Source: an optimization exercise on an open RTL-to-GDS flow (aim: small area). Production flows keep margins and buffers that such runs may drop.
The RTL was checked by simulation tests, not by an equivalence proof against the original design.
Some runs may be left out. An edit can pass the tests and still lose a function that they never use.
With no activity given, the tool overestimates toggling in this design, so its power and IR-drop figures are unreliable.

$ cat flow/design.v
module solver (
    input clk,
    input reset,
    input insert,
    input advance,
    input [3:0] value,
    output [40:0] solution
);
(* mem2reg *)
reg [40:0] counts [9];
assign solution =
    counts[0] + counts[1] + counts[2]
    + counts[3] + counts[4] + counts[5]
    + counts[6] + counts[7] + counts[8];
always @(posedge clk) begin
    if (reset) begin
        for (integer i = 0; i < 9; i = i + 1) begin
            counts[i] <= 0;
        end
    end if (insert) begin
        counts[value] <= counts[value] + 1;
    end if (advance) begin
        for (integer i = 1; i < 7; i = i + 1) begin
            counts[i - 1] <= counts[i];
        end
        counts[6] <= counts[7] + counts[0];
        counts[7] <= counts[8];
        counts[8] <= counts[0];
    end
end
endmodule
$ cat flow/run.sh
#!/bin/bash
# synth_recipe.tcl (not shown) runs the flow's synth.tcl, then flattens the netlist and writes it again
# the make line also repeats each setting of config.mk as NAME=value (left out here)
make -C /OpenROAD-flow-scripts/flow DESIGN_CONFIG=/design/flow/config.mk WORK_HOME=/design/flow/orfs CLKGATE_MAP_FILE= SYNTH_SCRIPT=/design/flow/synth_recipe.tcl finish
$ cat flow/config.mk
export PLATFORM = sky130hd
export DESIGN_NAME = solver
export DESIGN_NICKNAME = solver
export VERILOG_FILES = /design/flow/design.v
export SDC_FILE = /design/flow/constraint.sdc
export NUM_CORES = 4
export LEC_CHECK = 0
export CAP_MARGIN = 20
export CORE_MARGIN = 2
export CORE_UTILIZATION = 40
export SLEW_MARGIN = 20
$ cat flow/constraint.sdc
create_clock -name core_clock -period 9.0 [get_ports {clk}]
set_input_delay 1.8000 -clock core_clock [delete_from_list [all_inputs] [get_ports {clk}]]
set_output_delay 1.8000 -clock core_clock [all_outputs]
set_load 0.01 [all_outputs]
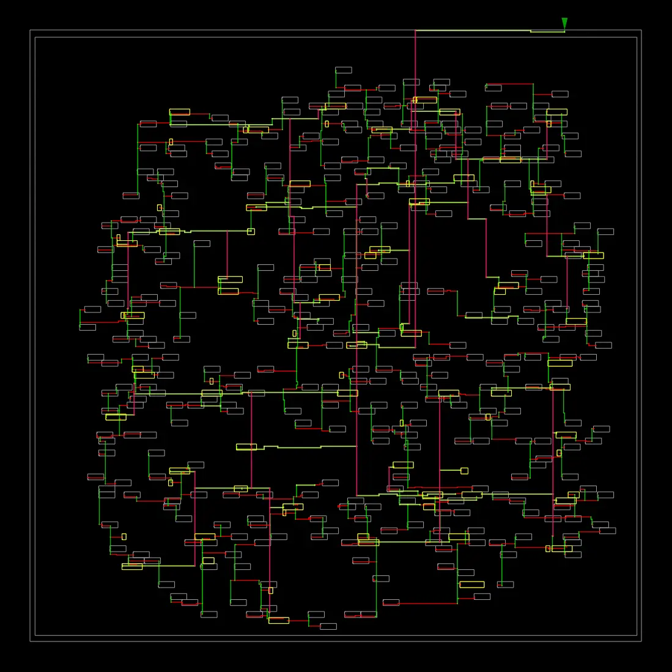
Figure 1: run 1, clock routing.
clock sink count: 369
Seq cells: 369
TritonCTS Buffers: 46
clock buffers: 66

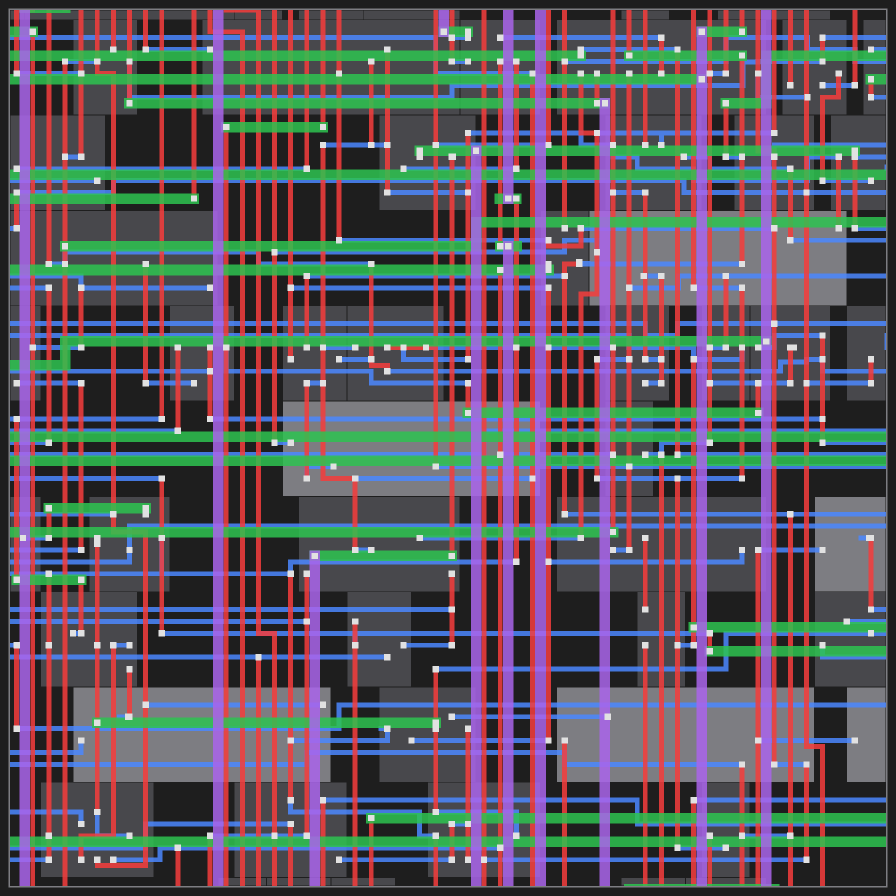
Figure 2: run 1, a small window of the routed layout.
Window x 127 to 152, y 182 to 207 um. Cells in grey, sequential cells in the stronger grey; small squares are vias.
green -> met3
purple -> met4
red -> met2
blue -> met1
netlist names of flops here include = `counts` (4)
cells with their middle in the window = 36
sequential cells in the window = 4
most frequent = dfxtp_1 (4)

==> results.py, run 1 <==
metrics = {
    "status": {
        "status": "finished clean",
    },
    "cells_and_area": {
        "stdcell_area_um2": 32790,
        "area_growth_pct": 9.164,
        "largest_reg_flops": 369,
        "multi_input_area_um2": 20280,
        "buffers_excl_clock": 116,
        "regMostFlops": "counts",
        "buf_share_pct": 3.022,
        "final_cell_mix": "inv_1 (379), dfxtp_1 (369), fa_1 (277)",
        "multi_input_cells": 2487,
        "diodes": 0,
        "final_common_cell": "inv_1",
        "sh_seq_area_pct": 22.53,
        "fill_cells": 7312,
        "largestRegisters": "counts (369)",
        "n_all_inverters": 383,
        "dominant-cell-class": "multi-input gates",
        "multi_input_area_share_pct": 61.84,
        "ff_latch_area_um2": 7387,
        "clk_share_pct": 4.514,
        "nets": 3770,
    },
    "placement": {
        "io_buffers": 48,
        "placedCellCount": 4324,
        "dp_hpwl_mm": 80.52,
        "routabilityCongestion": 0.9652,
        "dp_worst_setup_slack_ns": 0.5715,
        "place_area_um2": 31280,
    },
    "drt": {
        "initialDrtViolationCount": 3513,
        "dr_wl_met2_mm": 50.21,
        "post-route-drc-count": 0,
        "routed_wirelength_mm": 116.1,
        "drt-met1-wl_mm": 48.16,
        "via_per_inst": 6.212,
        "first_pass_iters": 7,
        "top_layer": "met4",
        "via_count": 27370,
        "avgRoutedWirePerCell_um": 26.36,
        "dr_wl_met3_mm": 12.20,
    },
    "clocking": {
        "cts_buffer_depth": 3,
        "htree_levels": 2,
        "clockRootBuffer": "clkbuf_16",
        "clock_latency_ns": 0.62,
        "cts.clk_slew.worst_paths_ns": 0.06,
        "postCtsHoldBufs": 0,
        "cts_tree": "done",
        "post_cts_resized": 2,
    },
    "timing": {
        "drv_slew": 0,
        "holdWs_ns": 0.4794,
        "tightestPinTransition_ns": 1.190,
        "hold_viol": 0,
        "slew-limit-headroom_pct": 20.45,
        "fin_crit_sh_pct": 96.57,
        "setup_tns_ns": 0,
        "fmax_ghz": 0.1151,
        "period_needed_ns": 8.692,
        "rsz0062_at_grt": "no",
        "layout_setup_ws_ns": 0.3083,
        "setup_viol": 0,
    },
    "synth": {
        "synthXorXnorAreaFrac_pct": 4.070,
        "ys_seq_area_share_pct": 24.59,
        "syn_area_um2": 30040,
        "synth-compound-area-share_pct": 25.26,
        "synth.most_common_cell": "inv_1",
        "synth_top_area_share_pct": 24.59,
        "ys_ff_latch": 369,
        "synth.mux.area_fraction_pct": 1.895,
        "synth-edff-count": 0,
        "synthArstFlopShare_pct": 0,
        "syn_inst": 3480,
        "synthTopCellsByArea": "dfxtp_1 (25%), fa_1 (18%), inv_1 (4.7%)",
        "syn-num-nets": 3847,
        "synth.distinct_cells": 108,
        "synth_top_flop_cell": "dfxtp_1",
        "yosysWarnings": 1,
        "synth_top_family_by_area": "compound AO/OA/AOI/OAI gates",
        "yosys.area_share.simple_pct": 13.95,
        "netlist_top_cells_count": "inv_1 (380), dfxtp_1 (369), fa_1 (277)",
    },
    "critical_path": {
        "worstSetupPathType": "flop to output port",
        "endpoint_kind": "output port",
        "endpoint": "solution[40]",
        "cp_num_buf_inv": 7,
        "r2r_setup_slack_ns": 4.58,
        "r2r_end": "counts[6][40]",
        "reg2reg_depth": 14,
        "slowest_stage": "clkdlybuf4s50_1",
        "cp-startpoint": "counts[0][2]",
        "worst_path_most_repeated_cell": "fa_1",
        "crit_family": "adder cells",
        "crit_cells": 23,
        "cp-start-kind": "flop",
        "cp_max_fo": 5,
        "crit-reg2reg-launch": "counts[0][0]",
        "cp.required_ns": 7.20,
    },
    "grt": {
        "grt_max_degree": 213,
        "grt_pass1_wl_mm": 173.7,
        "grt_use_total_pct": 29.68,
        "antenna_found_initial": 1,
        "grt-ovfl-total": 0,
        "grt_pass1_vias": 26300,
        "grt_use_met1_pct": 40.95,
        "busiest_layer": "met2",
        "globalRouteMet3Util_pct": 6.313,
    },
    "floorplanning": {
        "n_tap_cell": 969,
        "die_w_um": 278.0,
        "dieArea_um2": 77300,
        "rows": 100,
        "die_h_um": 278.0,
        "start_util_pct": 40.35,
        "io_pins": 49,
    },
    "min_path": {
        "min_from": "counts[1][7]",
        "hold-path-endpoint": "counts[0][7]",
        "hold_class": "flop to flop",
        "holdPathStages": 2,
    },
    "run": {
        "drv_cap": 0,
    },
}
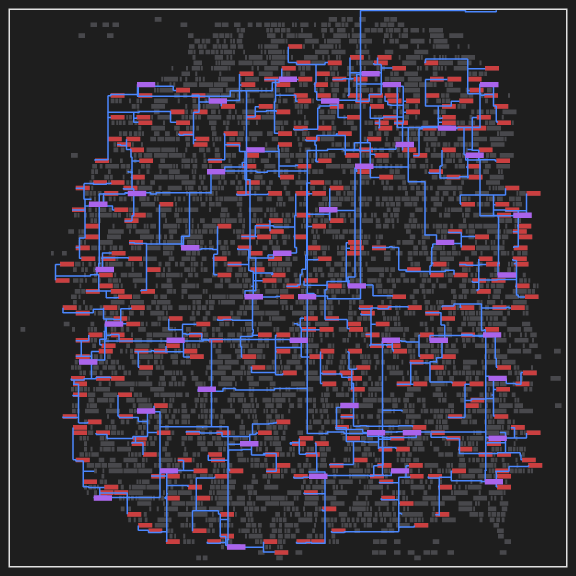
Figure 3: run 1, clock network drawn from the DEF.
(2 px per um)
red -> flip-flops  # count 369
blue -> clock wires  # length 6150 um
purple -> cells driving clock nets  # count 46
routed clock nets = 47

Figure 4. Port wiring (run 1).
(1.5 px per um)
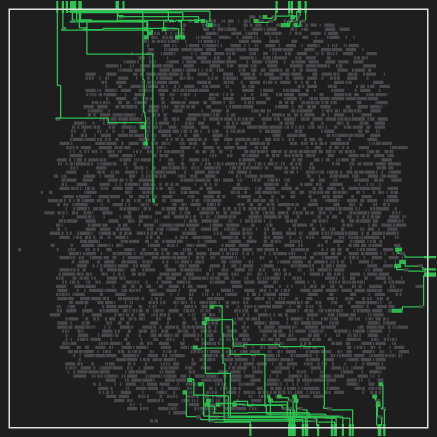

## Run 2: what changed since run 1
==> flow/design.v (replaced) <==
module solver (
    input clk,
    input reset,
    input insert,
    input advance,
    input [3:0] value,
    output [40:0] solution
);
reg [40:0] slot [0:6];
reg [6:0]  sv;
reg [40:0] j7, j8;
reg        v7, v8;
reg [2:0]  q;
reg [40:0] total;
assign solution = total;
wire       ins = insert & ~(value[3] & |value[2:0]);
wire [3:0] qv  = {1'b0, q} + {1'b0, value[2:0]};
wire [2:0] tgt = (qv >= 4'd7) ? qv - 4'd7 : qv[2:0];
wire       to_j7 = (value == 4'd7);
wire       to_j8 = (value == 4'd8);
wire       to_adult = ~value[3] & ~to_j7;
reg [6:0] sel;
integer k, m;
always @* begin
    for (k = 0; k < 7; k = k + 1)
        sel[k] = sv[k] & (advance ? (q == k) : (to_adult & (tgt == k)));
end
wire selj7 = v7 & ~advance & to_j7;
wire selj8 = v8 & ~advance & to_j8;
reg [40:0] rd;
always @* begin
    rd = {41{selj7}} & j7 | {41{selj8}} & j8;
    for (m = 0; m < 7; m = m + 1)
        rd = rd | ({41{sel[m]}} & slot[m]);
end
wire [40:0] addend = {41{advance & v7}} & j7;
wire [40:0] sum_a  = rd + addend + {40'd0, ~advance};
wire [40:0] sum_t  = total + ({41{advance}} & rd) + {40'd0, ins & ~advance};
always @(posedge clk) begin
    if (advance) begin
        slot[q] <= sum_a;
        sv[q] <= 1'b1;
        j7 <= j8;
        v7 <= v8;
        j8 <= rd;
        v8 <= 1'b1;
        q <= (q == 3'd6) ? 3'd0 : q + 3'd1;
        total <= sum_t;
    end else begin
        if (reset) begin
            sv <= 7'd0;
            v7 <= 1'b0;
            v8 <= 1'b0;
        end
        if (ins) begin
            if (to_j7) begin
                j7 <= sum_a;
                v7 <= 1'b1;
            end else if (to_j8) begin
                j8 <= sum_a;
                v8 <= 1'b1;
            end else begin
                slot[tgt] <= sum_a;
                sv[tgt] <= 1'b1;
            end
        end
        if (reset & ~ins)
            q <= 3'd0;
        if (reset)
            total <= ins ? sum_a : 41'd0;
        else
            total <= sum_t;
    end
end
endmodule
--- a/flow/config.mk
+++ b/flow/config.mk
@@ -8,4 +8,6 @@
 export CAP_MARGIN = 20
 export CORE_MARGIN = 2
 export CORE_UTILIZATION = 40
+export CTS_BUF_LIST = sky130_fd_sc_hd__clkbuf_4
+export CTS_CLUSTER_SIZE = 30
 export SLEW_MARGIN = 20
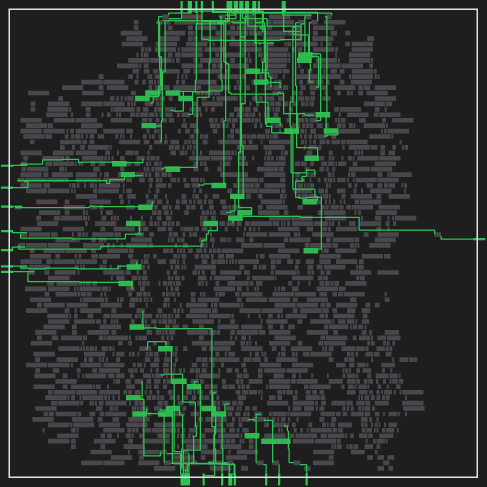
Figure 5: run 2, port wiring.
(2 px per um)
green -> `solution`  # bits 41, direction output, edge 20 north, 13 south, 7 west, 1 east, end cells 41, buffers 41, wire 3480 um
Port Buffer Count: 48
I/O pin count: 49

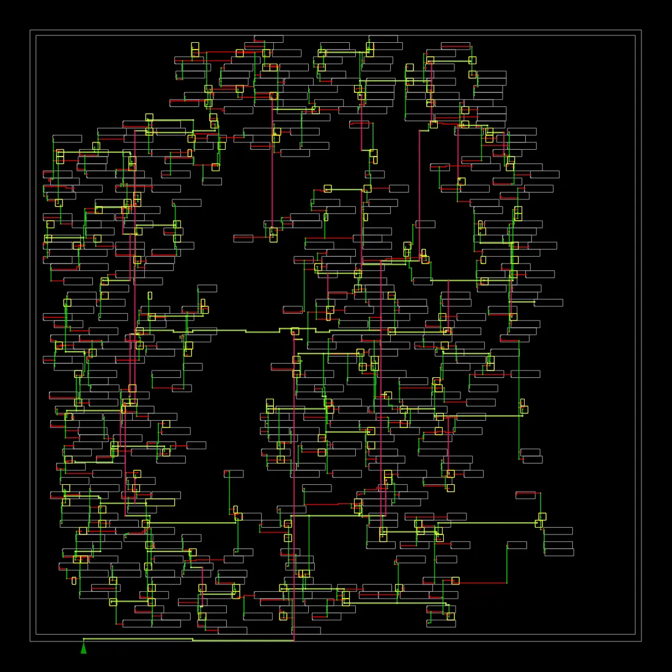
Figure 6: run 2, clock routing.
Clock Latency Late Sink: 0.89 ns
Seq cells: 422
skew final: 0.08340 ns
clock buffers: 175

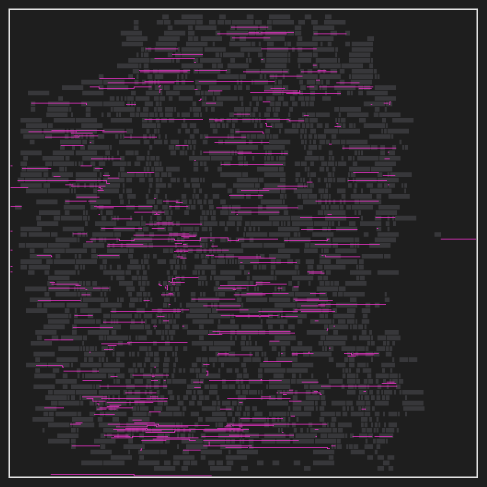
Figure 7: run 2, signal wires on met3.
(2 px per um) Cells faint in the background.
nets with wire on the layer = 164
share of all routed wire = 6.6%
longest straight run = 50.8 um
main direction = horizontal
DR vias: 15940
GRT met3 Usage: 3.625%
drt total wl: 62.77 mm

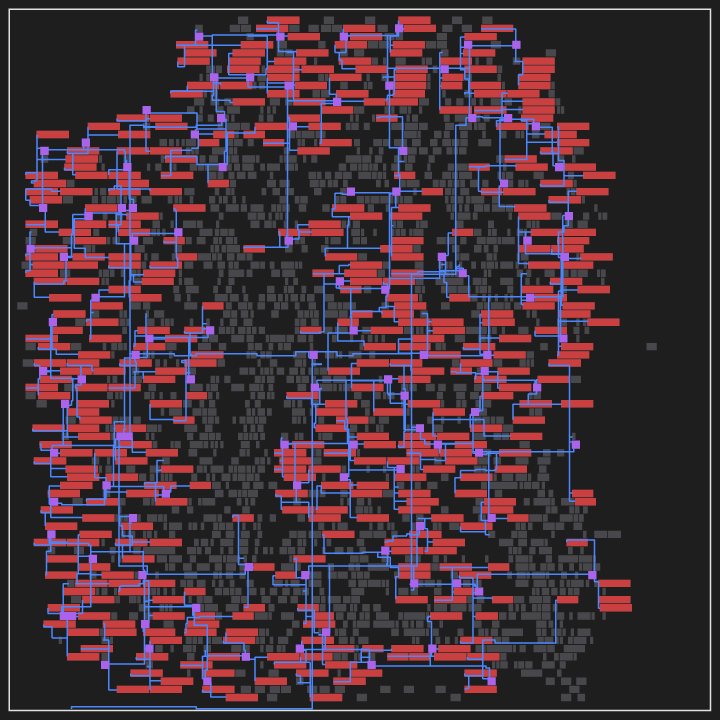
Figure 8: run 2, clock network drawn from the DEF.
(3 px per um)
red -> flip-flops  # count 422
blue -> clock wires  # length 5960 um
purple -> cells driving clock nets  # count 106
flops lie = all over the die
routed clock nets = 107

==> run 2 against run 1 <==
  * Cell area down 27%
  * Area after synthesis down 30%
  * Non-clock buffer count down 13
  * Utilization up 2.0 points
  * Cell count down 38%
  * Register-to-register slack worse by 3.2 ns
  * Critical endpoint is now total[33]
  * Largest cell class is now sequential cells
==> results.py, run 2 <==
metrics = {
    "synth": {
        "yosysWarnings": 1,
        "synth.mux.area_fraction_pct": 0.1428,
        "synth_top_family_by_area": "compound AO/OA/AOI/OAI gates",
        "synth_top_flop_cell": "edfxtp_1",
        "synth-compound-area-share_pct": 17.35,
        "synth.most_common_cell": "edfxtp_1",
        "syn_inst": 1838,
        "synth_top_area_share_pct": 53.13,
        "netlist_top_cells_count": "edfxtp_1 (372), nand2_1 (228), a21oi_1 (115)",
        "synthXorXnorAreaFrac_pct": 3.118,
        "synthTopCellsByArea": "edfxtp_1 (53%), ha_1 (6.0%), dfxtp_1 (4.8%)",
    },
    "floorplanning": {
        "n_tap_cell": 688,
        "die_w_um": 233.3,
        "dieArea_um2": 54410,
        "die_h_um": 233.3,
    },
    "status": {
        "status": "finished clean",
    },
    "timing": {
        "setup_tns_ns": 0,
        "holdWs_ns": 0.4731,
        "setup_viol": 0,
        "fin_crit_sh_pct": 93.72,
        "drv_slew": 0,
        "fmax_ghz": 0.1186,
        "slew-limit-headroom_pct": 29.23,
    },
    "drt": {
        "via_per_inst": 5.818,
        "first_pass_iters": 6,
        "dr_wl_met3_mm": 4.150,
    },
    "critical_path": {
        "crit_cells": 30,
        "slowest_stage": "a311oi_1",
        "cp.required_ns": 9.69,
        "cp_max_fo": 12,
        "cp-startpoint": "value[0]",
        "worst_path_most_repeated_cell": "ha_1",
        "r2r_setup_slack_ns": 1.43,
    },
    "clocking": {
        "cts_tree": "done",
        "postCtsHoldBufs": 0,
        "cts.clk_slew.worst_paths_ns": 0.06,
        "clockRootBuffer": "clkbuf_4",
        "cts_buffer_depth": 3,
        "cts_sinks": 422,
        "cts-buffers-inserted": 106,
    },
    "grt": {
        "grt_use_total_pct": 23.17,
        "busiest_layer": "met2",
        "antenna_found_initial": 1,
        "grt-ovfl-total": 0,
        "grt_use_met1_pct": 30.60,
        "grt_max_degree": 76,
        "grt_pass1_wl_mm": 95.01,
    },
    "cells_and_area": {
        "stdcell_area_um2": 24040,
        "final_common_cell": "edfxtp_1",
        "final_cell_mix": "edfxtp_1 (372), nand2_1 (226), clkbuf_4 (175)",
        "multi_input_area_um2": 8227,
        "diodes": 1,
        "buffers_excl_clock": 103,
        "n_all_inverters": 108,
        "largest_reg_flops": 287,
        "nets": 2075,
        "buf_share_pct": 3.893,
        "multi_input_area_share_pct": 34.22,
    },
    "run": {
        "drv_cap": 0,
    },
    "min_path": {
        "holdPathStages": 1,
    },
    "placement": {
        "routabilityCongestion": 0.9384,
        "dp_worst_setup_slack_ns": -0.04979,
        "placedCellCount": 2542,
    },
}
Figure 9. Static IR drop (run 2).
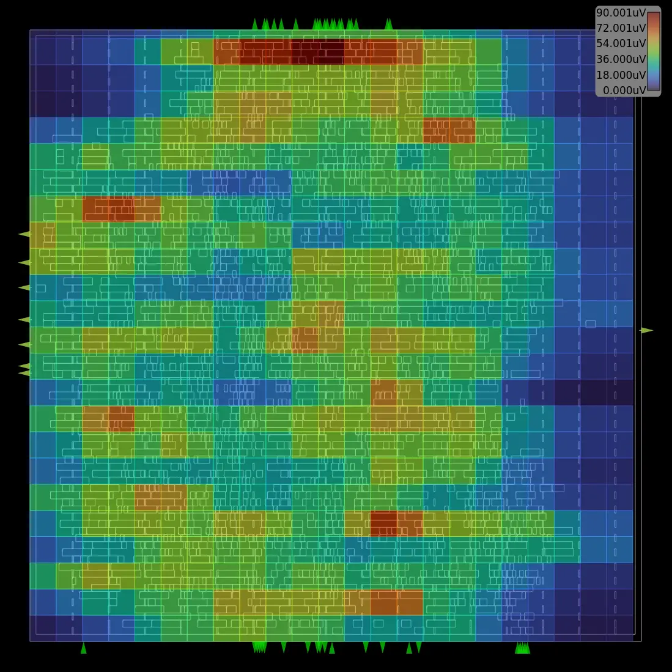

## Run 3: what changed since run 2
--- a/flow/config.mk
+++ b/flow/config.mk
@@ -8,6 +8,4 @@
 export CAP_MARGIN = 20
 export CORE_MARGIN = 2
 export CORE_UTILIZATION = 40
-export CTS_BUF_LIST = sky130_fd_sc_hd__clkbuf_4
-export CTS_CLUSTER_SIZE = 30
 export SLEW_MARGIN = 20
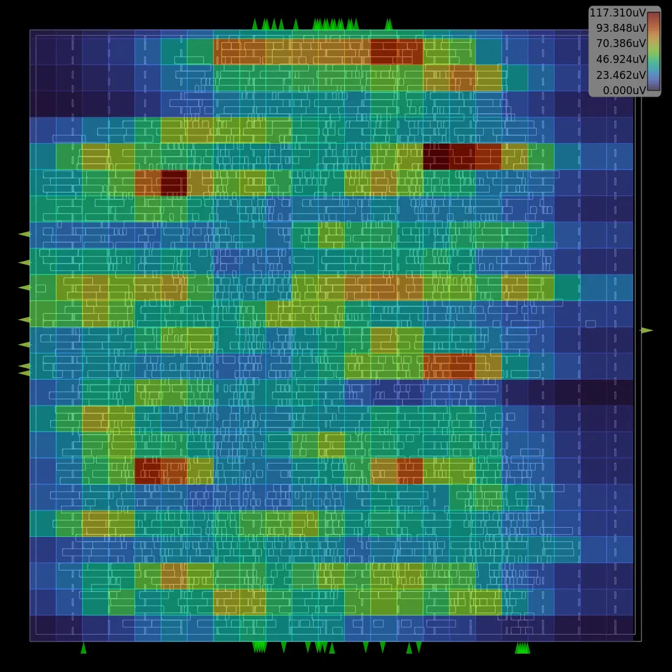
Figure 10: run 3, static IR drop.

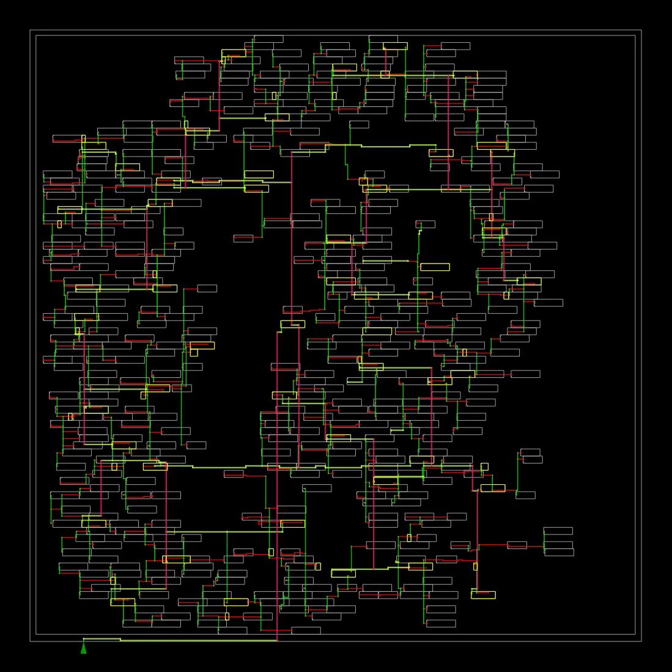
Figure 11: run 3, clock routing.
skew final: 0.02390 ns
Clock Latency Late Sink: 0.59 ns
TritonCTS Buffers: 44

==> run 3 against run 2 <==
  * Utilization is 0.077 points lower
  * Clock skew shrank 0.060 ns
  * Still clean on timing, DRC and antenna
  * Cell count down 4.4%
==> results.py, run 3 <==
metrics = {
    "critical_path": {
        "cp-start-kind": "input port",
        "endpoint_kind": "flop",
        "cp_max_fo": 12,
        "cpPeakStageDelay_ns": 0.62,
        "reg2reg_depth": 29,
        "crit_family": "compound AO/OA/AOI/OAI gates",
        "worstSetupPathType": "input port to flop",
        "endpoint": "total[33]",
        "cp-startpoint": "value[0]",
        "r2r_setup_slack_ns": 1.49,
        "slowest_stage": "a311oi_1",
        "crit-reg2reg-launch": "q[0]",
        "arrival_ns": 9.08,
        "worst_path_most_repeated_cell": "ha_1",
        "crit_cells": 30,
        "cp.required_ns": 9.43,
        "cp_num_buf_inv": 6,
        "r2r_end": "total[33]",
    },
    "floorplanning": {
        "die_w_um": 233.3,
        "io_pins": 49,
        "die_h_um": 233.3,
        "fp.coreArea_um2": 52240,
        "rows": 84,
        "dieArea_um2": 54410,
        "start_util_pct": 40.25,
        "n_tap_cell": 688,
    },
    "cells_and_area": {
        "dominant-cell-class": "sequential cells",
        "final_common_cell": "edfxtp_1",
        "multi_input_area_um2": 8227,
        "nets": 2013,
        "n_all_inverters": 108,
        "buffers_excl_clock": 103,
        "regMostFlops": "slot",
        "post-route-util_pct": 45.95,
        "multi_input_area_share_pct": 34.28,
        "area_growth_pct": 14.16,
        "largest_reg_flops": 287,
        "final_cell_mix": "edfxtp_1 (372), nand2_1 (226), a21oi_1 (115)",
        "drive_gt1_share_pct": 8.342,
        "ff_latch_area_um2": 12170,
        "clk_share_pct": 5.828,
        "multi_input_cells": 1221,
        "diodes": 0,
        "stdcell_area_um2": 24000,
        "sh_seq_area_pct": 50.72,
        "fill_cells": 4762,
        "buf_share_pct": 3.899,
        "seq_cell_count": 422,
        "clock_buffers": 53,
        "fin_cells": 2618,
    },
    "drt": {
        "via_per_inst": 5.924,
        "dr_wl_met3_mm": 3.971,
        "dr_wl_met2_mm": 29.79,
        "ant_nets": 0,
        "avgRoutedWirePerCell_um": 23.81,
        "first_pass_iters": 6,
        "drt-met1-wl_mm": 26.85,
        "top_layer": "met4",
        "initialDrtViolationCount": 1708,
        "post-route-drc-count": 0,
    },
    "synth": {
        "ys_seq_area_share_pct": 57.89,
        "syn-num-nets": 1951,
        "yosys.area.top_type": "edfxtp_1",
        "synth.mux.area_fraction_pct": 0.1428,
        "synth_top_family_by_area": "compound AO/OA/AOI/OAI gates",
        "syn_area_um2": 21030,
        "synthArstFlopShare_pct": 0,
        "synthTopCellsByArea": "edfxtp_1 (53%), ha_1 (6.0%), dfxtp_1 (4.8%)",
        "synthXorXnorAreaFrac_pct": 3.118,
        "synth.distinct_cells": 79,
        "synth.most_common_cell": "edfxtp_1",
        "synth-edff-count": 372,
        "ys_ff_latch": 422,
        "netlist_top_cells_count": "edfxtp_1 (372), nand2_1 (228), a21oi_1 (115)",
        "syn_inst": 1838,
        "synth-compound-area-share_pct": 17.35,
        "yosys.area_share.simple_pct": 11.54,
        "synthAdderAreaFrac_pct": 6.427,
        "yosysWarnings": 1,
        "synth_top_flop_cell": "edfxtp_1",
        "synth.avg_cell_area_um2": 11.44,
        "synth_top_area_share_pct": 53.13,
    },
    "timing": {
        "period_needed_ns": 8.650,
        "rsz0062_at_grt": "no",
        "hold_viol": 0,
        "fin_crit_sh_pct": 96.11,
        "holdWs_ns": 0.4761,
        "slew-limit-headroom_pct": 28.36,
        "fmax_ghz": 0.1156,
        "layout_setup_ws_ns": 0.3500,
        "setup_viol": 0,
        "drv_slew": 0,
        "tightestPinTransition_ns": 1.075,
        "setup_tns_ns": 0,
    },
    "placement": {
        "io_buffers": 48,
        "routabilityCongestion": 0.9384,
        "place_area_um2": 22600,
        "placedCellCount": 2542,
        "dp_worst_setup_slack_ns": -0.04979,
        "dp_hpwl_mm": 40.67,
    },
    "min_path": {
        "min_from": "v8",
        "hold-path-endpoint": "v8",
        "hold_class": "flop to flop",
        "holdPathStages": 1,
    },
    "status": {
        "status": "finished clean",
    },
    "run": {
        "drv_cap": 0,
    },
    "clocking": {
        "cts_tree": "done",
        "cts.clk_slew.worst_paths_ns": 0.06,
        "post-cts-setup-buffers": 0,
        "cts_sinks": 422,
        "clockRootBuffer": "clkbuf_16",
        "postCtsHoldBufs": 0,
        "htree_levels": 2,
        "post_cts_resized": 0,
        "cts_buffer_depth": 3,
    },
    "grt": {
        "grt_pass1_wl_mm": 93.82,
        "grt_use_met2_pct": 38.15,
        "grt_pass1_vias": 15200,
        "grt_use_met1_pct": 30.67,
        "grt_use_total_pct": 22.89,
        "busiest_layer": "met2",
        "grt-ovfl-total": 0,
        "grt_max_degree": 76,
        "antenna_found_initial": 0,
    },
}
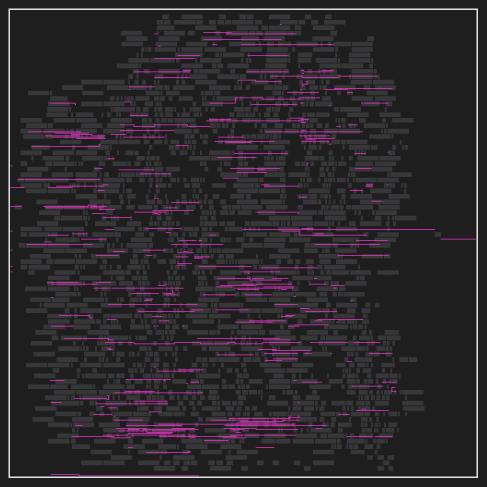
Figure 12: run 3, signal wires on met3.
(2 px per um) Cells faint in the background.
share of all routed wire = 6.4%
nets with wire on the layer = 161
main direction = horizontal
wire length on this layer = 3970 um
GRT met3 Usage: 3.540%
DR vias: 15510
drt total wl: 62.34 mm

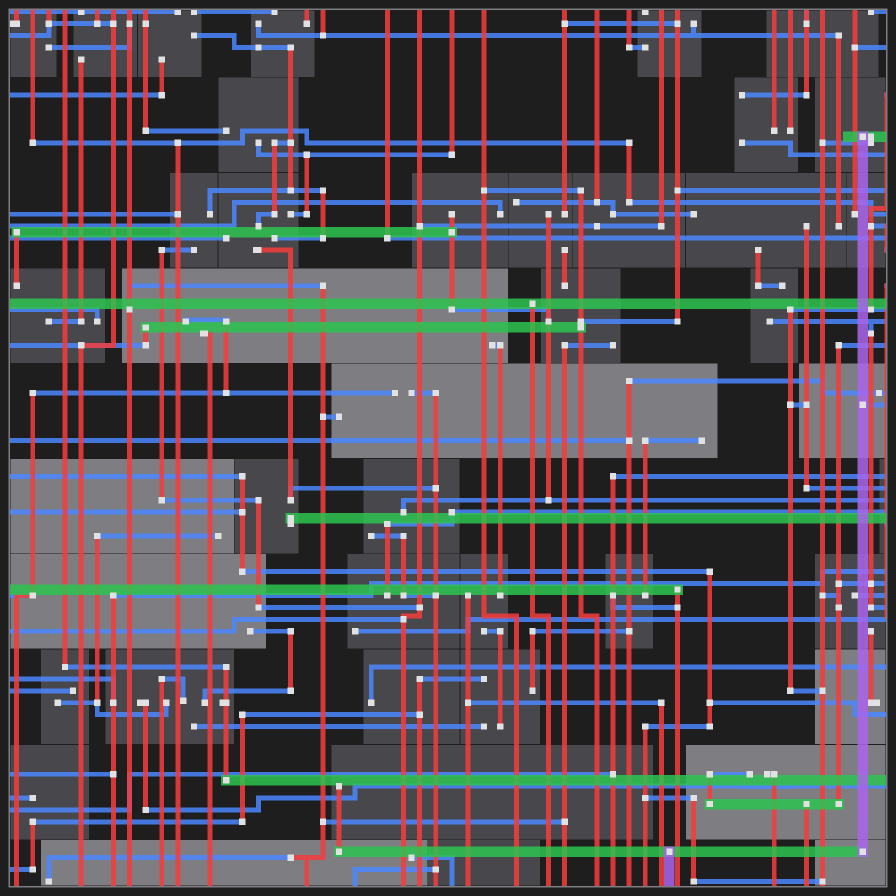
Figure 13: run 3, a small window of the routed layout.
Window x 104 to 129, y 151 to 176 um. Cells in grey, sequential cells in the stronger grey; small squares are vias.
green -> met3
blue -> met1
red -> met2
purple -> met4
netlist names of flops here include = `slot` (4), `j8` (1)
most frequent = edfxtp_1 (5), a21oi_1 (4), nand2_1 (3)
cells with their middle in the window = 35
sequential cells in the window = 5

Figure 14. Port wiring (run 3).
(2 px per um)
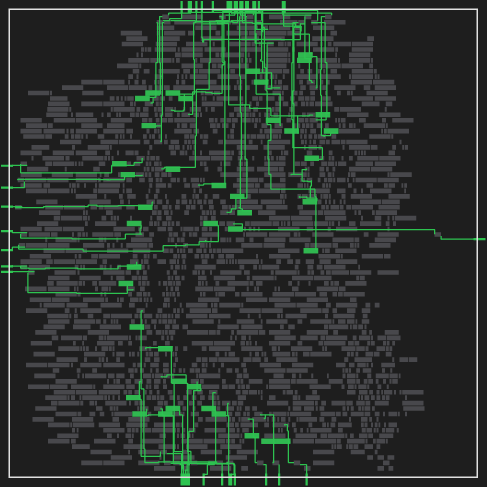

## Run 4: what changed since run 3
--- a/flow/config.mk
+++ b/flow/config.mk
@@ -8,4 +8,7 @@
 export CAP_MARGIN = 20
 export CORE_MARGIN = 2
 export CORE_UTILIZATION = 40
+export CTS_BUF_LIST = sky130_fd_sc_hd__clkbuf_16
+export CTS_CLUSTER_DIAMETER = 60
+export CTS_CLUSTER_SIZE = 30
 export SLEW_MARGIN = 20
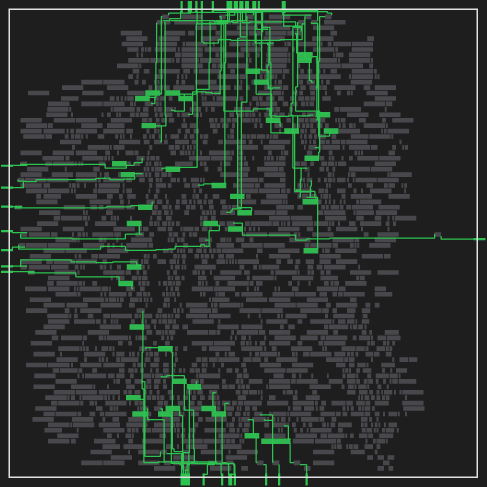
Figure 15: run 4, port wiring.
(2 px per um)
green -> `solution`  # bits 41, direction output, edge 20 north, 13 south, 7 west, 1 east, end cells 41, buffers 41, wire 3480 um

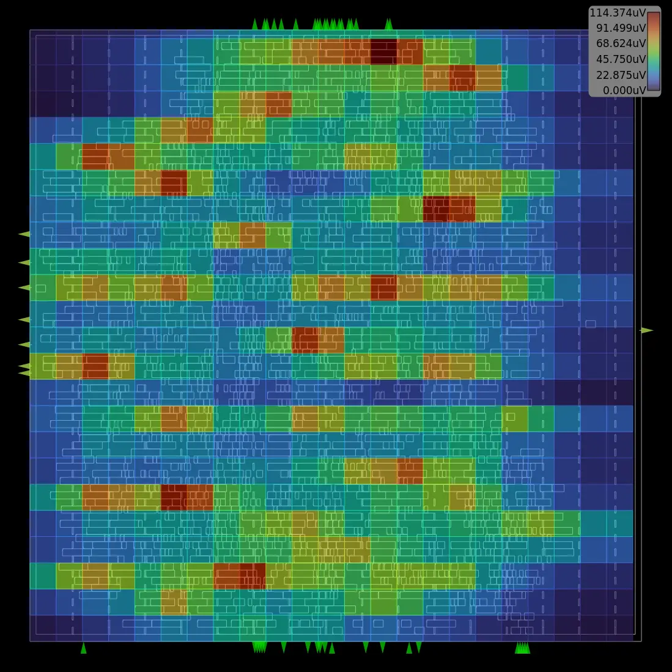
Figure 16: run 4, static IR drop.

==> run 4 against run 3 <==
  * Still clean
  * Register-to-register slack got worse by 0.04 ns
  * Wire length shrank 0.64%
  * Synthesized cell count is the same
  * Critical endpoint unchanged
  * Highest routed layer unchanged
==> results.py, run 4 <==
metrics = {
    "cells_and_area": {
        "largest_reg_flops": 287,
        "final_common_cell": "edfxtp_1",
        "area_growth_pct": 13.07,
        "drive_gt1_share_pct": 8.403,
        "final_cell_mix": "edfxtp_1 (372), nand2_1 (226), a21oi_1 (115)",
        "stdcell_area_um2": 23770,
        "buffers_excl_clock": 103,
        "seq_cell_count": 422,
        "fin_cells": 2604,
        "multi_input_cells": 1221,
        "multi_input_area_um2": 8227,
        "nets": 2003,
        "clk_share_pct": 4.921,
        "ff_latch_area_um2": 12170,
    },
    "critical_path": {
        "reg2reg_depth": 29,
        "endpoint_kind": "flop",
        "worst_path_most_repeated_cell": "ha_1",
        "endpoint": "total[33]",
        "slowest_stage": "a311oi_1",
        "arrival_ns": 9.15,
        "r2r_end": "total[33]",
    },
    "synth": {
        "yosys.area.top_type": "edfxtp_1",
        "synth_top_family_by_area": "compound AO/OA/AOI/OAI gates",
        "synth-compound-area-share_pct": 17.35,
        "synthAdderAreaFrac_pct": 6.427,
        "synth.distinct_cells": 79,
        "synth-edff-count": 372,
        "yosys.area_share.simple_pct": 11.54,
        "synthTopCellsByArea": "edfxtp_1 (53%), ha_1 (6.0%), dfxtp_1 (4.8%)",
        "syn_inst": 1838,
    },
    "drt": {
        "drt-met1-wl_mm": 26.82,
        "ant_nets": 0,
        "via_per_inst": 5.917,
        "dr_wl_met2_mm": 29.89,
    },
    "run": {
        "drv_cap": 0,
    },
    "clocking": {
        "postCtsHoldBufs": 0,
        "post_cts_resized": 0,
        "cts_tree": "done",
        "cts_buffer_depth": 3,
        "htree_levels": 2,
        "post-cts-setup-buffers": 0,
    },
    "min_path": {
        "hold_class": "flop to flop",
        "holdPathStages": 1,
        "min_from": "v8",
    },
    "floorplanning": {
        "start_util_pct": 40.25,
        "rows": 84,
        "die_h_um": 233.3,
    },
    "grt": {
        "busiest_layer": "met2",
        "grt-ovfl-total": 0,
        "grt_use_met2_pct": 38.08,
        "globalRouteMet3Util_pct": 2.466,
        "antenna_found_initial": 0,
        "grt_use_met1_pct": 30.96,
    },
    "status": {
        "status": "finished clean",
    },
    "timing": {
        "setup_viol": 0,
        "layout_setup_ws_ns": 0.2996,
        "hold_viol": 0,
        "slew-limit-headroom_pct": 30.18,
        "finClkSkew_ns": 0.02785,
        "fin_crit_sh_pct": 96.67,
    },
    "placement": {
        "dp_hpwl_mm": 40.67,
    },
}
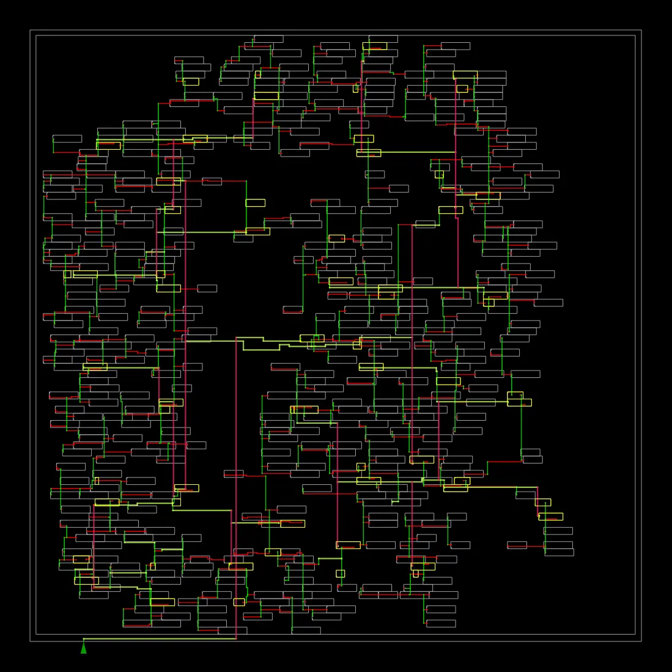
Figure 17: run 4, clock routing.
TritonCTS Buffers: 34
clock sink count: 422
clock buffers: 34

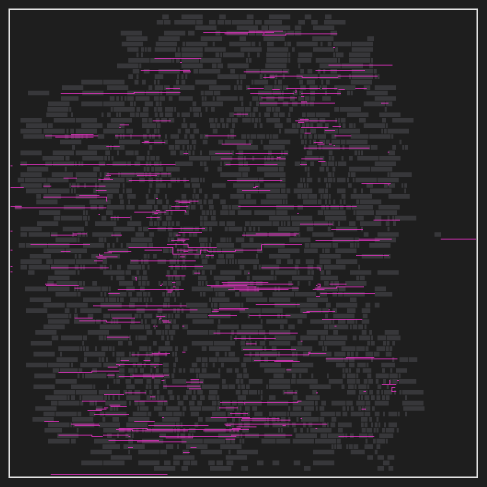
Figure 18: run 4, signal wires on met3.
(2 px per um) Cells faint in the background.
main direction = horizontal
share of all routed wire = 6.0%
nets with wire on the layer = 154

Figure 19. A small window of the routed layout (run 4).
Window x 104 to 129, y 151 to 176 um. Cells in grey, sequential cells in the stronger grey; small squares are vias.
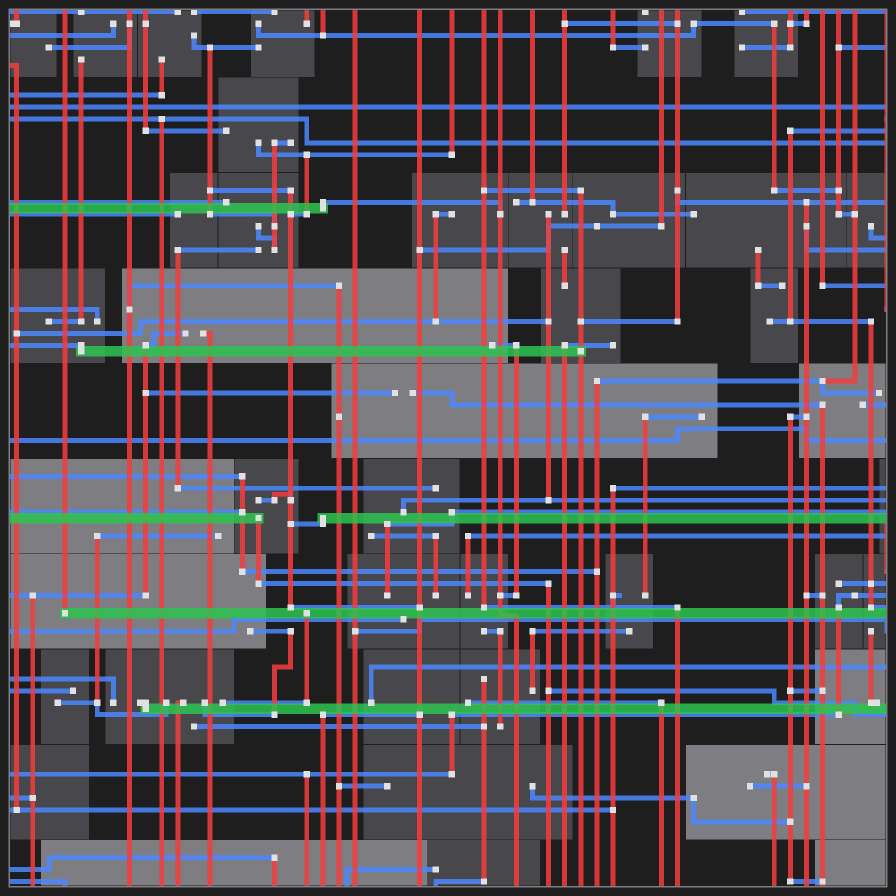

## Run 5: what changed since run 4
--- a/flow/config.mk
+++ b/flow/config.mk
@@ -8,7 +8,7 @@
 export CAP_MARGIN = 20
 export CORE_MARGIN = 2
 export CORE_UTILIZATION = 40
-export CTS_BUF_LIST = sky130_fd_sc_hd__clkbuf_16
-export CTS_CLUSTER_DIAMETER = 60
-export CTS_CLUSTER_SIZE = 30
+export CTS_BUF_LIST = sky130_fd_sc_hd__clkbuf_8
+export CTS_CLUSTER_DIAMETER = 50
+export CTS_CLUSTER_SIZE = 20
 export SLEW_MARGIN = 20
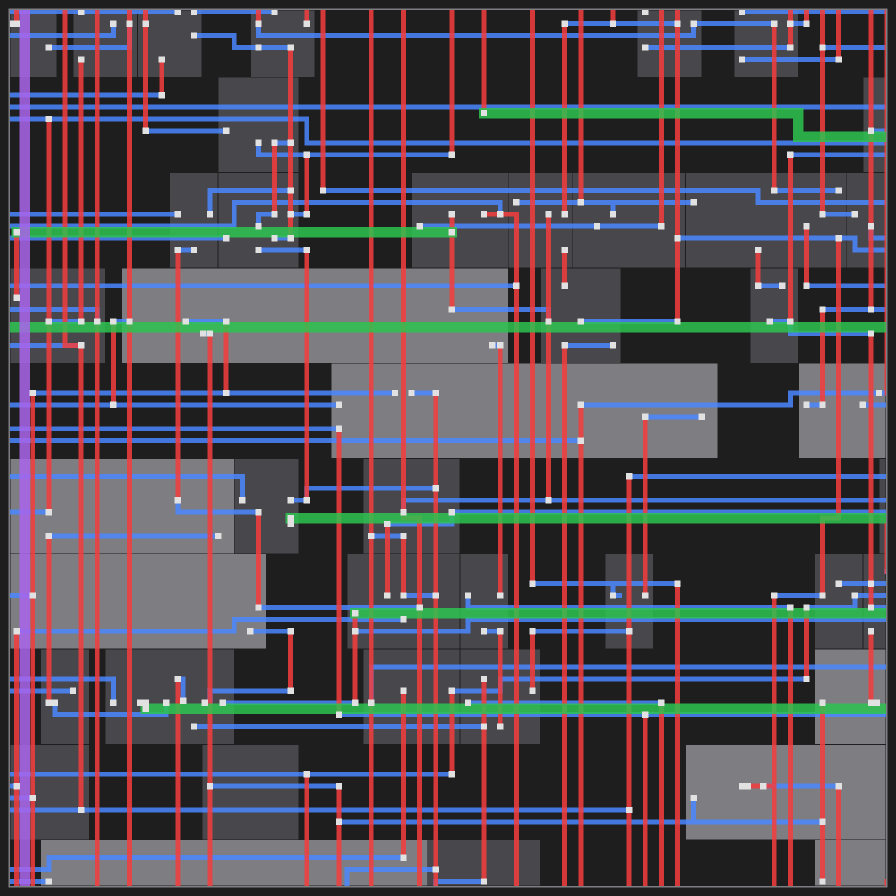
Figure 20: run 5, a small window of the routed layout.
Window x 104 to 129, y 151 to 176 um. Cells in grey, sequential cells in the stronger grey; small squares are vias.
red -> met2
blue -> met1
purple -> met4
green -> met3
cells with their middle in the window = 34
most frequent = edfxtp_1 (5), a21oi_1 (4), nand2_1 (3)
netlist names of flops here include = `slot` (4), `j8` (1)
sequential cells in the window = 5

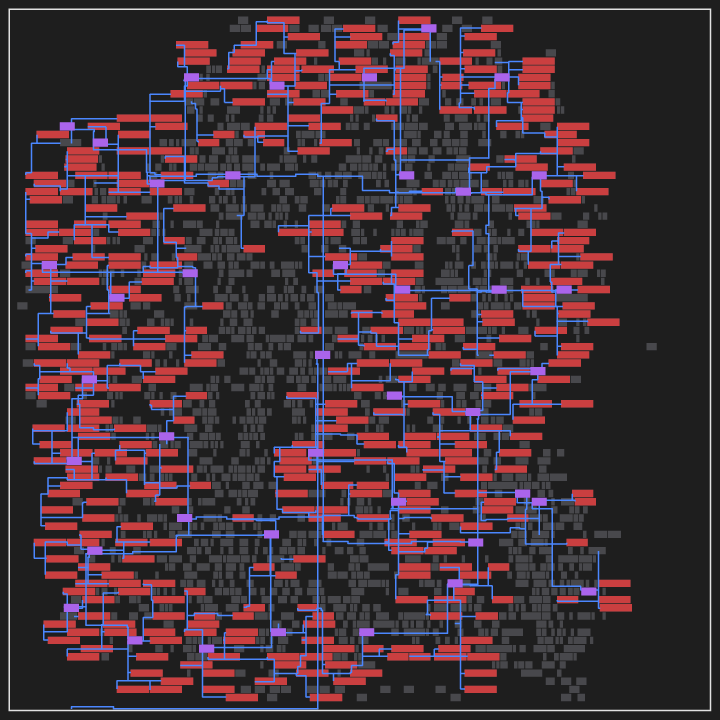
Figure 21: run 5, clock network drawn from the DEF.
(3 px per um)
blue -> clock wires  # length 5340 um
purple -> cells driving clock nets  # count 41
red -> flip-flops  # count 422
routed clock nets = 42

==> run 5 against run 4 <==
  * Still clean on timing, DRC and antenna
  * Count of clock-buffer cells in the layout increased by 9
  * Setup slack improved by 0.075 ns
  * First-iteration DRC count down 0.86%
  * Largest cell class unchanged
==> results.py, run 5 <==
metrics = {
    "drt": {
        "drt-met1-wl_mm": 26.94,
        "routed_wirelength_mm": 62.21,
        "avgRoutedWirePerCell_um": 23.75,
        "initialDrtViolationCount": 1727,
        "first_pass_iters": 5,
    },
    "min_path": {
        "hold_class": "flop to flop",
    },
    "critical_path": {
        "r2r_setup_slack_ns": 1.44,
        "endpoint": "total[33]",
        "cp-start-kind": "input port",
        "slowest_stage": "a311oi_1",
        "r2r_end": "total[33]",
        "crit_cells": 30,
        "reg2reg_depth": 29,
        "cp_max_fo": 12,
        "endpoint_kind": "flop",
        "worst_path_most_repeated_cell": "ha_1",
        "cpPeakStageDelay_ns": 0.63,
    },
    "cells_and_area": {
        "post-route-util_pct": 45.28,
        "diodes": 1,
        "n_all_inverters": 108,
        "sh_seq_area_pct": 51.46,
        "buf_share_pct": 3.957,
        "regMostFlops": "slot",
        "ff_latch_area_um2": 12170,
        "clk_share_pct": 4.433,
        "fill_cells": 4821,
    },
    "synth": {
        "synth_top_area_share_pct": 53.13,
        "syn-num-nets": 1951,
        "synth.mux.area_fraction_pct": 0.1428,
        "synth_top_flop_cell": "edfxtp_1",
        "synth.most_common_cell": "edfxtp_1",
        "syn_inst": 1838,
        "yosys.area_share.simple_pct": 11.54,
        "synth-compound-area-share_pct": 17.35,
        "yosysWarnings": 1,
        "synthAdderAreaFrac_pct": 6.427,
        "yosys.area.top_type": "edfxtp_1",
        "synth.avg_cell_area_um2": 11.44,
        "synth_top_family_by_area": "compound AO/OA/AOI/OAI gates",
    },
    "timing": {
        "tightestPinTransition_ns": 1.066,
        "rsz0062_at_grt": "no",
        "drv_slew": 0,
        "holdWs_ns": 0.4853,
        "fmax_ghz": 0.1159,
        "fin_crit_sh_pct": 95.84,
        "slew-limit-headroom_pct": 28.96,
    },
    "clocking": {
        "cts_buffer_depth": 3,
        "clock_latency_ns": 0.68,
        "post-cts-setup-buffers": 0,
        "postCtsHoldBufs": 0,
        "cts_sinks": 422,
        "cts_tree": "done",
    },
    "floorplanning": {
        "dieArea_um2": 54410,
        "die_h_um": 233.3,
        "n_tap_cell": 688,
        "io_pins": 49,
        "fp.coreArea_um2": 52240,
    },
    "run": {
        "drv_cap": 0,
    },
    "grt": {
        "antenna_found_initial": 1,
        "grt-ovfl-total": 0,
        "grt_pass1_wl_mm": 93.83,
    },
    "placement": {
        "placedCellCount": 2542,
        "place_area_um2": 22600,
        "io_buffers": 48,
        "dp_hpwl_mm": 40.67,
    },
    "status": {
        "status": "finished clean",
    },
}
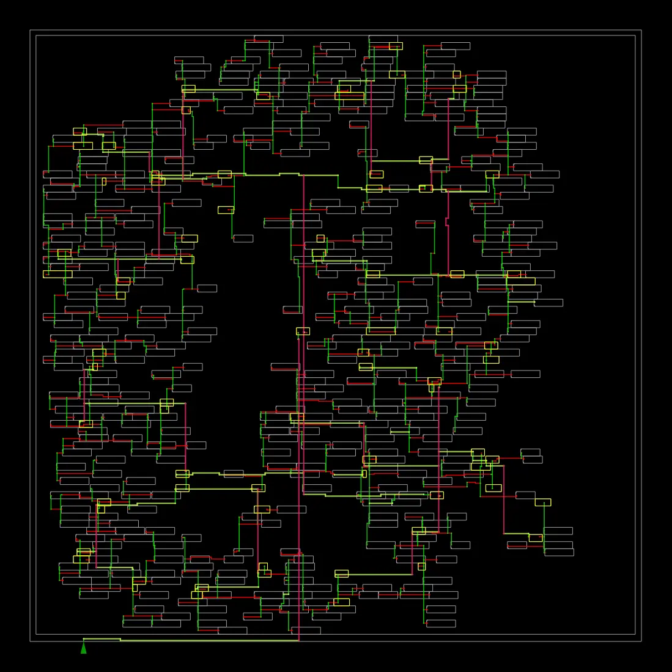
Figure 22: run 5, clock routing.
skew final: 0.05167 ns
clock buffers: 43
TritonCTS Buffers: 41

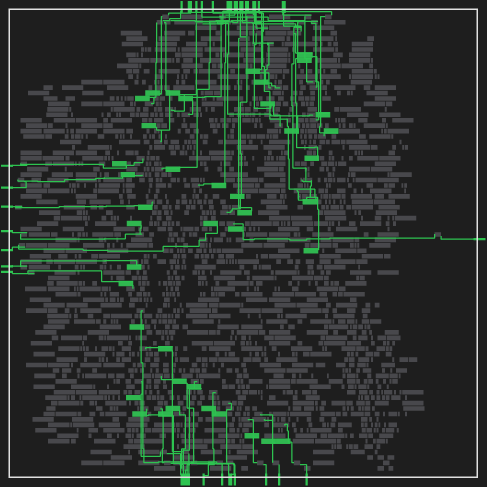
Figure 23: run 5, port wiring.
(2 px per um)
green -> `solution`  # bits 41, direction output, edge 20 north, 13 south, 7 west, 1 east, end cells 41, buffers 41, wire 3450 um

## Run 6: what changed since run 5
==> flow/flow/run.sh (new file) <==
#!/bin/bash
# Standard ORFS layout, but clock tree synthesis without dummy loads and with
# a chosen buffer and sink clustering.
set -euo pipefail
export CTS_ARGS="-sink_clustering_enable -repair_clock_nets -dont_use_dummy_load -sink_clustering_size 20 -sink_clustering_max_diameter 50 -buf_list sky130_fd_sc_hd__clkbuf_8"
bash standard.sh > standard_flow.log 2>&1
==> flow/standard.sh (new file) <==
#!/bin/bash
# synth_recipe.tcl (not shown) runs the flow's synth.tcl, then flattens the netlist and writes it again
# the make line also repeats each setting of config.mk as NAME=value (left out here)
make -C /OpenROAD-flow-scripts/flow DESIGN_CONFIG=/design/flow/config.mk WORK_HOME=/design/flow/orfs CLKGATE_MAP_FILE= SYNTH_SCRIPT=/design/flow/synth_recipe.tcl "${@:-finish}"
--- a/flow/config.mk
+++ b/flow/config.mk
@@ -8,7 +8,4 @@
 export CAP_MARGIN = 20
 export CORE_MARGIN = 2
 export CORE_UTILIZATION = 40
-export CTS_BUF_LIST = sky130_fd_sc_hd__clkbuf_8
-export CTS_CLUSTER_DIAMETER = 50
-export CTS_CLUSTER_SIZE = 20
 export SLEW_MARGIN = 20
removed: flow/run.sh
==> run 6 against run 5 <==
  * Highest routed layer unchanged
  * Via count shrank 1.3%
  * Hold slack got worse by 0.0033 ns
  * Cell count shrank 1.3%
  * Flip-flop and latch count unchanged
  * Largest cell class unchanged
  * Setup slack got worse by 0.044 ns
  * Clock skew is 0.058 ns higher
  * Sequential share of layout area up 1.1 points
  * Utilization is 0.93 points lower
  * Still clean on timing, DRC and antenna
==> results.py, run 6 <==
metrics = {
    "timing": {
        "holdWs_ns": 0.4820,
        "slew-limit-headroom_pct": 28.19,
        "layout_setup_ws_ns": 0.3304,
        "fin_crit_sh_pct": 96.33,
        "drv_slew": 0,
    },
    "synth": {
        "synthAdderAreaFrac_pct": 6.427,
        "synth.most_common_cell": "edfxtp_1",
        "netlist_top_cells_count": "edfxtp_1 (372), nand2_1 (228), a21oi_1 (115)",
        "ys_seq_area_share_pct": 57.89,
        "synthXorXnorAreaFrac_pct": 3.118,
        "synth.avg_cell_area_um2": 11.44,
        "yosys.area.top_type": "edfxtp_1",
        "yosysWarnings": 1,
        "synth-edff-count": 372,
        "synth_top_family_by_area": "compound AO/OA/AOI/OAI gates",
        "syn-num-nets": 1951,
    },
    "floorplanning": {
        "rows": 84,
        "io_pins": 49,
        "n_tap_cell": 688,
        "dieArea_um2": 54410,
    },
    "clocking": {
        "cts.clk_slew.worst_paths_ns": 0.10,
        "cts_tree": "done",
        "cts_sinks": 422,
        "cts-buffers-inserted": 41,
        "clockRootBuffer": "clkbuf_8",
        "post-cts-setup-buffers": 0,
        "htree_levels": 2,
    },
    "drt": {
        "ant_nets": 0,
        "initialDrtViolationCount": 1696,
        "avgRoutedWirePerCell_um": 24.01,
        "dr_wl_met3_mm": 3.860,
        "via_per_inst": 5.961,
        "dr_wl_met2_mm": 29.93,
        "first_pass_iters": 8,
        "post-route-drc-count": 0,
    },
    "critical_path": {
        "r2r_end": "total[35]",
        "worst_path_most_repeated_cell": "ha_1",
        "cp.required_ns": 9.45,
        "endpoint_kind": "flop",
        "crit-reg2reg-launch": "q[0]",
        "cp-start-kind": "input port",
        "endpoint": "total[35]",
        "arrival_ns": 9.12,
        "crit_cells": 30,
        "r2r_setup_slack_ns": 1.46,
        "cpPeakStageDelay_ns": 0.63,
        "worstSetupPathType": "input port to flop",
    },
    "min_path": {
        "hold_class": "flop to flop",
        "hold-path-endpoint": "v8",
        "min_from": "v8",
        "holdPathStages": 1,
    },
    "cells_and_area": {
        "seq_cell_count": 422,
        "drive_gt1_share_pct": 7.493,
        "dominant-cell-class": "sequential cells",
        "fill_cells": 4859,
        "post-route-util_pct": 44.36,
        "stdcell_area_um2": 23170,
        "clk_share_pct": 2.435,
        "ff_latch_area_um2": 12170,
        "multi_input_area_um2": 8227,
        "n_all_inverters": 108,
        "area_growth_pct": 10.20,
        "diodes": 1,
        "nets": 2010,
        "final_cell_mix": "edfxtp_1 (372), nand2_1 (226), a21oi_1 (115)",
        "multi_input_area_share_pct": 35.51,
    },
    "run": {
        "drv_cap": 0,
    },
    "placement": {
        "placedCellCount": 2542,
        "dp_worst_setup_slack_ns": -0.04979,
        "routabilityCongestion": 0.9384,
        "place_area_um2": 22600,
    },
    "grt": {
        "busiest_layer": "met2",
        "grt_use_met1_pct": 30.81,
        "antenna_found_initial": 1,
        "grt_max_degree": 76,
    },
    "status": {
        "status": "finished clean",
    },
}
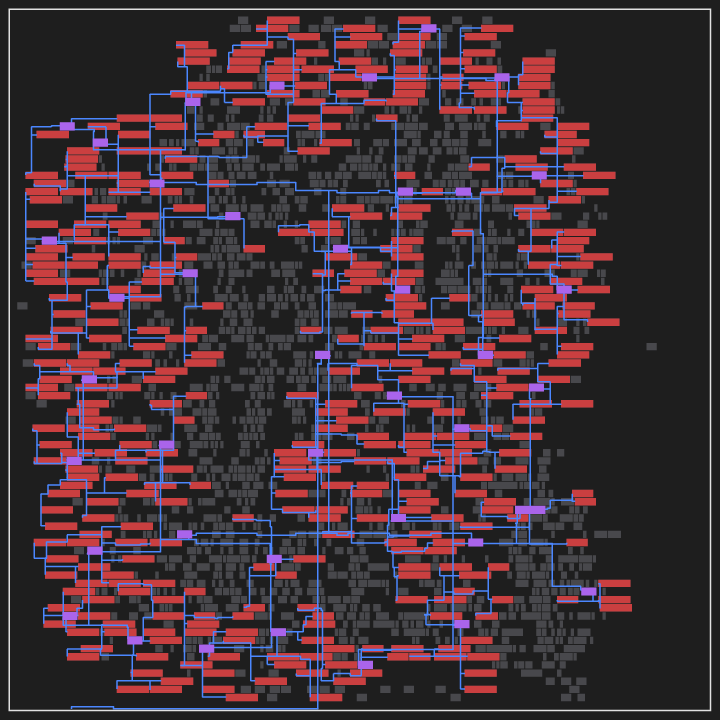
Figure 24: run 6, clock network drawn from the DEF.
(3 px per um)
blue -> clock wires  # length 5280 um
purple -> cells driving clock nets  # count 41
red -> flip-flops  # count 422
flops lie = all over the die
routed clock nets = 42

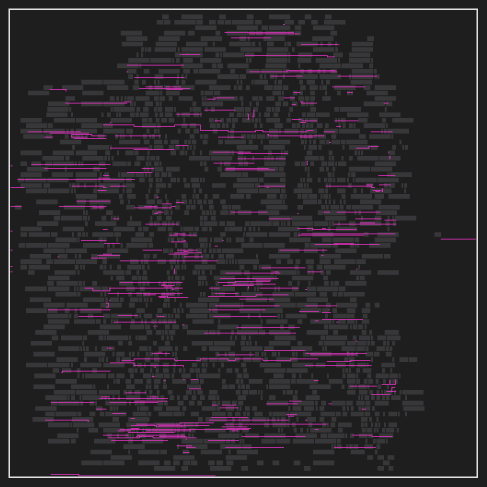
Figure 25: run 6, signal wires on met3.
(2 px per um) Cells faint in the background.
longest straight run = 68.1 um
share of all routed wire = 6.2%
wire length on this layer = 3860 um
main direction = horizontal
nets with wire on the layer = 155
GRT met3 Usage: 3.076%
drt total wl: 62.05 mm
DR vias: 15400

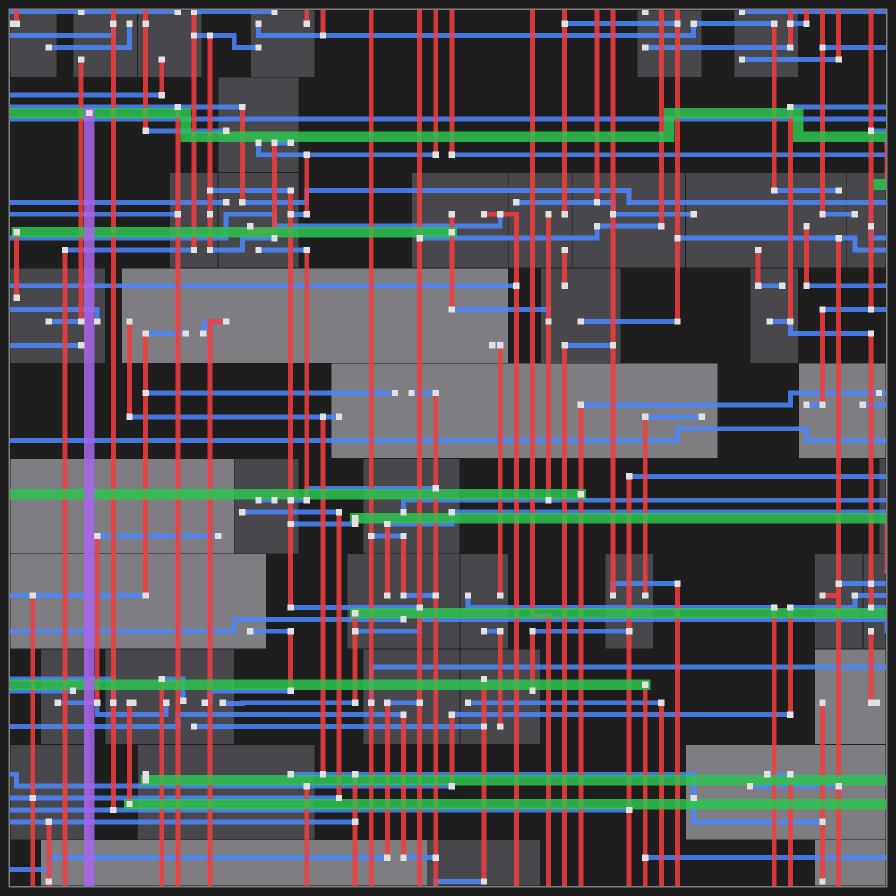
Figure 26: run 6, a small window of the routed layout.
Window x 104 to 129, y 151 to 176 um. Cells in grey, sequential cells in the stronger grey; small squares are vias.
purple -> met4
blue -> met1
red -> met2
green -> met3
most frequent = edfxtp_1 (5), a21oi_1 (4), nand2_1 (3)
cells with their middle in the window = 34
netlist names of flops here include = `slot` (4), `j8` (1)
sequential cells in the window = 5

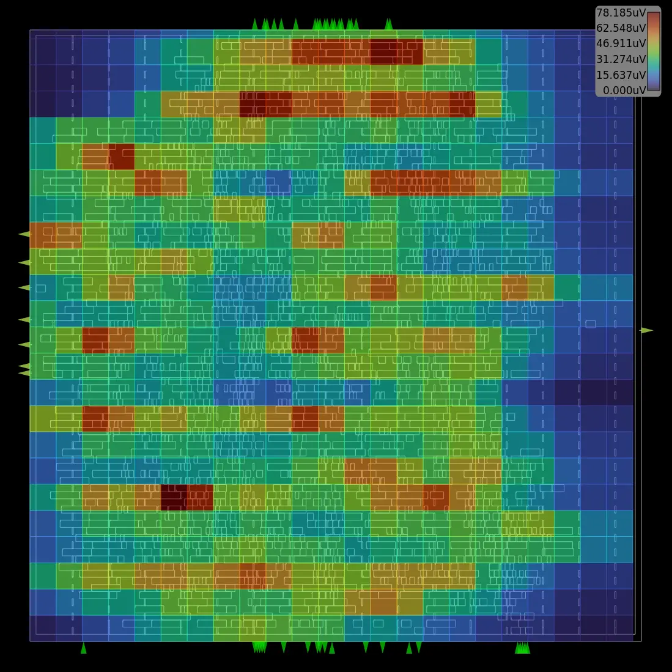
Figure 27: run 6, static IR drop.

--- run 7 (changed files replaced; the others as in run 6) ---
removed: flow/flow/run.sh
removed: flow/standard.sh
==> flow/design.v <==
module solver (
    input clk,
    input reset,
    input insert,
    input advance,
    input [3:0] value,
    output [40:0] solution
);
reg [40:0] slot [0:6];
reg [6:0]  sv;
reg [40:0] j7, j8;
reg        v7, v8;
reg [2:0]  q;
reg [40:0] total;
assign solution = total;
wire       ins = insert & ~(value[3] & |value[2:0]);
wire       to_j7 = (value == 4'd7);
wire       to_j8 = (value == 4'd8);
reg [6:0] hit, sel;
reg [2:0] e;
integer k;
always @* begin
    for (k = 0; k < 7; k = k + 1) begin
        e = (k + 7 - q) % 7;
        hit[k] = advance ? (q == k) : (ins & (value == {1'b0, e}));
        sel[k] = sv[k] & hit[k];
    end
end
wire selj7 = v7 & ~advance & to_j7;
wire selj8 = v8 & ~advance & to_j8;
reg [40:0] rd;
integer m;
always @* begin
    rd = {41{selj7}} & j7 | {41{selj8}} & j8;
    for (m = 0; m < 7; m = m + 1)
        rd = rd | ({41{sel[m]}} & slot[m]);
end
wire [40:0] sa_a = rd;
wire [40:0] sa_b = {41{advance & v7}} & j7;
wire        sa_ci = ~advance;
wire [40:0] sa_p = sa_a ^ sa_b;
wire [40:0] sa_g0 = sa_a & sa_b;
wire sa_gc0 = sa_g0[0] | sa_p[0] & sa_ci;
wire sa_G0 = sa_g0[1] | sa_p[1] & sa_gc0;
wire sa_G1 = sa_g0[3] | sa_p[3] & sa_g0[2];
wire sa_P1 = sa_p[3] & sa_p[2];
wire sa_G2 = sa_g0[5] | sa_p[5] & sa_g0[4];
wire sa_P2 = sa_p[5] & sa_p[4];
wire sa_G3 = sa_g0[7] | sa_p[7] & sa_g0[6];
wire sa_P3 = sa_p[7] & sa_p[6];
wire sa_G4 = sa_g0[9] | sa_p[9] & sa_g0[8];
wire sa_P4 = sa_p[9] & sa_p[8];
wire sa_G5 = sa_g0[11] | sa_p[11] & sa_g0[10];
wire sa_P5 = sa_p[11] & sa_p[10];
wire sa_G6 = sa_g0[13] | sa_p[13] & sa_g0[12];
wire sa_P6 = sa_p[13] & sa_p[12];
wire sa_G7 = sa_g0[15] | sa_p[15] & sa_g0[14];
wire sa_P7 = sa_p[15] & sa_p[14];
wire sa_G8 = sa_g0[17] | sa_p[17] & sa_g0[16];
wire sa_P8 = sa_p[17] & sa_p[16];
wire sa_G9 = sa_g0[19] | sa_p[19] & sa_g0[18];
wire sa_P9 = sa_p[19] & sa_p[18];
wire sa_G10 = sa_g0[21] | sa_p[21] & sa_g0[20];
wire sa_P10 = sa_p[21] & sa_p[20];
wire sa_G11 = sa_g0[23] | sa_p[23] & sa_g0[22];
wire sa_P11 = sa_p[23] & sa_p[22];
wire sa_G12 = sa_g0[25] | sa_p[25] & sa_g0[24];
wire sa_P12 = sa_p[25] & sa_p[24];
wire sa_G13 = sa_g0[27] | sa_p[27] & sa_g0[26];
wire sa_P13 = sa_p[27] & sa_p[26];
wire sa_G14 = sa_g0[29] | sa_p[29] & sa_g0[28];
wire sa_P14 = sa_p[29] & sa_p[28];
wire sa_G15 = sa_g0[31] | sa_p[31] & sa_g0[30];
wire sa_P15 = sa_p[31] & sa_p[30];
wire sa_G16 = sa_g0[33] | sa_p[33] & sa_g0[32];
wire sa_P16 = sa_p[33] & sa_p[32];
wire sa_G17 = sa_g0[35] | sa_p[35] & sa_g0[34];
wire sa_P17 = sa_p[35] & sa_p[34];
wire sa_G18 = sa_g0[37] | sa_p[37] & sa_g0[36];
wire sa_P18 = sa_p[37] & sa_p[36];
wire sa_G19 = sa_g0[39] | sa_p[39] & sa_g0[38];
wire sa_P19 = sa_p[39] & sa_p[38];
wire sa_G20 = sa_g0[2] | sa_p[2] & sa_G0;
wire sa_P20 = sa_p[2] & sa_p[1];
wire sa_G21 = sa_G1 | sa_P1 & sa_G0;
wire sa_P21 = sa_P1 & sa_p[1];
wire sa_G22 = sa_g0[6] | sa_p[6] & sa_G2;
wire sa_P22 = sa_p[6] & sa_P2;
wire sa_G23 = sa_G3 | sa_P3 & sa_G2;
wire sa_P23 = sa_P3 & sa_P2;
wire sa_G24 = sa_g0[10] | sa_p[10] & sa_G4;
wire sa_P24 = sa_p[10] & sa_P4;
wire sa_G25 = sa_G5 | sa_P5 & sa_G4;
wire sa_P25 = sa_P5 & sa_P4;
wire sa_G26 = sa_g0[14] | sa_p[14] & sa_G6;
wire sa_P26 = sa_p[14] & sa_P6;
wire sa_G27 = sa_G7 | sa_P7 & sa_G6;
wire sa_P27 = sa_P7 & sa_P6;
wire sa_G28 = sa_g0[18] | sa_p[18] & sa_G8;
wire sa_P28 = sa_p[18] & sa_P8;
wire sa_G29 = sa_G9 | sa_P9 & sa_G8;
wire sa_P29 = sa_P9 & sa_P8;
wire sa_G30 = sa_g0[22] | sa_p[22] & sa_G10;
wire sa_P30 = sa_p[22] & sa_P10;
wire sa_G31 = sa_G11 | sa_P11 & sa_G10;
wire sa_P31 = sa_P11 & sa_P10;
wire sa_G32 = sa_g0[26] | sa_p[26] & sa_G12;
wire sa_P32 = sa_p[26] & sa_P12;
wire sa_G33 = sa_G13 | sa_P13 & sa_G12;
wire sa_P33 = sa_P13 & sa_P12;
wire sa_G34 = sa_g0[30] | sa_p[30] & sa_G14;
wire sa_P34 = sa_p[30] & sa_P14;
wire sa_G35 = sa_G15 | sa_P15 & sa_G14;
wire sa_P35 = sa_P15 & sa_P14;
wire sa_G36 = sa_g0[34] | sa_p[34] & sa_G16;
wire sa_P36 = sa_p[34] & sa_P16;
wire sa_G37 = sa_G17 | sa_P17 & sa_G16;
wire sa_P37 = sa_P17 & sa_P16;
wire sa_G38 = sa_g0[38] | sa_p[38] & sa_G18;
wire sa_P38 = sa_p[38] & sa_P18;
wire sa_G39 = sa_G19 | sa_P19 & sa_G18;
wire sa_P39 = sa_P19 & sa_P18;
wire sa_G40 = sa_g0[4] | sa_p[4] & sa_G21;
wire sa_P40 = sa_p[4] & sa_P21;
wire sa_G41 = sa_G2 | sa_P2 & sa_G21;
wire sa_P41 = sa_P2 & sa_P21;
wire sa_G42 = sa_G22 | sa_P22 & sa_G21;
wire sa_P42 = sa_P22 & sa_P21;
wire sa_G43 = sa_G23 | sa_P23 & sa_G21;
wire sa_P43 = sa_P23 & sa_P21;
wire sa_G44 = sa_g0[12] | sa_p[12] & sa_G25;
wire sa_P44 = sa_p[12] & sa_P25;
wire sa_G45 = sa_G6 | sa_P6 & sa_G25;
wire sa_P45 = sa_P6 & sa_P25;
wire sa_G46 = sa_G26 | sa_P26 & sa_G25;
wire sa_P46 = sa_P26 & sa_P25;
wire sa_G47 = sa_G27 | sa_P27 & sa_G25;
wire sa_P47 = sa_P27 & sa_P25;
wire sa_G48 = sa_g0[20] | sa_p[20] & sa_G29;
wire sa_P48 = sa_p[20] & sa_P29;
wire sa_G49 = sa_G10 | sa_P10 & sa_G29;
wire sa_P49 = sa_P10 & sa_P29;
wire sa_G50 = sa_G30 | sa_P30 & sa_G29;
wire sa_P50 = sa_P30 & sa_P29;
wire sa_G51 = sa_G31 | sa_P31 & sa_G29;
wire sa_P51 = sa_P31 & sa_P29;
wire sa_G52 = sa_g0[28] | sa_p[28] & sa_G33;
wire sa_P52 = sa_p[28] & sa_P33;
wire sa_G53 = sa_G14 | sa_P14 & sa_G33;
wire sa_P53 = sa_P14 & sa_P33;
wire sa_G54 = sa_G34 | sa_P34 & sa_G33;
wire sa_P54 = sa_P34 & sa_P33;
wire sa_G55 = sa_G35 | sa_P35 & sa_G33;
wire sa_P55 = sa_P35 & sa_P33;
wire sa_G56 = sa_g0[36] | sa_p[36] & sa_G37;
wire sa_P56 = sa_p[36] & sa_P37;
wire sa_G57 = sa_G18 | sa_P18 & sa_G37;
wire sa_P57 = sa_P18 & sa_P37;
wire sa_G58 = sa_G38 | sa_P38 & sa_G37;
wire sa_P58 = sa_P38 & sa_P37;
wire sa_G59 = sa_G39 | sa_P39 & sa_G37;
wire sa_P59 = sa_P39 & sa_P37;
wire sa_G60 = sa_g0[8] | sa_p[8] & sa_G43;
wire sa_P60 = sa_p[8] & sa_P43;
wire sa_G61 = sa_G4 | sa_P4 & sa_G43;
wire sa_P61 = sa_P4 & sa_P43;
wire sa_G62 = sa_G24 | sa_P24 & sa_G43;
wire sa_P62 = sa_P24 & sa_P43;
wire sa_G63 = sa_G25 | sa_P25 & sa_G43;
wire sa_P63 = sa_P25 & sa_P43;
wire sa_G64 = sa_G44 | sa_P44 & sa_G43;
wire sa_P64 = sa_P44 & sa_P43;
wire sa_G65 = sa_G45 | sa_P45 & sa_G43;
wire sa_P65 = sa_P45 & sa_P43;
wire sa_G66 = sa_G46 | sa_P46 & sa_G43;
wire sa_P66 = sa_P46 & sa_P43;
wire sa_G67 = sa_G47 | sa_P47 & sa_G43;
wire sa_P67 = sa_P47 & sa_P43;
wire sa_G68 = sa_g0[24] | sa_p[24] & sa_G51;
wire sa_P68 = sa_p[24] & sa_P51;
wire sa_G69 = sa_G12 | sa_P12 & sa_G51;
wire sa_P69 = sa_P12 & sa_P51;
wire sa_G70 = sa_G32 | sa_P32 & sa_G51;
wire sa_P70 = sa_P32 & sa_P51;
wire sa_G71 = sa_G33 | sa_P33 & sa_G51;
wire sa_P71 = sa_P33 & sa_P51;
wire sa_G72 = sa_G52 | sa_P52 & sa_G51;
wire sa_P72 = sa_P52 & sa_P51;
wire sa_G73 = sa_G53 | sa_P53 & sa_G51;
wire sa_P73 = sa_P53 & sa_P51;
wire sa_G74 = sa_G54 | sa_P54 & sa_G51;
wire sa_P74 = sa_P54 & sa_P51;
wire sa_G75 = sa_G55 | sa_P55 & sa_G51;
wire sa_P75 = sa_P55 & sa_P51;
wire sa_G76 = sa_g0[40] | sa_p[40] & sa_G59;
wire sa_P76 = sa_p[40] & sa_P59;
wire sa_G77 = sa_g0[16] | sa_p[16] & sa_G67;
wire sa_P77 = sa_p[16] & sa_P67;
wire sa_G78 = sa_G8 | sa_P8 & sa_G67;
wire sa_P78 = sa_P8 & sa_P67;
wire sa_G79 = sa_G28 | sa_P28 & sa_G67;
wire sa_P79 = sa_P28 & sa_P67;
wire sa_G80 = sa_G29 | sa_P29 & sa_G67;
wire sa_P80 = sa_P29 & sa_P67;
wire sa_G81 = sa_G48 | sa_P48 & sa_G67;
wire sa_P81 = sa_P48 & sa_P67;
wire sa_G82 = sa_G49 | sa_P49 & sa_G67;
wire sa_P82 = sa_P49 & sa_P67;
wire sa_G83 = sa_G50 | sa_P50 & sa_G67;
wire sa_P83 = sa_P50 & sa_P67;
wire sa_G84 = sa_G51 | sa_P51 & sa_G67;
wire sa_P84 = sa_P51 & sa_P67;
wire sa_G85 = sa_G68 | sa_P68 & sa_G67;
wire sa_P85 = sa_P68 & sa_P67;
wire sa_G86 = sa_G69 | sa_P69 & sa_G67;
wire sa_P86 = sa_P69 & sa_P67;
wire sa_G87 = sa_G70 | sa_P70 & sa_G67;
wire sa_P87 = sa_P70 & sa_P67;
wire sa_G88 = sa_G71 | sa_P71 & sa_G67;
wire sa_P88 = sa_P71 & sa_P67;
wire sa_G89 = sa_G72 | sa_P72 & sa_G67;
wire sa_P89 = sa_P72 & sa_P67;
wire sa_G90 = sa_G73 | sa_P73 & sa_G67;
wire sa_P90 = sa_P73 & sa_P67;
wire sa_G91 = sa_G74 | sa_P74 & sa_G67;
wire sa_P91 = sa_P74 & sa_P67;
wire sa_G92 = sa_G75 | sa_P75 & sa_G67;
wire sa_P92 = sa_P75 & sa_P67;
wire sa_G93 = sa_g0[32] | sa_p[32] & sa_G92;
wire sa_P93 = sa_p[32] & sa_P92;
wire sa_G94 = sa_G16 | sa_P16 & sa_G92;
wire sa_P94 = sa_P16 & sa_P92;
wire sa_G95 = sa_G36 | sa_P36 & sa_G92;
wire sa_P95 = sa_P36 & sa_P92;
wire sa_G96 = sa_G37 | sa_P37 & sa_G92;
wire sa_P96 = sa_P37 & sa_P92;
wire sa_G97 = sa_G56 | sa_P56 & sa_G92;
wire sa_P97 = sa_P56 & sa_P92;
wire sa_G98 = sa_G57 | sa_P57 & sa_G92;
wire sa_P98 = sa_P57 & sa_P92;
wire sa_G99 = sa_G58 | sa_P58 & sa_G92;
wire sa_P99 = sa_P58 & sa_P92;
wire sa_G100 = sa_G59 | sa_P59 & sa_G92;
wire sa_P100 = sa_P59 & sa_P92;
wire sa_G101 = sa_G76 | sa_P76 & sa_G92;
wire sa_P101 = sa_P76 & sa_P92;
wire [40:0] sa_c = {sa_G100, sa_G99, sa_G98, sa_G97, sa_G96, sa_G95, sa_G94, sa_G93, sa_G92, sa_G91, sa_G90, sa_G89, sa_G88, sa_G87, sa_G86, sa_G85, sa_G84, sa_G83, sa_G82, sa_G81, sa_G80, sa_G79, sa_G78, sa_G77, sa_G67, sa_G66, sa_G65, sa_G64, sa_G63, sa_G62, sa_G61, sa_G60, sa_G43, sa_G42, sa_G41, sa_G40, sa_G21, sa_G20, sa_G0, sa_gc0, sa_ci};
wire [40:0] sa_s = sa_p ^ sa_c;
wire [40:0] st_a = total;
wire [40:0] st_b = {41{advance}} & rd;
wire        st_ci = ins & ~advance;
wire [40:0] st_p = st_a ^ st_b;
wire [40:0] st_g0 = st_a & st_b;
wire st_gc0 = st_g0[0] | st_p[0] & st_ci;
wire st_G0 = st_g0[1] | st_p[1] & st_gc0;
wire st_G1 = st_g0[3] | st_p[3] & st_g0[2];
wire st_P1 = st_p[3] & st_p[2];
wire st_G2 = st_g0[5] | st_p[5] & st_g0[4];
wire st_P2 = st_p[5] & st_p[4];
wire st_G3 = st_g0[7] | st_p[7] & st_g0[6];
wire st_P3 = st_p[7] & st_p[6];
wire st_G4 = st_g0[9] | st_p[9] & st_g0[8];
wire st_P4 = st_p[9] & st_p[8];
wire st_G5 = st_g0[11] | st_p[11] & st_g0[10];
wire st_P5 = st_p[11] & st_p[10];
wire st_G6 = st_g0[13] | st_p[13] & st_g0[12];
wire st_P6 = st_p[13] & st_p[12];
wire st_G7 = st_g0[15] | st_p[15] & st_g0[14];
wire st_P7 = st_p[15] & st_p[14];
wire st_G8 = st_g0[17] | st_p[17] & st_g0[16];
wire st_P8 = st_p[17] & st_p[16];
wire st_G9 = st_g0[19] | st_p[19] & st_g0[18];
wire st_P9 = st_p[19] & st_p[18];
wire st_G10 = st_g0[21] | st_p[21] & st_g0[20];
wire st_P10 = st_p[21] & st_p[20];
wire st_G11 = st_g0[23] | st_p[23] & st_g0[22];
wire st_P11 = st_p[23] & st_p[22];
wire st_G12 = st_g0[25] | st_p[25] & st_g0[24];
wire st_P12 = st_p[25] & st_p[24];
wire st_G13 = st_g0[27] | st_p[27] & st_g0[26];
wire st_P13 = st_p[27] & st_p[26];
wire st_G14 = st_g0[29] | st_p[29] & st_g0[28];
wire st_P14 = st_p[29] & st_p[28];
wire st_G15 = st_g0[31] | st_p[31] & st_g0[30];
wire st_P15 = st_p[31] & st_p[30];
wire st_G16 = st_g0[33] | st_p[33] & st_g0[32];
wire st_P16 = st_p[33] & st_p[32];
wire st_G17 = st_g0[35] | st_p[35] & st_g0[34];
wire st_P17 = st_p[35] & st_p[34];
wire st_G18 = st_g0[37] | st_p[37] & st_g0[36];
wire st_P18 = st_p[37] & st_p[36];
wire st_G19 = st_g0[39] | st_p[39] & st_g0[38];
wire st_P19 = st_p[39] & st_p[38];
wire st_G20 = st_g0[2] | st_p[2] & st_G0;
wire st_P20 = st_p[2] & st_p[1];
wire st_G21 = st_G1 | st_P1 & st_G0;
wire st_P21 = st_P1 & st_p[1];
wire st_G22 = st_g0[6] | st_p[6] & st_G2;
wire st_P22 = st_p[6] & st_P2;
wire st_G23 = st_G3 | st_P3 & st_G2;
wire st_P23 = st_P3 & st_P2;
wire st_G24 = st_g0[10] | st_p[10] & st_G4;
wire st_P24 = st_p[10] & st_P4;
wire st_G25 = st_G5 | st_P5 & st_G4;
wire st_P25 = st_P5 & st_P4;
wire st_G26 = st_g0[14] | st_p[14] & st_G6;
wire st_P26 = st_p[14] & st_P6;
wire st_G27 = st_G7 | st_P7 & st_G6;
wire st_P27 = st_P7 & st_P6;
wire st_G28 = st_g0[18] | st_p[18] & st_G8;
wire st_P28 = st_p[18] & st_P8;
wire st_G29 = st_G9 | st_P9 & st_G8;
wire st_P29 = st_P9 & st_P8;
wire st_G30 = st_g0[22] | st_p[22] & st_G10;
wire st_P30 = st_p[22] & st_P10;
wire st_G31 = st_G11 | st_P11 & st_G10;
wire st_P31 = st_P11 & st_P10;
wire st_G32 = st_g0[26] | st_p[26] & st_G12;
wire st_P32 = st_p[26] & st_P12;
wire st_G33 = st_G13 | st_P13 & st_G12;
wire st_P33 = st_P13 & st_P12;
wire st_G34 = st_g0[30] | st_p[30] & st_G14;
wire st_P34 = st_p[30] & st_P14;
wire st_G35 = st_G15 | st_P15 & st_G14;
wire st_P35 = st_P15 & st_P14;
wire st_G36 = st_g0[34] | st_p[34] & st_G16;
wire st_P36 = st_p[34] & st_P16;
wire st_G37 = st_G17 | st_P17 & st_G16;
wire st_P37 = st_P17 & st_P16;
wire st_G38 = st_g0[38] | st_p[38] & st_G18;
wire st_P38 = st_p[38] & st_P18;
wire st_G39 = st_G19 | st_P19 & st_G18;
wire st_P39 = st_P19 & st_P18;
wire st_G40 = st_g0[4] | st_p[4] & st_G21;
wire st_P40 = st_p[4] & st_P21;
wire st_G41 = st_G2 | st_P2 & st_G21;
wire st_P41 = st_P2 & st_P21;
wire st_G42 = st_G22 | st_P22 & st_G21;
wire st_P42 = st_P22 & st_P21;
wire st_G43 = st_G23 | st_P23 & st_G21;
wire st_P43 = st_P23 & st_P21;
wire st_G44 = st_g0[12] | st_p[12] & st_G25;
wire st_P44 = st_p[12] & st_P25;
wire st_G45 = st_G6 | st_P6 & st_G25;
wire st_P45 = st_P6 & st_P25;
wire st_G46 = st_G26 | st_P26 & st_G25;
wire st_P46 = st_P26 & st_P25;
wire st_G47 = st_G27 | st_P27 & st_G25;
wire st_P47 = st_P27 & st_P25;
wire st_G48 = st_g0[20] | st_p[20] & st_G29;
wire st_P48 = st_p[20] & st_P29;
wire st_G49 = st_G10 | st_P10 & st_G29;
wire st_P49 = st_P10 & st_P29;
wire st_G50 = st_G30 | st_P30 & st_G29;
wire st_P50 = st_P30 & st_P29;
wire st_G51 = st_G31 | st_P31 & st_G29;
wire st_P51 = st_P31 & st_P29;
wire st_G52 = st_g0[28] | st_p[28] & st_G33;
wire st_P52 = st_p[28] & st_P33;
wire st_G53 = st_G14 | st_P14 & st_G33;
wire st_P53 = st_P14 & st_P33;
wire st_G54 = st_G34 | st_P34 & st_G33;
wire st_P54 = st_P34 & st_P33;
wire st_G55 = st_G35 | st_P35 & st_G33;
wire st_P55 = st_P35 & st_P33;
wire st_G56 = st_g0[36] | st_p[36] & st_G37;
wire st_P56 = st_p[36] & st_P37;
wire st_G57 = st_G18 | st_P18 & st_G37;
wire st_P57 = st_P18 & st_P37;
wire st_G58 = st_G38 | st_P38 & st_G37;
wire st_P58 = st_P38 & st_P37;
wire st_G59 = st_G39 | st_P39 & st_G37;
wire st_P59 = st_P39 & st_P37;
wire st_G60 = st_g0[8] | st_p[8] & st_G43;
wire st_P60 = st_p[8] & st_P43;
wire st_G61 = st_G4 | st_P4 & st_G43;
wire st_P61 = st_P4 & st_P43;
wire st_G62 = st_G24 | st_P24 & st_G43;
wire st_P62 = st_P24 & st_P43;
wire st_G63 = st_G25 | st_P25 & st_G43;
wire st_P63 = st_P25 & st_P43;
wire st_G64 = st_G44 | st_P44 & st_G43;
wire st_P64 = st_P44 & st_P43;
wire st_G65 = st_G45 | st_P45 & st_G43;
wire st_P65 = st_P45 & st_P43;
wire st_G66 = st_G46 | st_P46 & st_G43;
wire st_P66 = st_P46 & st_P43;
wire st_G67 = st_G47 | st_P47 & st_G43;
wire st_P67 = st_P47 & st_P43;
wire st_G68 = st_g0[24] | st_p[24] & st_G51;
wire st_P68 = st_p[24] & st_P51;
wire st_G69 = st_G12 | st_P12 & st_G51;
wire st_P69 = st_P12 & st_P51;
wire st_G70 = st_G32 | st_P32 & st_G51;
wire st_P70 = st_P32 & st_P51;
wire st_G71 = st_G33 | st_P33 & st_G51;
wire st_P71 = st_P33 & st_P51;
wire st_G72 = st_G52 | st_P52 & st_G51;
wire st_P72 = st_P52 & st_P51;
wire st_G73 = st_G53 | st_P53 & st_G51;
wire st_P73 = st_P53 & st_P51;
wire st_G74 = st_G54 | st_P54 & st_G51;
wire st_P74 = st_P54 & st_P51;
wire st_G75 = st_G55 | st_P55 & st_G51;
wire st_P75 = st_P55 & st_P51;
wire st_G76 = st_g0[40] | st_p[40] & st_G59;
wire st_P76 = st_p[40] & st_P59;
wire st_G77 = st_g0[16] | st_p[16] & st_G67;
wire st_P77 = st_p[16] & st_P67;
wire st_G78 = st_G8 | st_P8 & st_G67;
wire st_P78 = st_P8 & st_P67;
wire st_G79 = st_G28 | st_P28 & st_G67;
wire st_P79 = st_P28 & st_P67;
wire st_G80 = st_G29 | st_P29 & st_G67;
wire st_P80 = st_P29 & st_P67;
wire st_G81 = st_G48 | st_P48 & st_G67;
wire st_P81 = st_P48 & st_P67;
wire st_G82 = st_G49 | st_P49 & st_G67;
wire st_P82 = st_P49 & st_P67;
wire st_G83 = st_G50 | st_P50 & st_G67;
wire st_P83 = st_P50 & st_P67;
wire st_G84 = st_G51 | st_P51 & st_G67;
wire st_P84 = st_P51 & st_P67;
wire st_G85 = st_G68 | st_P68 & st_G67;
wire st_P85 = st_P68 & st_P67;
wire st_G86 = st_G69 | st_P69 & st_G67;
wire st_P86 = st_P69 & st_P67;
wire st_G87 = st_G70 | st_P70 & st_G67;
wire st_P87 = st_P70 & st_P67;
wire st_G88 = st_G71 | st_P71 & st_G67;
wire st_P88 = st_P71 & st_P67;
wire st_G89 = st_G72 | st_P72 & st_G67;
wire st_P89 = st_P72 & st_P67;
wire st_G90 = st_G73 | st_P73 & st_G67;
wire st_P90 = st_P73 & st_P67;
wire st_G91 = st_G74 | st_P74 & st_G67;
wire st_P91 = st_P74 & st_P67;
wire st_G92 = st_G75 | st_P75 & st_G67;
wire st_P92 = st_P75 & st_P67;
wire st_G93 = st_g0[32] | st_p[32] & st_G92;
wire st_P93 = st_p[32] & st_P92;
wire st_G94 = st_G16 | st_P16 & st_G92;
wire st_P94 = st_P16 & st_P92;
wire st_G95 = st_G36 | st_P36 & st_G92;
wire st_P95 = st_P36 & st_P92;
wire st_G96 = st_G37 | st_P37 & st_G92;
wire st_P96 = st_P37 & st_P92;
wire st_G97 = st_G56 | st_P56 & st_G92;
wire st_P97 = st_P56 & st_P92;
wire st_G98 = st_G57 | st_P57 & st_G92;
wire st_P98 = st_P57 & st_P92;
wire st_G99 = st_G58 | st_P58 & st_G92;
wire st_P99 = st_P58 & st_P92;
wire st_G100 = st_G59 | st_P59 & st_G92;
wire st_P100 = st_P59 & st_P92;
wire st_G101 = st_G76 | st_P76 & st_G92;
wire st_P101 = st_P76 & st_P92;
wire [40:0] st_c = {st_G100, st_G99, st_G98, st_G97, st_G96, st_G95, st_G94, st_G93, st_G92, st_G91, st_G90, st_G89, st_G88, st_G87, st_G86, st_G85, st_G84, st_G83, st_G82, st_G81, st_G80, st_G79, st_G78, st_G77, st_G67, st_G66, st_G65, st_G64, st_G63, st_G62, st_G61, st_G60, st_G43, st_G42, st_G41, st_G40, st_G21, st_G20, st_G0, st_gc0, st_ci};
wire [40:0] st_s = st_p ^ st_c;
integer w;
always @(posedge clk) begin
    for (w = 0; w < 7; w = w + 1)
        if (hit[w])
            slot[w] <= sa_s;
    if (advance) begin
        sv <= sv | hit;
        j7 <= j8;
        v7 <= v8;
        j8 <= rd;
        v8 <= 1'b1;
        q <= (q == 3'd6) ? 3'd0 : q + 3'd1;
        total <= st_s;
    end else begin
        if (reset) begin
            sv <= hit;
            v7 <= ins & to_j7;
            v8 <= ins & to_j8;
        end else begin
            sv <= sv | hit;
            if (ins & to_j7) v7 <= 1'b1;
            if (ins & to_j8) v8 <= 1'b1;
        end
        if (ins & to_j7) j7 <= sa_s;
        if (ins & to_j8) j8 <= sa_s;
        if (reset & ~ins)
            q <= 3'd0;
        if (reset)
            total <= ins ? sa_s : 41'd0;
        else
            total <= st_s;
    end
end
endmodule
==> flow/run.sh <==
#!/bin/bash
# synth_recipe.tcl (not shown) runs the flow's synth.tcl, then flattens the netlist and writes it again
# the make line also repeats each setting of config.mk as NAME=value (left out here)
make -C /OpenROAD-flow-scripts/flow DESIGN_CONFIG=/design/flow/config.mk WORK_HOME=/design/flow/orfs CLKGATE_MAP_FILE= SYNTH_SCRIPT=/design/flow/synth_recipe.tcl finish
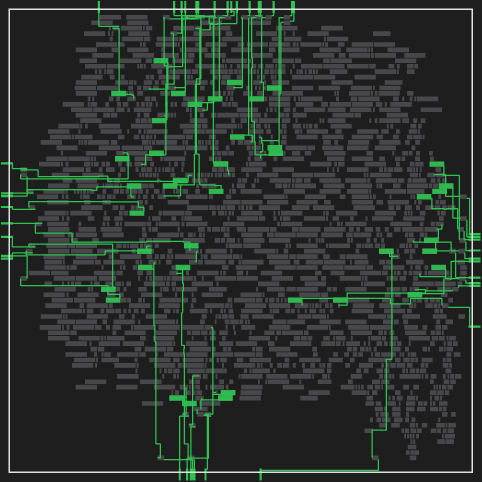
Figure 28: run 7, port wiring.
(2 px per um)
green -> `solution`  # bits 41, direction output, edge 16 north, 10 east, 8 west, 7 south, end cells 41, buffers 41, wire 3110 um

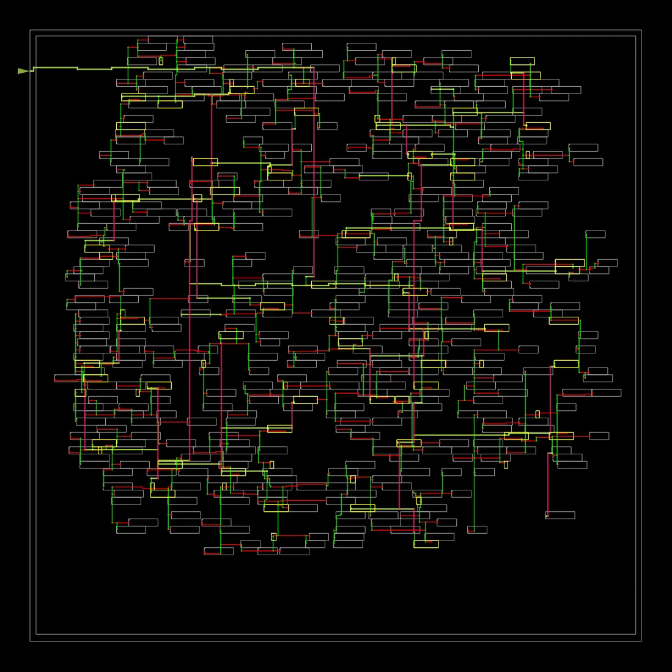
Figure 29: run 7, clock routing.
Clock Latency Late Sink: 0.58 ns

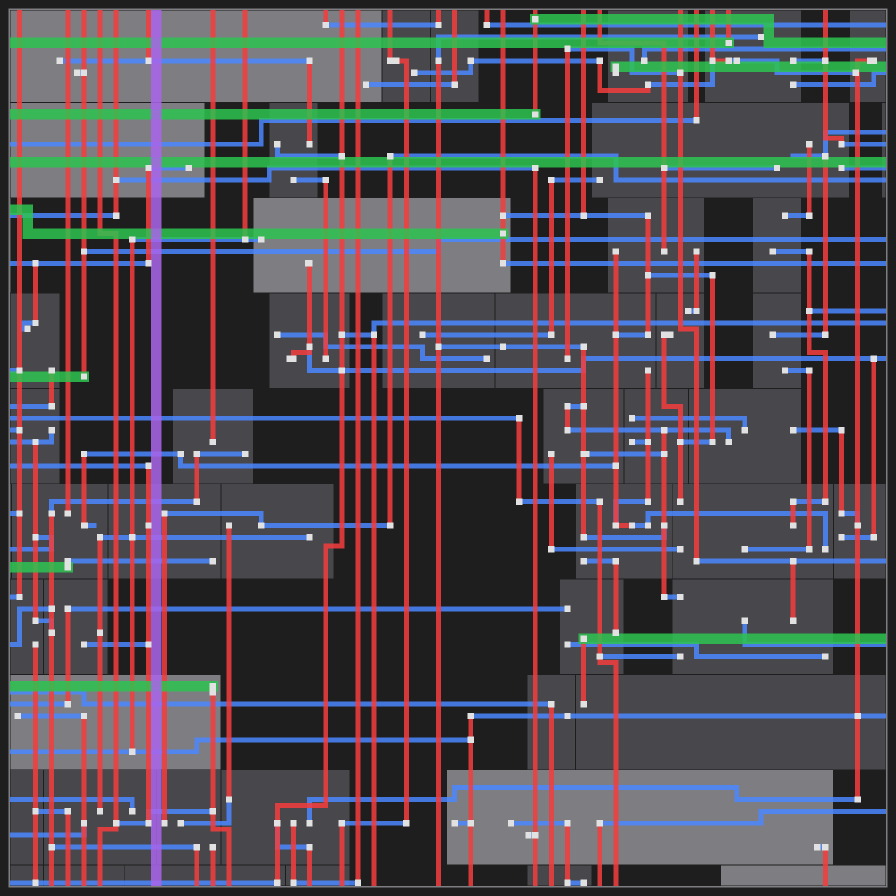
Figure 30: run 7, a small window of the routed layout.
Window x 103 to 128, y 149 to 174 um. Cells in grey, sequential cells in the stronger grey; small squares are vias.
red -> met2
blue -> met1
purple -> met4
green -> met3
cells with their middle in the window = 39
sequential cells in the window = 5
netlist names of flops here include = `j7` (2), `total` (2)
most frequent = inv_1 (4), a21oi_1 (4)

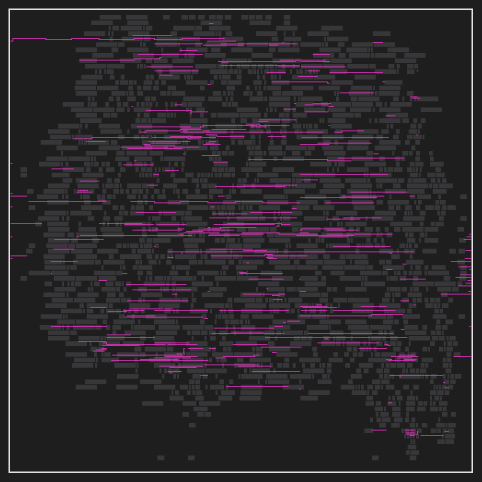
Figure 31: run 7, signal wires on met3.
(2 px per um) Cells faint in the background.
wire length on this layer = 4280 um
main direction = horizontal
share of all routed wire = 7.6%
longest straight run = 123 um
DR vias: 13990
GRT met3 Usage: 2.989%

==> run 7 against run 6 <==
  * Still clean
  * Clock skew is 0.087 ns lower
  * Die area fell by 2.1%
  * Area after synthesis down 2.2%
  * Register-to-register slack worse by 0.58 ns
  * Synthesized cell count decreased by 9.6%
  * Non-clock buffer count down 12
  * First-iteration DRC count fell by 14%
  * Critical endpoint is now total[40]
  * Largest cell class unchanged
==> results.py, run 7 <==
metrics = {
    "status": {
        "status": "finished clean",
    },
    "critical_path": {
        "slowest_stage": "a221oi_1",
        "arrival_ns": 8.59,
        "worstSetupPathType": "flop to flop",
        "crit-reg2reg-launch": "q[1]",
        "cp-startpoint": "q[1]",
        "worst_path_most_repeated_cell": "ha_1",
        "reg2reg_depth": 30,
        "cp-start-kind": "flop",
        "cp_num_buf_inv": 4,
        "cp.required_ns": 9.47,
        "crit_family": "compound AO/OA/AOI/OAI gates",
        "cp_max_fo": 23,
    },
    "synth": {
        "yosys.area.top_type": "edfxtp_1",
        "synth-compound-area-share_pct": 14.87,
        "yosysWarnings": 2,
        "synth-edff-count": 373,
        "synth.distinct_cells": 74,
        "synth.mux.area_fraction_pct": 1.071,
        "synth.avg_cell_area_um2": 12.37,
        "syn_inst": 1662,
        "syn-num-nets": 1784,
        "synth_top_flop_cell": "edfxtp_1",
        "synthTopCellsByArea": "edfxtp_1 (54%), ha_1 (6.1%), dfxtp_1 (4.8%)",
        "synthArstFlopShare_pct": 0,
        "synth_top_area_share_pct": 54.46,
        "ys_ff_latch": 422,
        "ys_seq_area_share_pct": 59.23,
        "yosys.area_share.simple_pct": 10.41,
    },
    "floorplanning": {
        "die_w_um": 230.8,
        "start_util_pct": 40.25,
        "fp.coreArea_um2": 51090,
        "die_h_um": 230.8,
        "io_pins": 49,
    },
    "cells_and_area": {
        "buf_share_pct": 3.579,
        "drive_gt1_share_pct": 9.138,
        "ff_latch_area_um2": 12180,
        "final_cell_mix": "edfxtp_1 (373), nand2_1 (189), ha_1 (100)",
        "regMostFlops": "slot",
        "multi_input_cells": 1057,
        "buffers_excl_clock": 91,
        "dominant-cell-class": "sequential cells",
        "stdcell_area_um2": 23530,
        "clk_share_pct": 6.398,
        "fill_cells": 4656,
        "final_common_cell": "edfxtp_1",
        "multi_input_area_um2": 7782,
        "seq_cell_count": 422,
        "largest_reg_flops": 287,
        "nets": 1837,
        "area_growth_pct": 14.39,
        "n_all_inverters": 97,
        "sh_seq_area_pct": 51.78,
        "diodes": 0,
    },
    "timing": {
        "setup_viol": 0,
        "fin_crit_sh_pct": 90.21,
        "hold_viol": 0,
        "slew-limit-headroom_pct": 36.81,
        "setup_tns_ns": 0,
        "rsz0062_at_grt": "no",
        "period_needed_ns": 8.119,
        "fmax_ghz": 0.1232,
        "holdWs_ns": 0.4471,
        "finClkSkew_ns": 0.02232,
        "tightestPinTransition_ns": 0.9412,
        "drv_slew": 0,
    },
    "run": {
        "drv_cap": 0,
    },
    "drt": {
        "avgRoutedWirePerCell_um": 23.18,
        "dr_wl_met2_mm": 26.37,
        "top_layer": "met4",
        "post-route-drc-count": 0,
        "ant_nets": 0,
        "dr_wl_met3_mm": 4.275,
    },
    "grt": {
        "grt_pass1_wl_mm": 86.04,
        "grt-ovfl-total": 0,
        "busiest_layer": "met2",
        "grt_pass1_vias": 14060,
        "grt_max_degree": 185,
        "antenna_found_initial": 1,
        "grt_use_total_pct": 21.37,
        "grt_use_met1_pct": 29.38,
        "grt_use_met2_pct": 35.15,
    },
    "placement": {
        "dp_hpwl_mm": 34.08,
        "place_area_um2": 22020,
        "io_buffers": 48,
    },
    "clocking": {
        "cts.clk_slew.worst_paths_ns": 0.07,
        "cts_sinks": 422,
        "postCtsHoldBufs": 0,
        "cts_tree": "done",
    },
    "min_path": {
        "hold-path-endpoint": "sv[0]",
        "holdPathStages": 1,
    },
}
## Run 8: what changed since run 7
==> flow/flow/run.sh (new file) <==
#!/bin/bash
# Own layout flow: the standard ORFS layout (bash standard.sh), with clock tree
# synthesis run without dummy loads and with a chosen buffer and sink clustering.
# The flow's output goes to log_layout.txt in this folder; ORFS's own logs are
# under orfs/logs/.
set -euo pipefail
export CTS_ARGS="-sink_clustering_enable -repair_clock_nets -dont_use_dummy_load -sink_clustering_size 10 -sink_clustering_max_diameter 40 -buf_list sky130_fd_sc_hd__clkbuf_4"
bash standard.sh > log_layout.txt 2>&1
==> flow/standard.sh (new file) <==
#!/bin/bash
# synth_recipe.tcl (not shown) runs the flow's synth.tcl, then flattens the netlist and writes it again
# the make line also repeats each setting of config.mk as NAME=value (left out here)
make -C /OpenROAD-flow-scripts/flow DESIGN_CONFIG=/design/flow/config.mk WORK_HOME=/design/flow/orfs CLKGATE_MAP_FILE= SYNTH_SCRIPT=/design/flow/synth_recipe.tcl "${@:-finish}"
removed: flow/run.sh
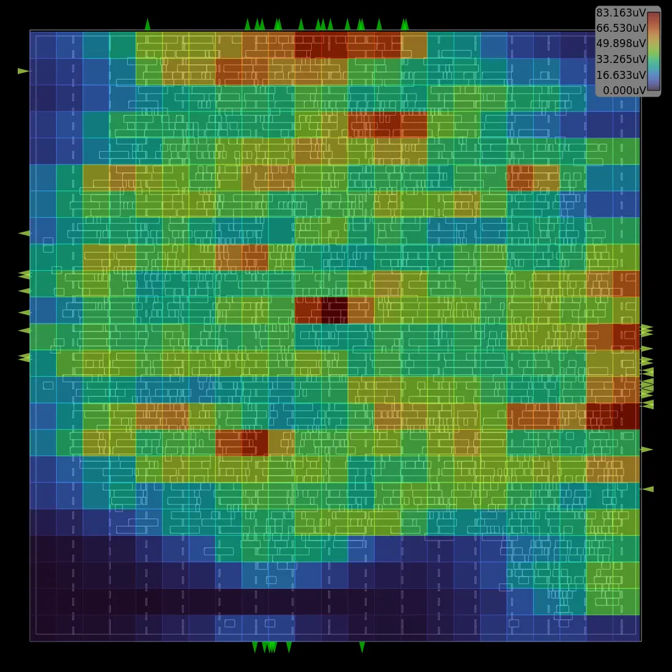
Figure 32: run 8, static IR drop.

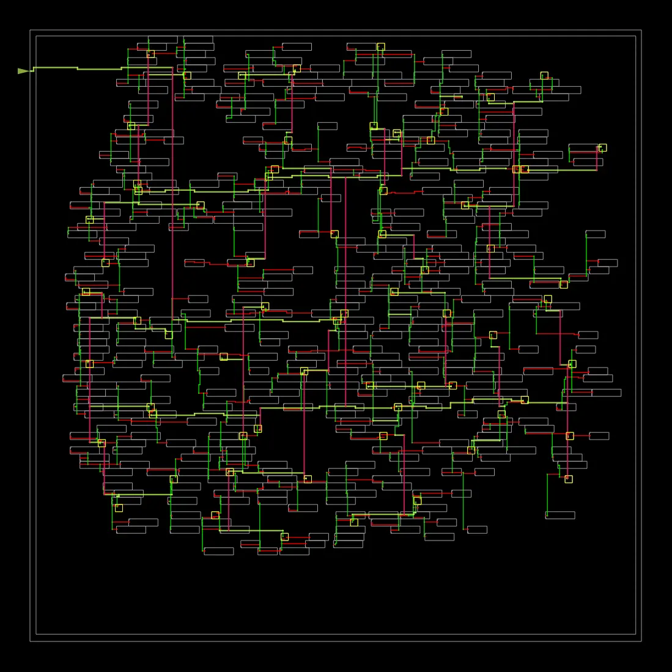
Figure 33: run 8, clock routing.
clock buffers: 68
TritonCTS Buffers: 68

==> run 8 against run 7 <==
  * Still clean on timing, DRC and antenna
  * Hold slack better by 0.0087 ns
  * Register-to-register slack better by 0.07 ns
  * Wire length about the same
  * Global-route usage up 0.080 points
  * Cell count down 0.53%
  * Fmax up 0.85%
  * Critical path type unchanged
==> results.py, run 8 <==
metrics = {
    "cells_and_area": {
        "buffers_excl_clock": 91,
        "multi_input_cells": 1057,
        "final_cell_mix": "edfxtp_1 (373), nand2_1 (189), ha_1 (100)",
        "dominant-cell-class": "sequential cells",
        "seq_cell_count": 422,
        "regMostFlops": "slot",
        "n_all_inverters": 97,
        "ff_latch_area_um2": 12180,
        "largest_reg_flops": 287,
        "multi_input_area_share_pct": 34.53,
        "fin_cells": 2418,
        "stdcell_area_um2": 22540,
        "clk_share_pct": 2.265,
        "final_common_cell": "edfxtp_1",
        "buf_share_pct": 3.736,
        "multi_input_area_um2": 7782,
        "fill_cells": 4746,
        "diodes": 3,
        "drive_gt1_share_pct": 9.510,
        "post-route-util_pct": 44.11,
        "sh_seq_area_pct": 54.05,
        "nets": 1859,
        "area_growth_pct": 9.587,
    },
    "floorplanning": {
        "die_h_um": 230.8,
        "rows": 83,
        "fp.coreArea_um2": 51090,
        "dieArea_um2": 53250,
        "start_util_pct": 40.25,
        "io_pins": 49,
        "n_tap_cell": 680,
        "die_w_um": 230.8,
    },
    "synth": {
        "ys_seq_area_share_pct": 59.23,
        "yosys.area_share.simple_pct": 10.41,
        "syn_area_um2": 20570,
        "synth-edff-count": 373,
        "synthXorXnorAreaFrac_pct": 3.486,
        "synthAdderAreaFrac_pct": 7.446,
        "synth-compound-area-share_pct": 14.87,
        "syn_inst": 1662,
        "synthArstFlopShare_pct": 0,
        "synth_top_flop_cell": "edfxtp_1",
        "yosysWarnings": 2,
        "synth.mux.area_fraction_pct": 1.071,
        "synth_top_family_by_area": "compound AO/OA/AOI/OAI gates",
        "syn-num-nets": 1784,
        "yosys.area.top_type": "edfxtp_1",
        "synth.avg_cell_area_um2": 12.37,
        "synth_top_area_share_pct": 54.46,
        "synth.most_common_cell": "edfxtp_1",
        "synthTopCellsByArea": "edfxtp_1 (54%), ha_1 (6.1%), dfxtp_1 (4.8%)",
        "netlist_top_cells_count": "edfxtp_1 (373), nand2_1 (189), ha_1 (100)",
        "ys_ff_latch": 422,
        "synth.distinct_cells": 74,
    },
    "drt": {
        "via_per_inst": 5.792,
        "dr_wl_met2_mm": 26.78,
        "initialDrtViolationCount": 1385,
        "via_count": 14010,
        "post-route-drc-count": 0,
        "ant_nets": 0,
        "top_layer": "met4",
        "avgRoutedWirePerCell_um": 23.31,
        "drt-met1-wl_mm": 23.96,
        "first_pass_iters": 8,
        "routed_wirelength_mm": 56.37,
        "dr_wl_met3_mm": 4.326,
    },
    "placement": {
        "dp_hpwl_mm": 34.08,
        "io_buffers": 48,
        "place_area_um2": 22020,
        "dp_worst_setup_slack_ns": 0.7467,
        "routabilityCongestion": 0.8658,
        "placedCellCount": 2347,
    },
    "grt": {
        "grt_use_total_pct": 21.45,
        "antenna_found_initial": 3,
        "grt-ovfl-total": 0,
        "grt_pass1_vias": 14120,
        "grt_max_degree": 185,
        "busiest_layer": "met2",
        "globalRouteMet3Util_pct": 3.990,
        "grt_use_met2_pct": 35.28,
        "grt_pass1_wl_mm": 86.02,
        "grt_use_met1_pct": 29.02,
    },
    "timing": {
        "slew-limit-headroom_pct": 39.11,
        "setup_tns_ns": 0,
        "drv_slew": 0,
        "layout_setup_ws_ns": 0.9497,
        "period_needed_ns": 8.050,
        "fin_crit_sh_pct": 89.45,
        "holdWs_ns": 0.4558,
        "hold_viol": 0,
        "fmax_ghz": 0.1242,
        "tightestPinTransition_ns": 0.9068,
        "rsz0062_at_grt": "no",
        "setup_viol": 0,
    },
    "clocking": {
        "cts_tree": "done",
        "post_cts_resized": 0,
        "cts_sinks": 422,
        "post-cts-setup-buffers": 0,
        "htree_levels": 3,
        "clockRootBuffer": "clkbuf_4",
        "cts.clk_slew.worst_paths_ns": 0.09,
        "cts_buffer_depth": 3,
        "postCtsHoldBufs": 0,
    },
    "critical_path": {
        "r2r_setup_slack_ns": 0.95,
        "worst_path_most_repeated_cell": "ha_1",
        "endpoint_kind": "flop",
        "reg2reg_depth": 30,
        "cp-start-kind": "flop",
        "crit_family": "compound AO/OA/AOI/OAI gates",
        "crit-reg2reg-launch": "q[1]",
        "cp_num_buf_inv": 4,
        "arrival_ns": 8.70,
        "cp-startpoint": "q[1]",
        "r2r_end": "total[40]",
        "crit_cells": 30,
        "slowest_stage": "a221oi_1",
        "worstSetupPathType": "flop to flop",
        "endpoint": "total[40]",
        "cp.required_ns": 9.65,
        "cp_max_fo": 23,
        "cpPeakStageDelay_ns": 0.57,
    },
    "min_path": {
        "hold_class": "flop to flop",
        "min_from": "sv[0]",
        "hold-path-endpoint": "sv[0]",
        "holdPathStages": 1,
    },
    "status": {
        "status": "finished clean",
    },
    "run": {
        "drv_cap": 0,
    },
}
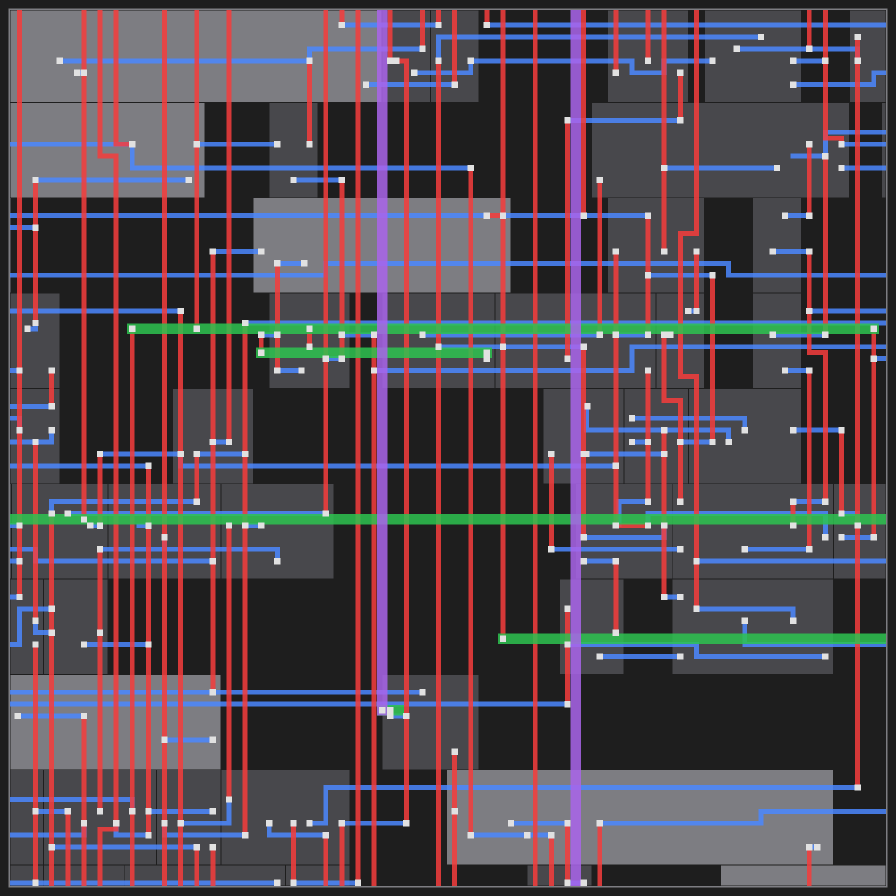
Figure 34: run 8, a small window of the routed layout.
Window x 103 to 128, y 149 to 174 um. Cells in grey, sequential cells in the stronger grey; small squares are vias.
red -> met2
purple -> met4
blue -> met1
green -> met3
netlist names of flops here include = `j7` (2), `total` (2)
most frequent = inv_1 (4), a21oi_1 (4)
cells with their middle in the window = 38
sequential cells in the window = 5

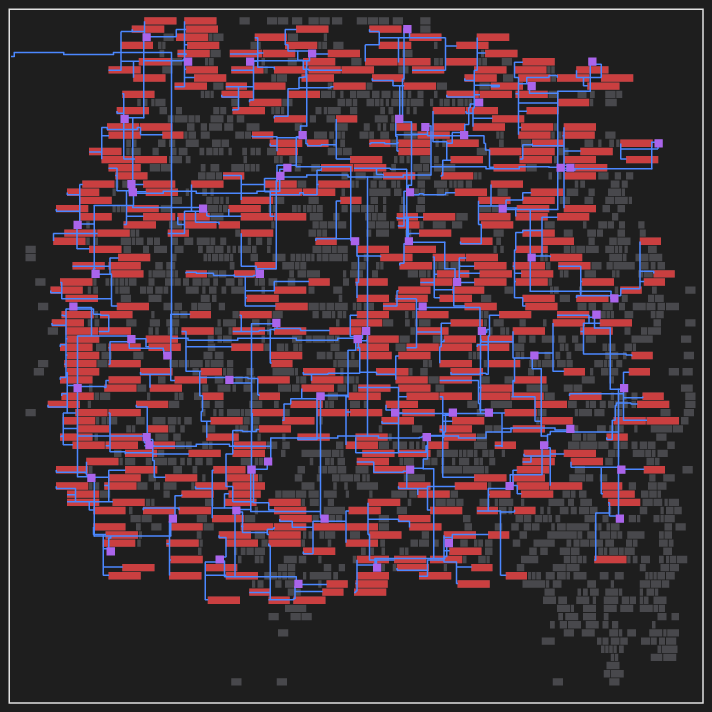
Figure 35: run 8, clock network drawn from the DEF.
(3 px per um)
purple -> cells driving clock nets  # count 68
blue -> clock wires  # length 5460 um
red -> flip-flops  # count 422
routed clock nets = 69
flops lie = all over the die
skew final: 0.1145 ns
Clock Latency Late Sink: 0.82 ns

Figure 36. Signal wires on met3 (run 8).
(2 px per um) Cells faint in the background.
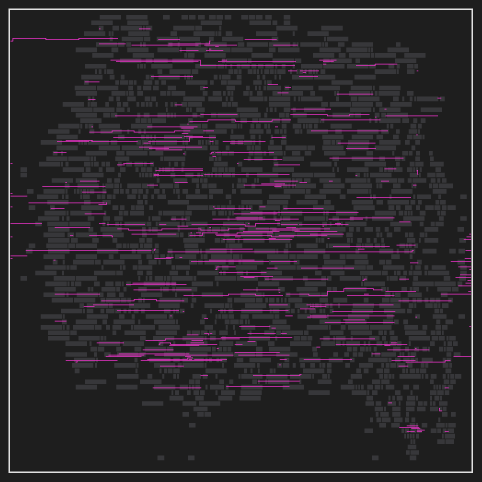

## Run 9: what changed since run 8
==> flow/flow/run.sh (replaced) <==
#!/bin/bash
# Own layout flow: the standard ORFS layout (bash standard.sh), with clock tree
# synthesis run without dummy loads and with a chosen buffer and sink clustering.
# The flow's output goes to log_layout.txt in this folder; ORFS's own logs are
# under orfs/logs/.
set -euo pipefail
export CTS_ARGS="-sink_clustering_enable -repair_clock_nets -dont_use_dummy_load -sink_clustering_size 16 -sink_clustering_max_diameter 50 -buf_list sky130_fd_sc_hd__clkbuf_8"
bash standard.sh > log_layout.txt 2>&1
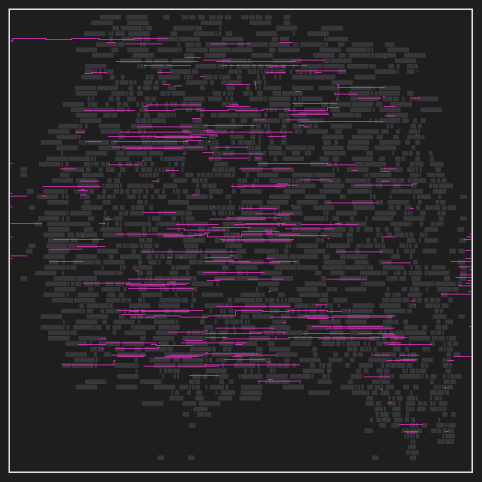
Figure 37: run 9, signal wires on met3.
(2 px per um) Cells faint in the background.
nets with wire on the layer = 137
share of all routed wire = 7.0%
main direction = horizontal
longest straight run = 60.7 um

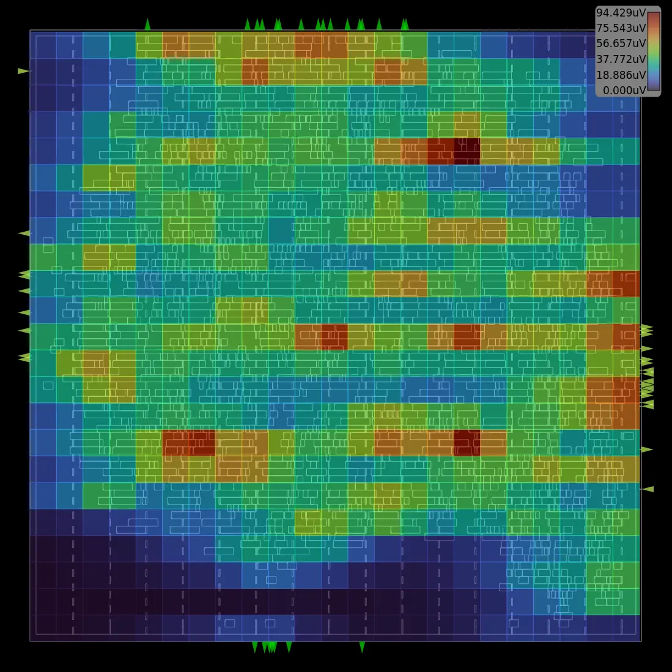
Figure 38: run 9, static IR drop.

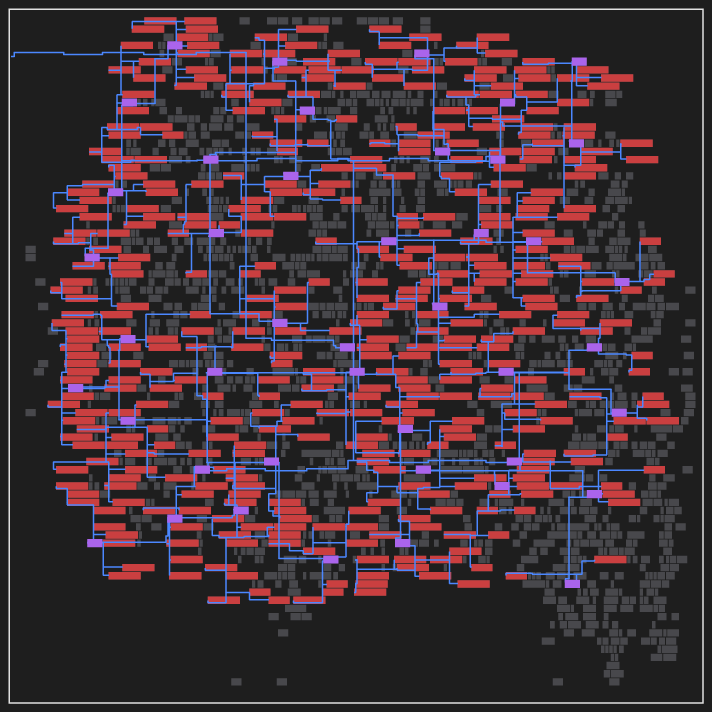
Figure 39: run 9, clock network drawn from the DEF.
(3 px per um)
blue -> clock wires  # length 5130 um
purple -> cells driving clock nets  # count 43
red -> flip-flops  # count 422
flops lie = all over the die
routed clock nets = 44

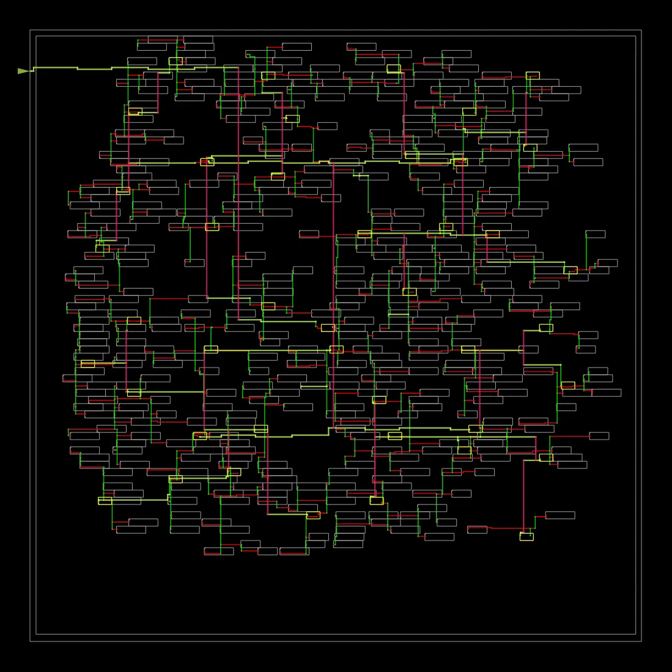
Figure 40: run 9, clock routing.
TritonCTS Buffers: 43
Clock Latency Late Sink: 0.64 ns
clock buffers: 43

==> run 9 against run 8 <==
  * Still clean on timing, DRC and antenna
  * Fmax shrank 0.76%
  * Die area is the same
  * Critical path depth is the same
  * Count of clock-buffer cells in the layout shrank 25
  * Synthesized cell count is the same
  * Utilization grew 0.14 points
  * Area after synthesis is the same
  * Hold slack lost 0.0055 ns
  * Via count shrank 0.73%
  * Critical path type unchanged
  * Largest cell class unchanged
==> results.py, run 9 <==
metrics = {
    "status": {
        "status": "finished clean",
    },
    "timing": {
        "period_needed_ns": 8.112,
        "tightestPinTransition_ns": 0.9131,
        "finClkSkew_ns": 0.06634,
        "slew-limit-headroom_pct": 38.69,
        "setup_viol": 0,
        "rsz0062_at_grt": "no",
        "fin_crit_sh_pct": 90.13,
        "hold_viol": 0,
    },
    "synth": {
        "synthXorXnorAreaFrac_pct": 3.486,
        "ys_ff_latch": 422,
        "synth.most_common_cell": "edfxtp_1",
        "synth.distinct_cells": 74,
        "syn_inst": 1662,
        "syn_area_um2": 20570,
        "synth.mux.area_fraction_pct": 1.071,
        "synthAdderAreaFrac_pct": 7.446,
        "ys_seq_area_share_pct": 59.23,
        "synth_top_family_by_area": "compound AO/OA/AOI/OAI gates",
        "synth.avg_cell_area_um2": 12.37,
        "synth-edff-count": 373,
        "synthArstFlopShare_pct": 0,
        "synth-compound-area-share_pct": 14.87,
        "yosys.area_share.simple_pct": 10.41,
    },
    "drt": {
        "avgRoutedWirePerCell_um": 23.51,
        "post-route-drc-count": 0,
        "ant_nets": 0,
        "drt-met1-wl_mm": 24.54,
        "via_count": 13900,
        "dr_wl_met2_mm": 26.63,
    },
    "critical_path": {
        "cp_max_fo": 23,
        "reg2reg_depth": 30,
        "crit_cells": 30,
        "endpoint_kind": "flop",
        "worstSetupPathType": "flop to flop",
        "cp_num_buf_inv": 4,
        "slowest_stage": "a221oi_1",
        "worst_path_most_repeated_cell": "ha_1",
        "arrival_ns": 8.60,
        "crit_family": "compound AO/OA/AOI/OAI gates",
        "r2r_end": "total[40]",
        "cp-start-kind": "flop",
        "crit-reg2reg-launch": "q[1]",
        "endpoint": "total[40]",
    },
    "cells_and_area": {
        "n_all_inverters": 97,
        "area_growth_pct": 9.946,
        "diodes": 0,
        "buf_share_pct": 3.724,
        "post-route-util_pct": 44.26,
        "nets": 1834,
        "buffers_excl_clock": 91,
        "multi_input_area_um2": 7782,
        "multi_input_area_share_pct": 34.42,
        "fill_cells": 4720,
        "regMostFlops": "slot",
        "stdcell_area_um2": 22610,
        "fin_cells": 2390,
        "ff_latch_area_um2": 12180,
        "sh_seq_area_pct": 53.87,
        "final_common_cell": "edfxtp_1",
        "multi_input_cells": 1057,
    },
    "min_path": {
        "hold_class": "flop to flop",
        "min_from": "sv[0]",
        "holdPathStages": 1,
    },
    "clocking": {
        "cts_tree": "done",
        "cts_buffer_depth": 3,
        "post-cts-setup-buffers": 0,
        "cts.clk_slew.worst_paths_ns": 0.07,
    },
    "grt": {
        "grt_pass1_wl_mm": 85.63,
        "grt_use_total_pct": 21.26,
        "busiest_layer": "met2",
        "globalRouteMet3Util_pct": 3.187,
        "grt-ovfl-total": 0,
    },
    "floorplanning": {
        "die_w_um": 230.8,
        "n_tap_cell": 680,
        "start_util_pct": 40.25,
        "fp.coreArea_um2": 51090,
        "die_h_um": 230.8,
        "rows": 83,
        "dieArea_um2": 53250,
    },
    "placement": {
        "io_buffers": 48,
        "place_area_um2": 22020,
        "dp_hpwl_mm": 34.08,
    },
    "run": {
        "drv_cap": 0,
    },
}

==> static timing again, ports no longer ideal <==
In the flow no input, the clock included, has a driving cell. The finished layouts below were timed again as built, in two steps. Step 1: set_driving_cell puts a clkbuf_16 on clk and a buf_2 on each other input, an assumption about the parent block. Step 2 adds t to the input delays and takes it off the output delays; t is the mean of the earliest and latest rising clock arrival at the registers after step 1. Input paths then give back, and output paths get back, about the clock's delay inside the block. a / b / c = no drivers / after step 1 / after step 2; a / b = the first two.
run | shift t [ns] | slack for setup (ns) | slew at the worst register clock pin (ns) | pins driven straight from the clock port
run 1 | 0.670 | 0.308 / 0.245 / 0.915 | 0.07 / 0.07 | 1
run 2 | 0.896 | 0.565 / 0.591 / -0.305 | 0.08 / 0.08 | 1
run 3 | 0.623 | 0.350 / 0.375 / -0.249 | 0.07 / 0.07 | 1
run 4 | 0.628 | 0.300 / 0.328 / -0.300 | 0.10 / 0.10 | 1
run 5 | 0.704 | 0.374 / 0.401 / -0.303 | 0.12 / 0.12 | 1
run 6 | 0.660 | 0.330 / 0.357 / -0.304 | 0.12 / 0.12 | 1
run 7 | 0.625 | 0.881 / 0.881 / 0.701 | 0.07 / 0.07 | 1
run 8 | 0.817 | 0.950 / 0.950 / 0.678 | 0.11 / 0.11 | 1
run 9 | 0.665 | 0.888 / 0.888 / 0.666 | 0.10 / 0.10 | 1
Met with ideal ports but missed after step 2: setup timing in 5 of these runs. The setup slack of run 2, which loses most, moves by +0.026 ns with the drivers and by -0.870 ns with both steps.
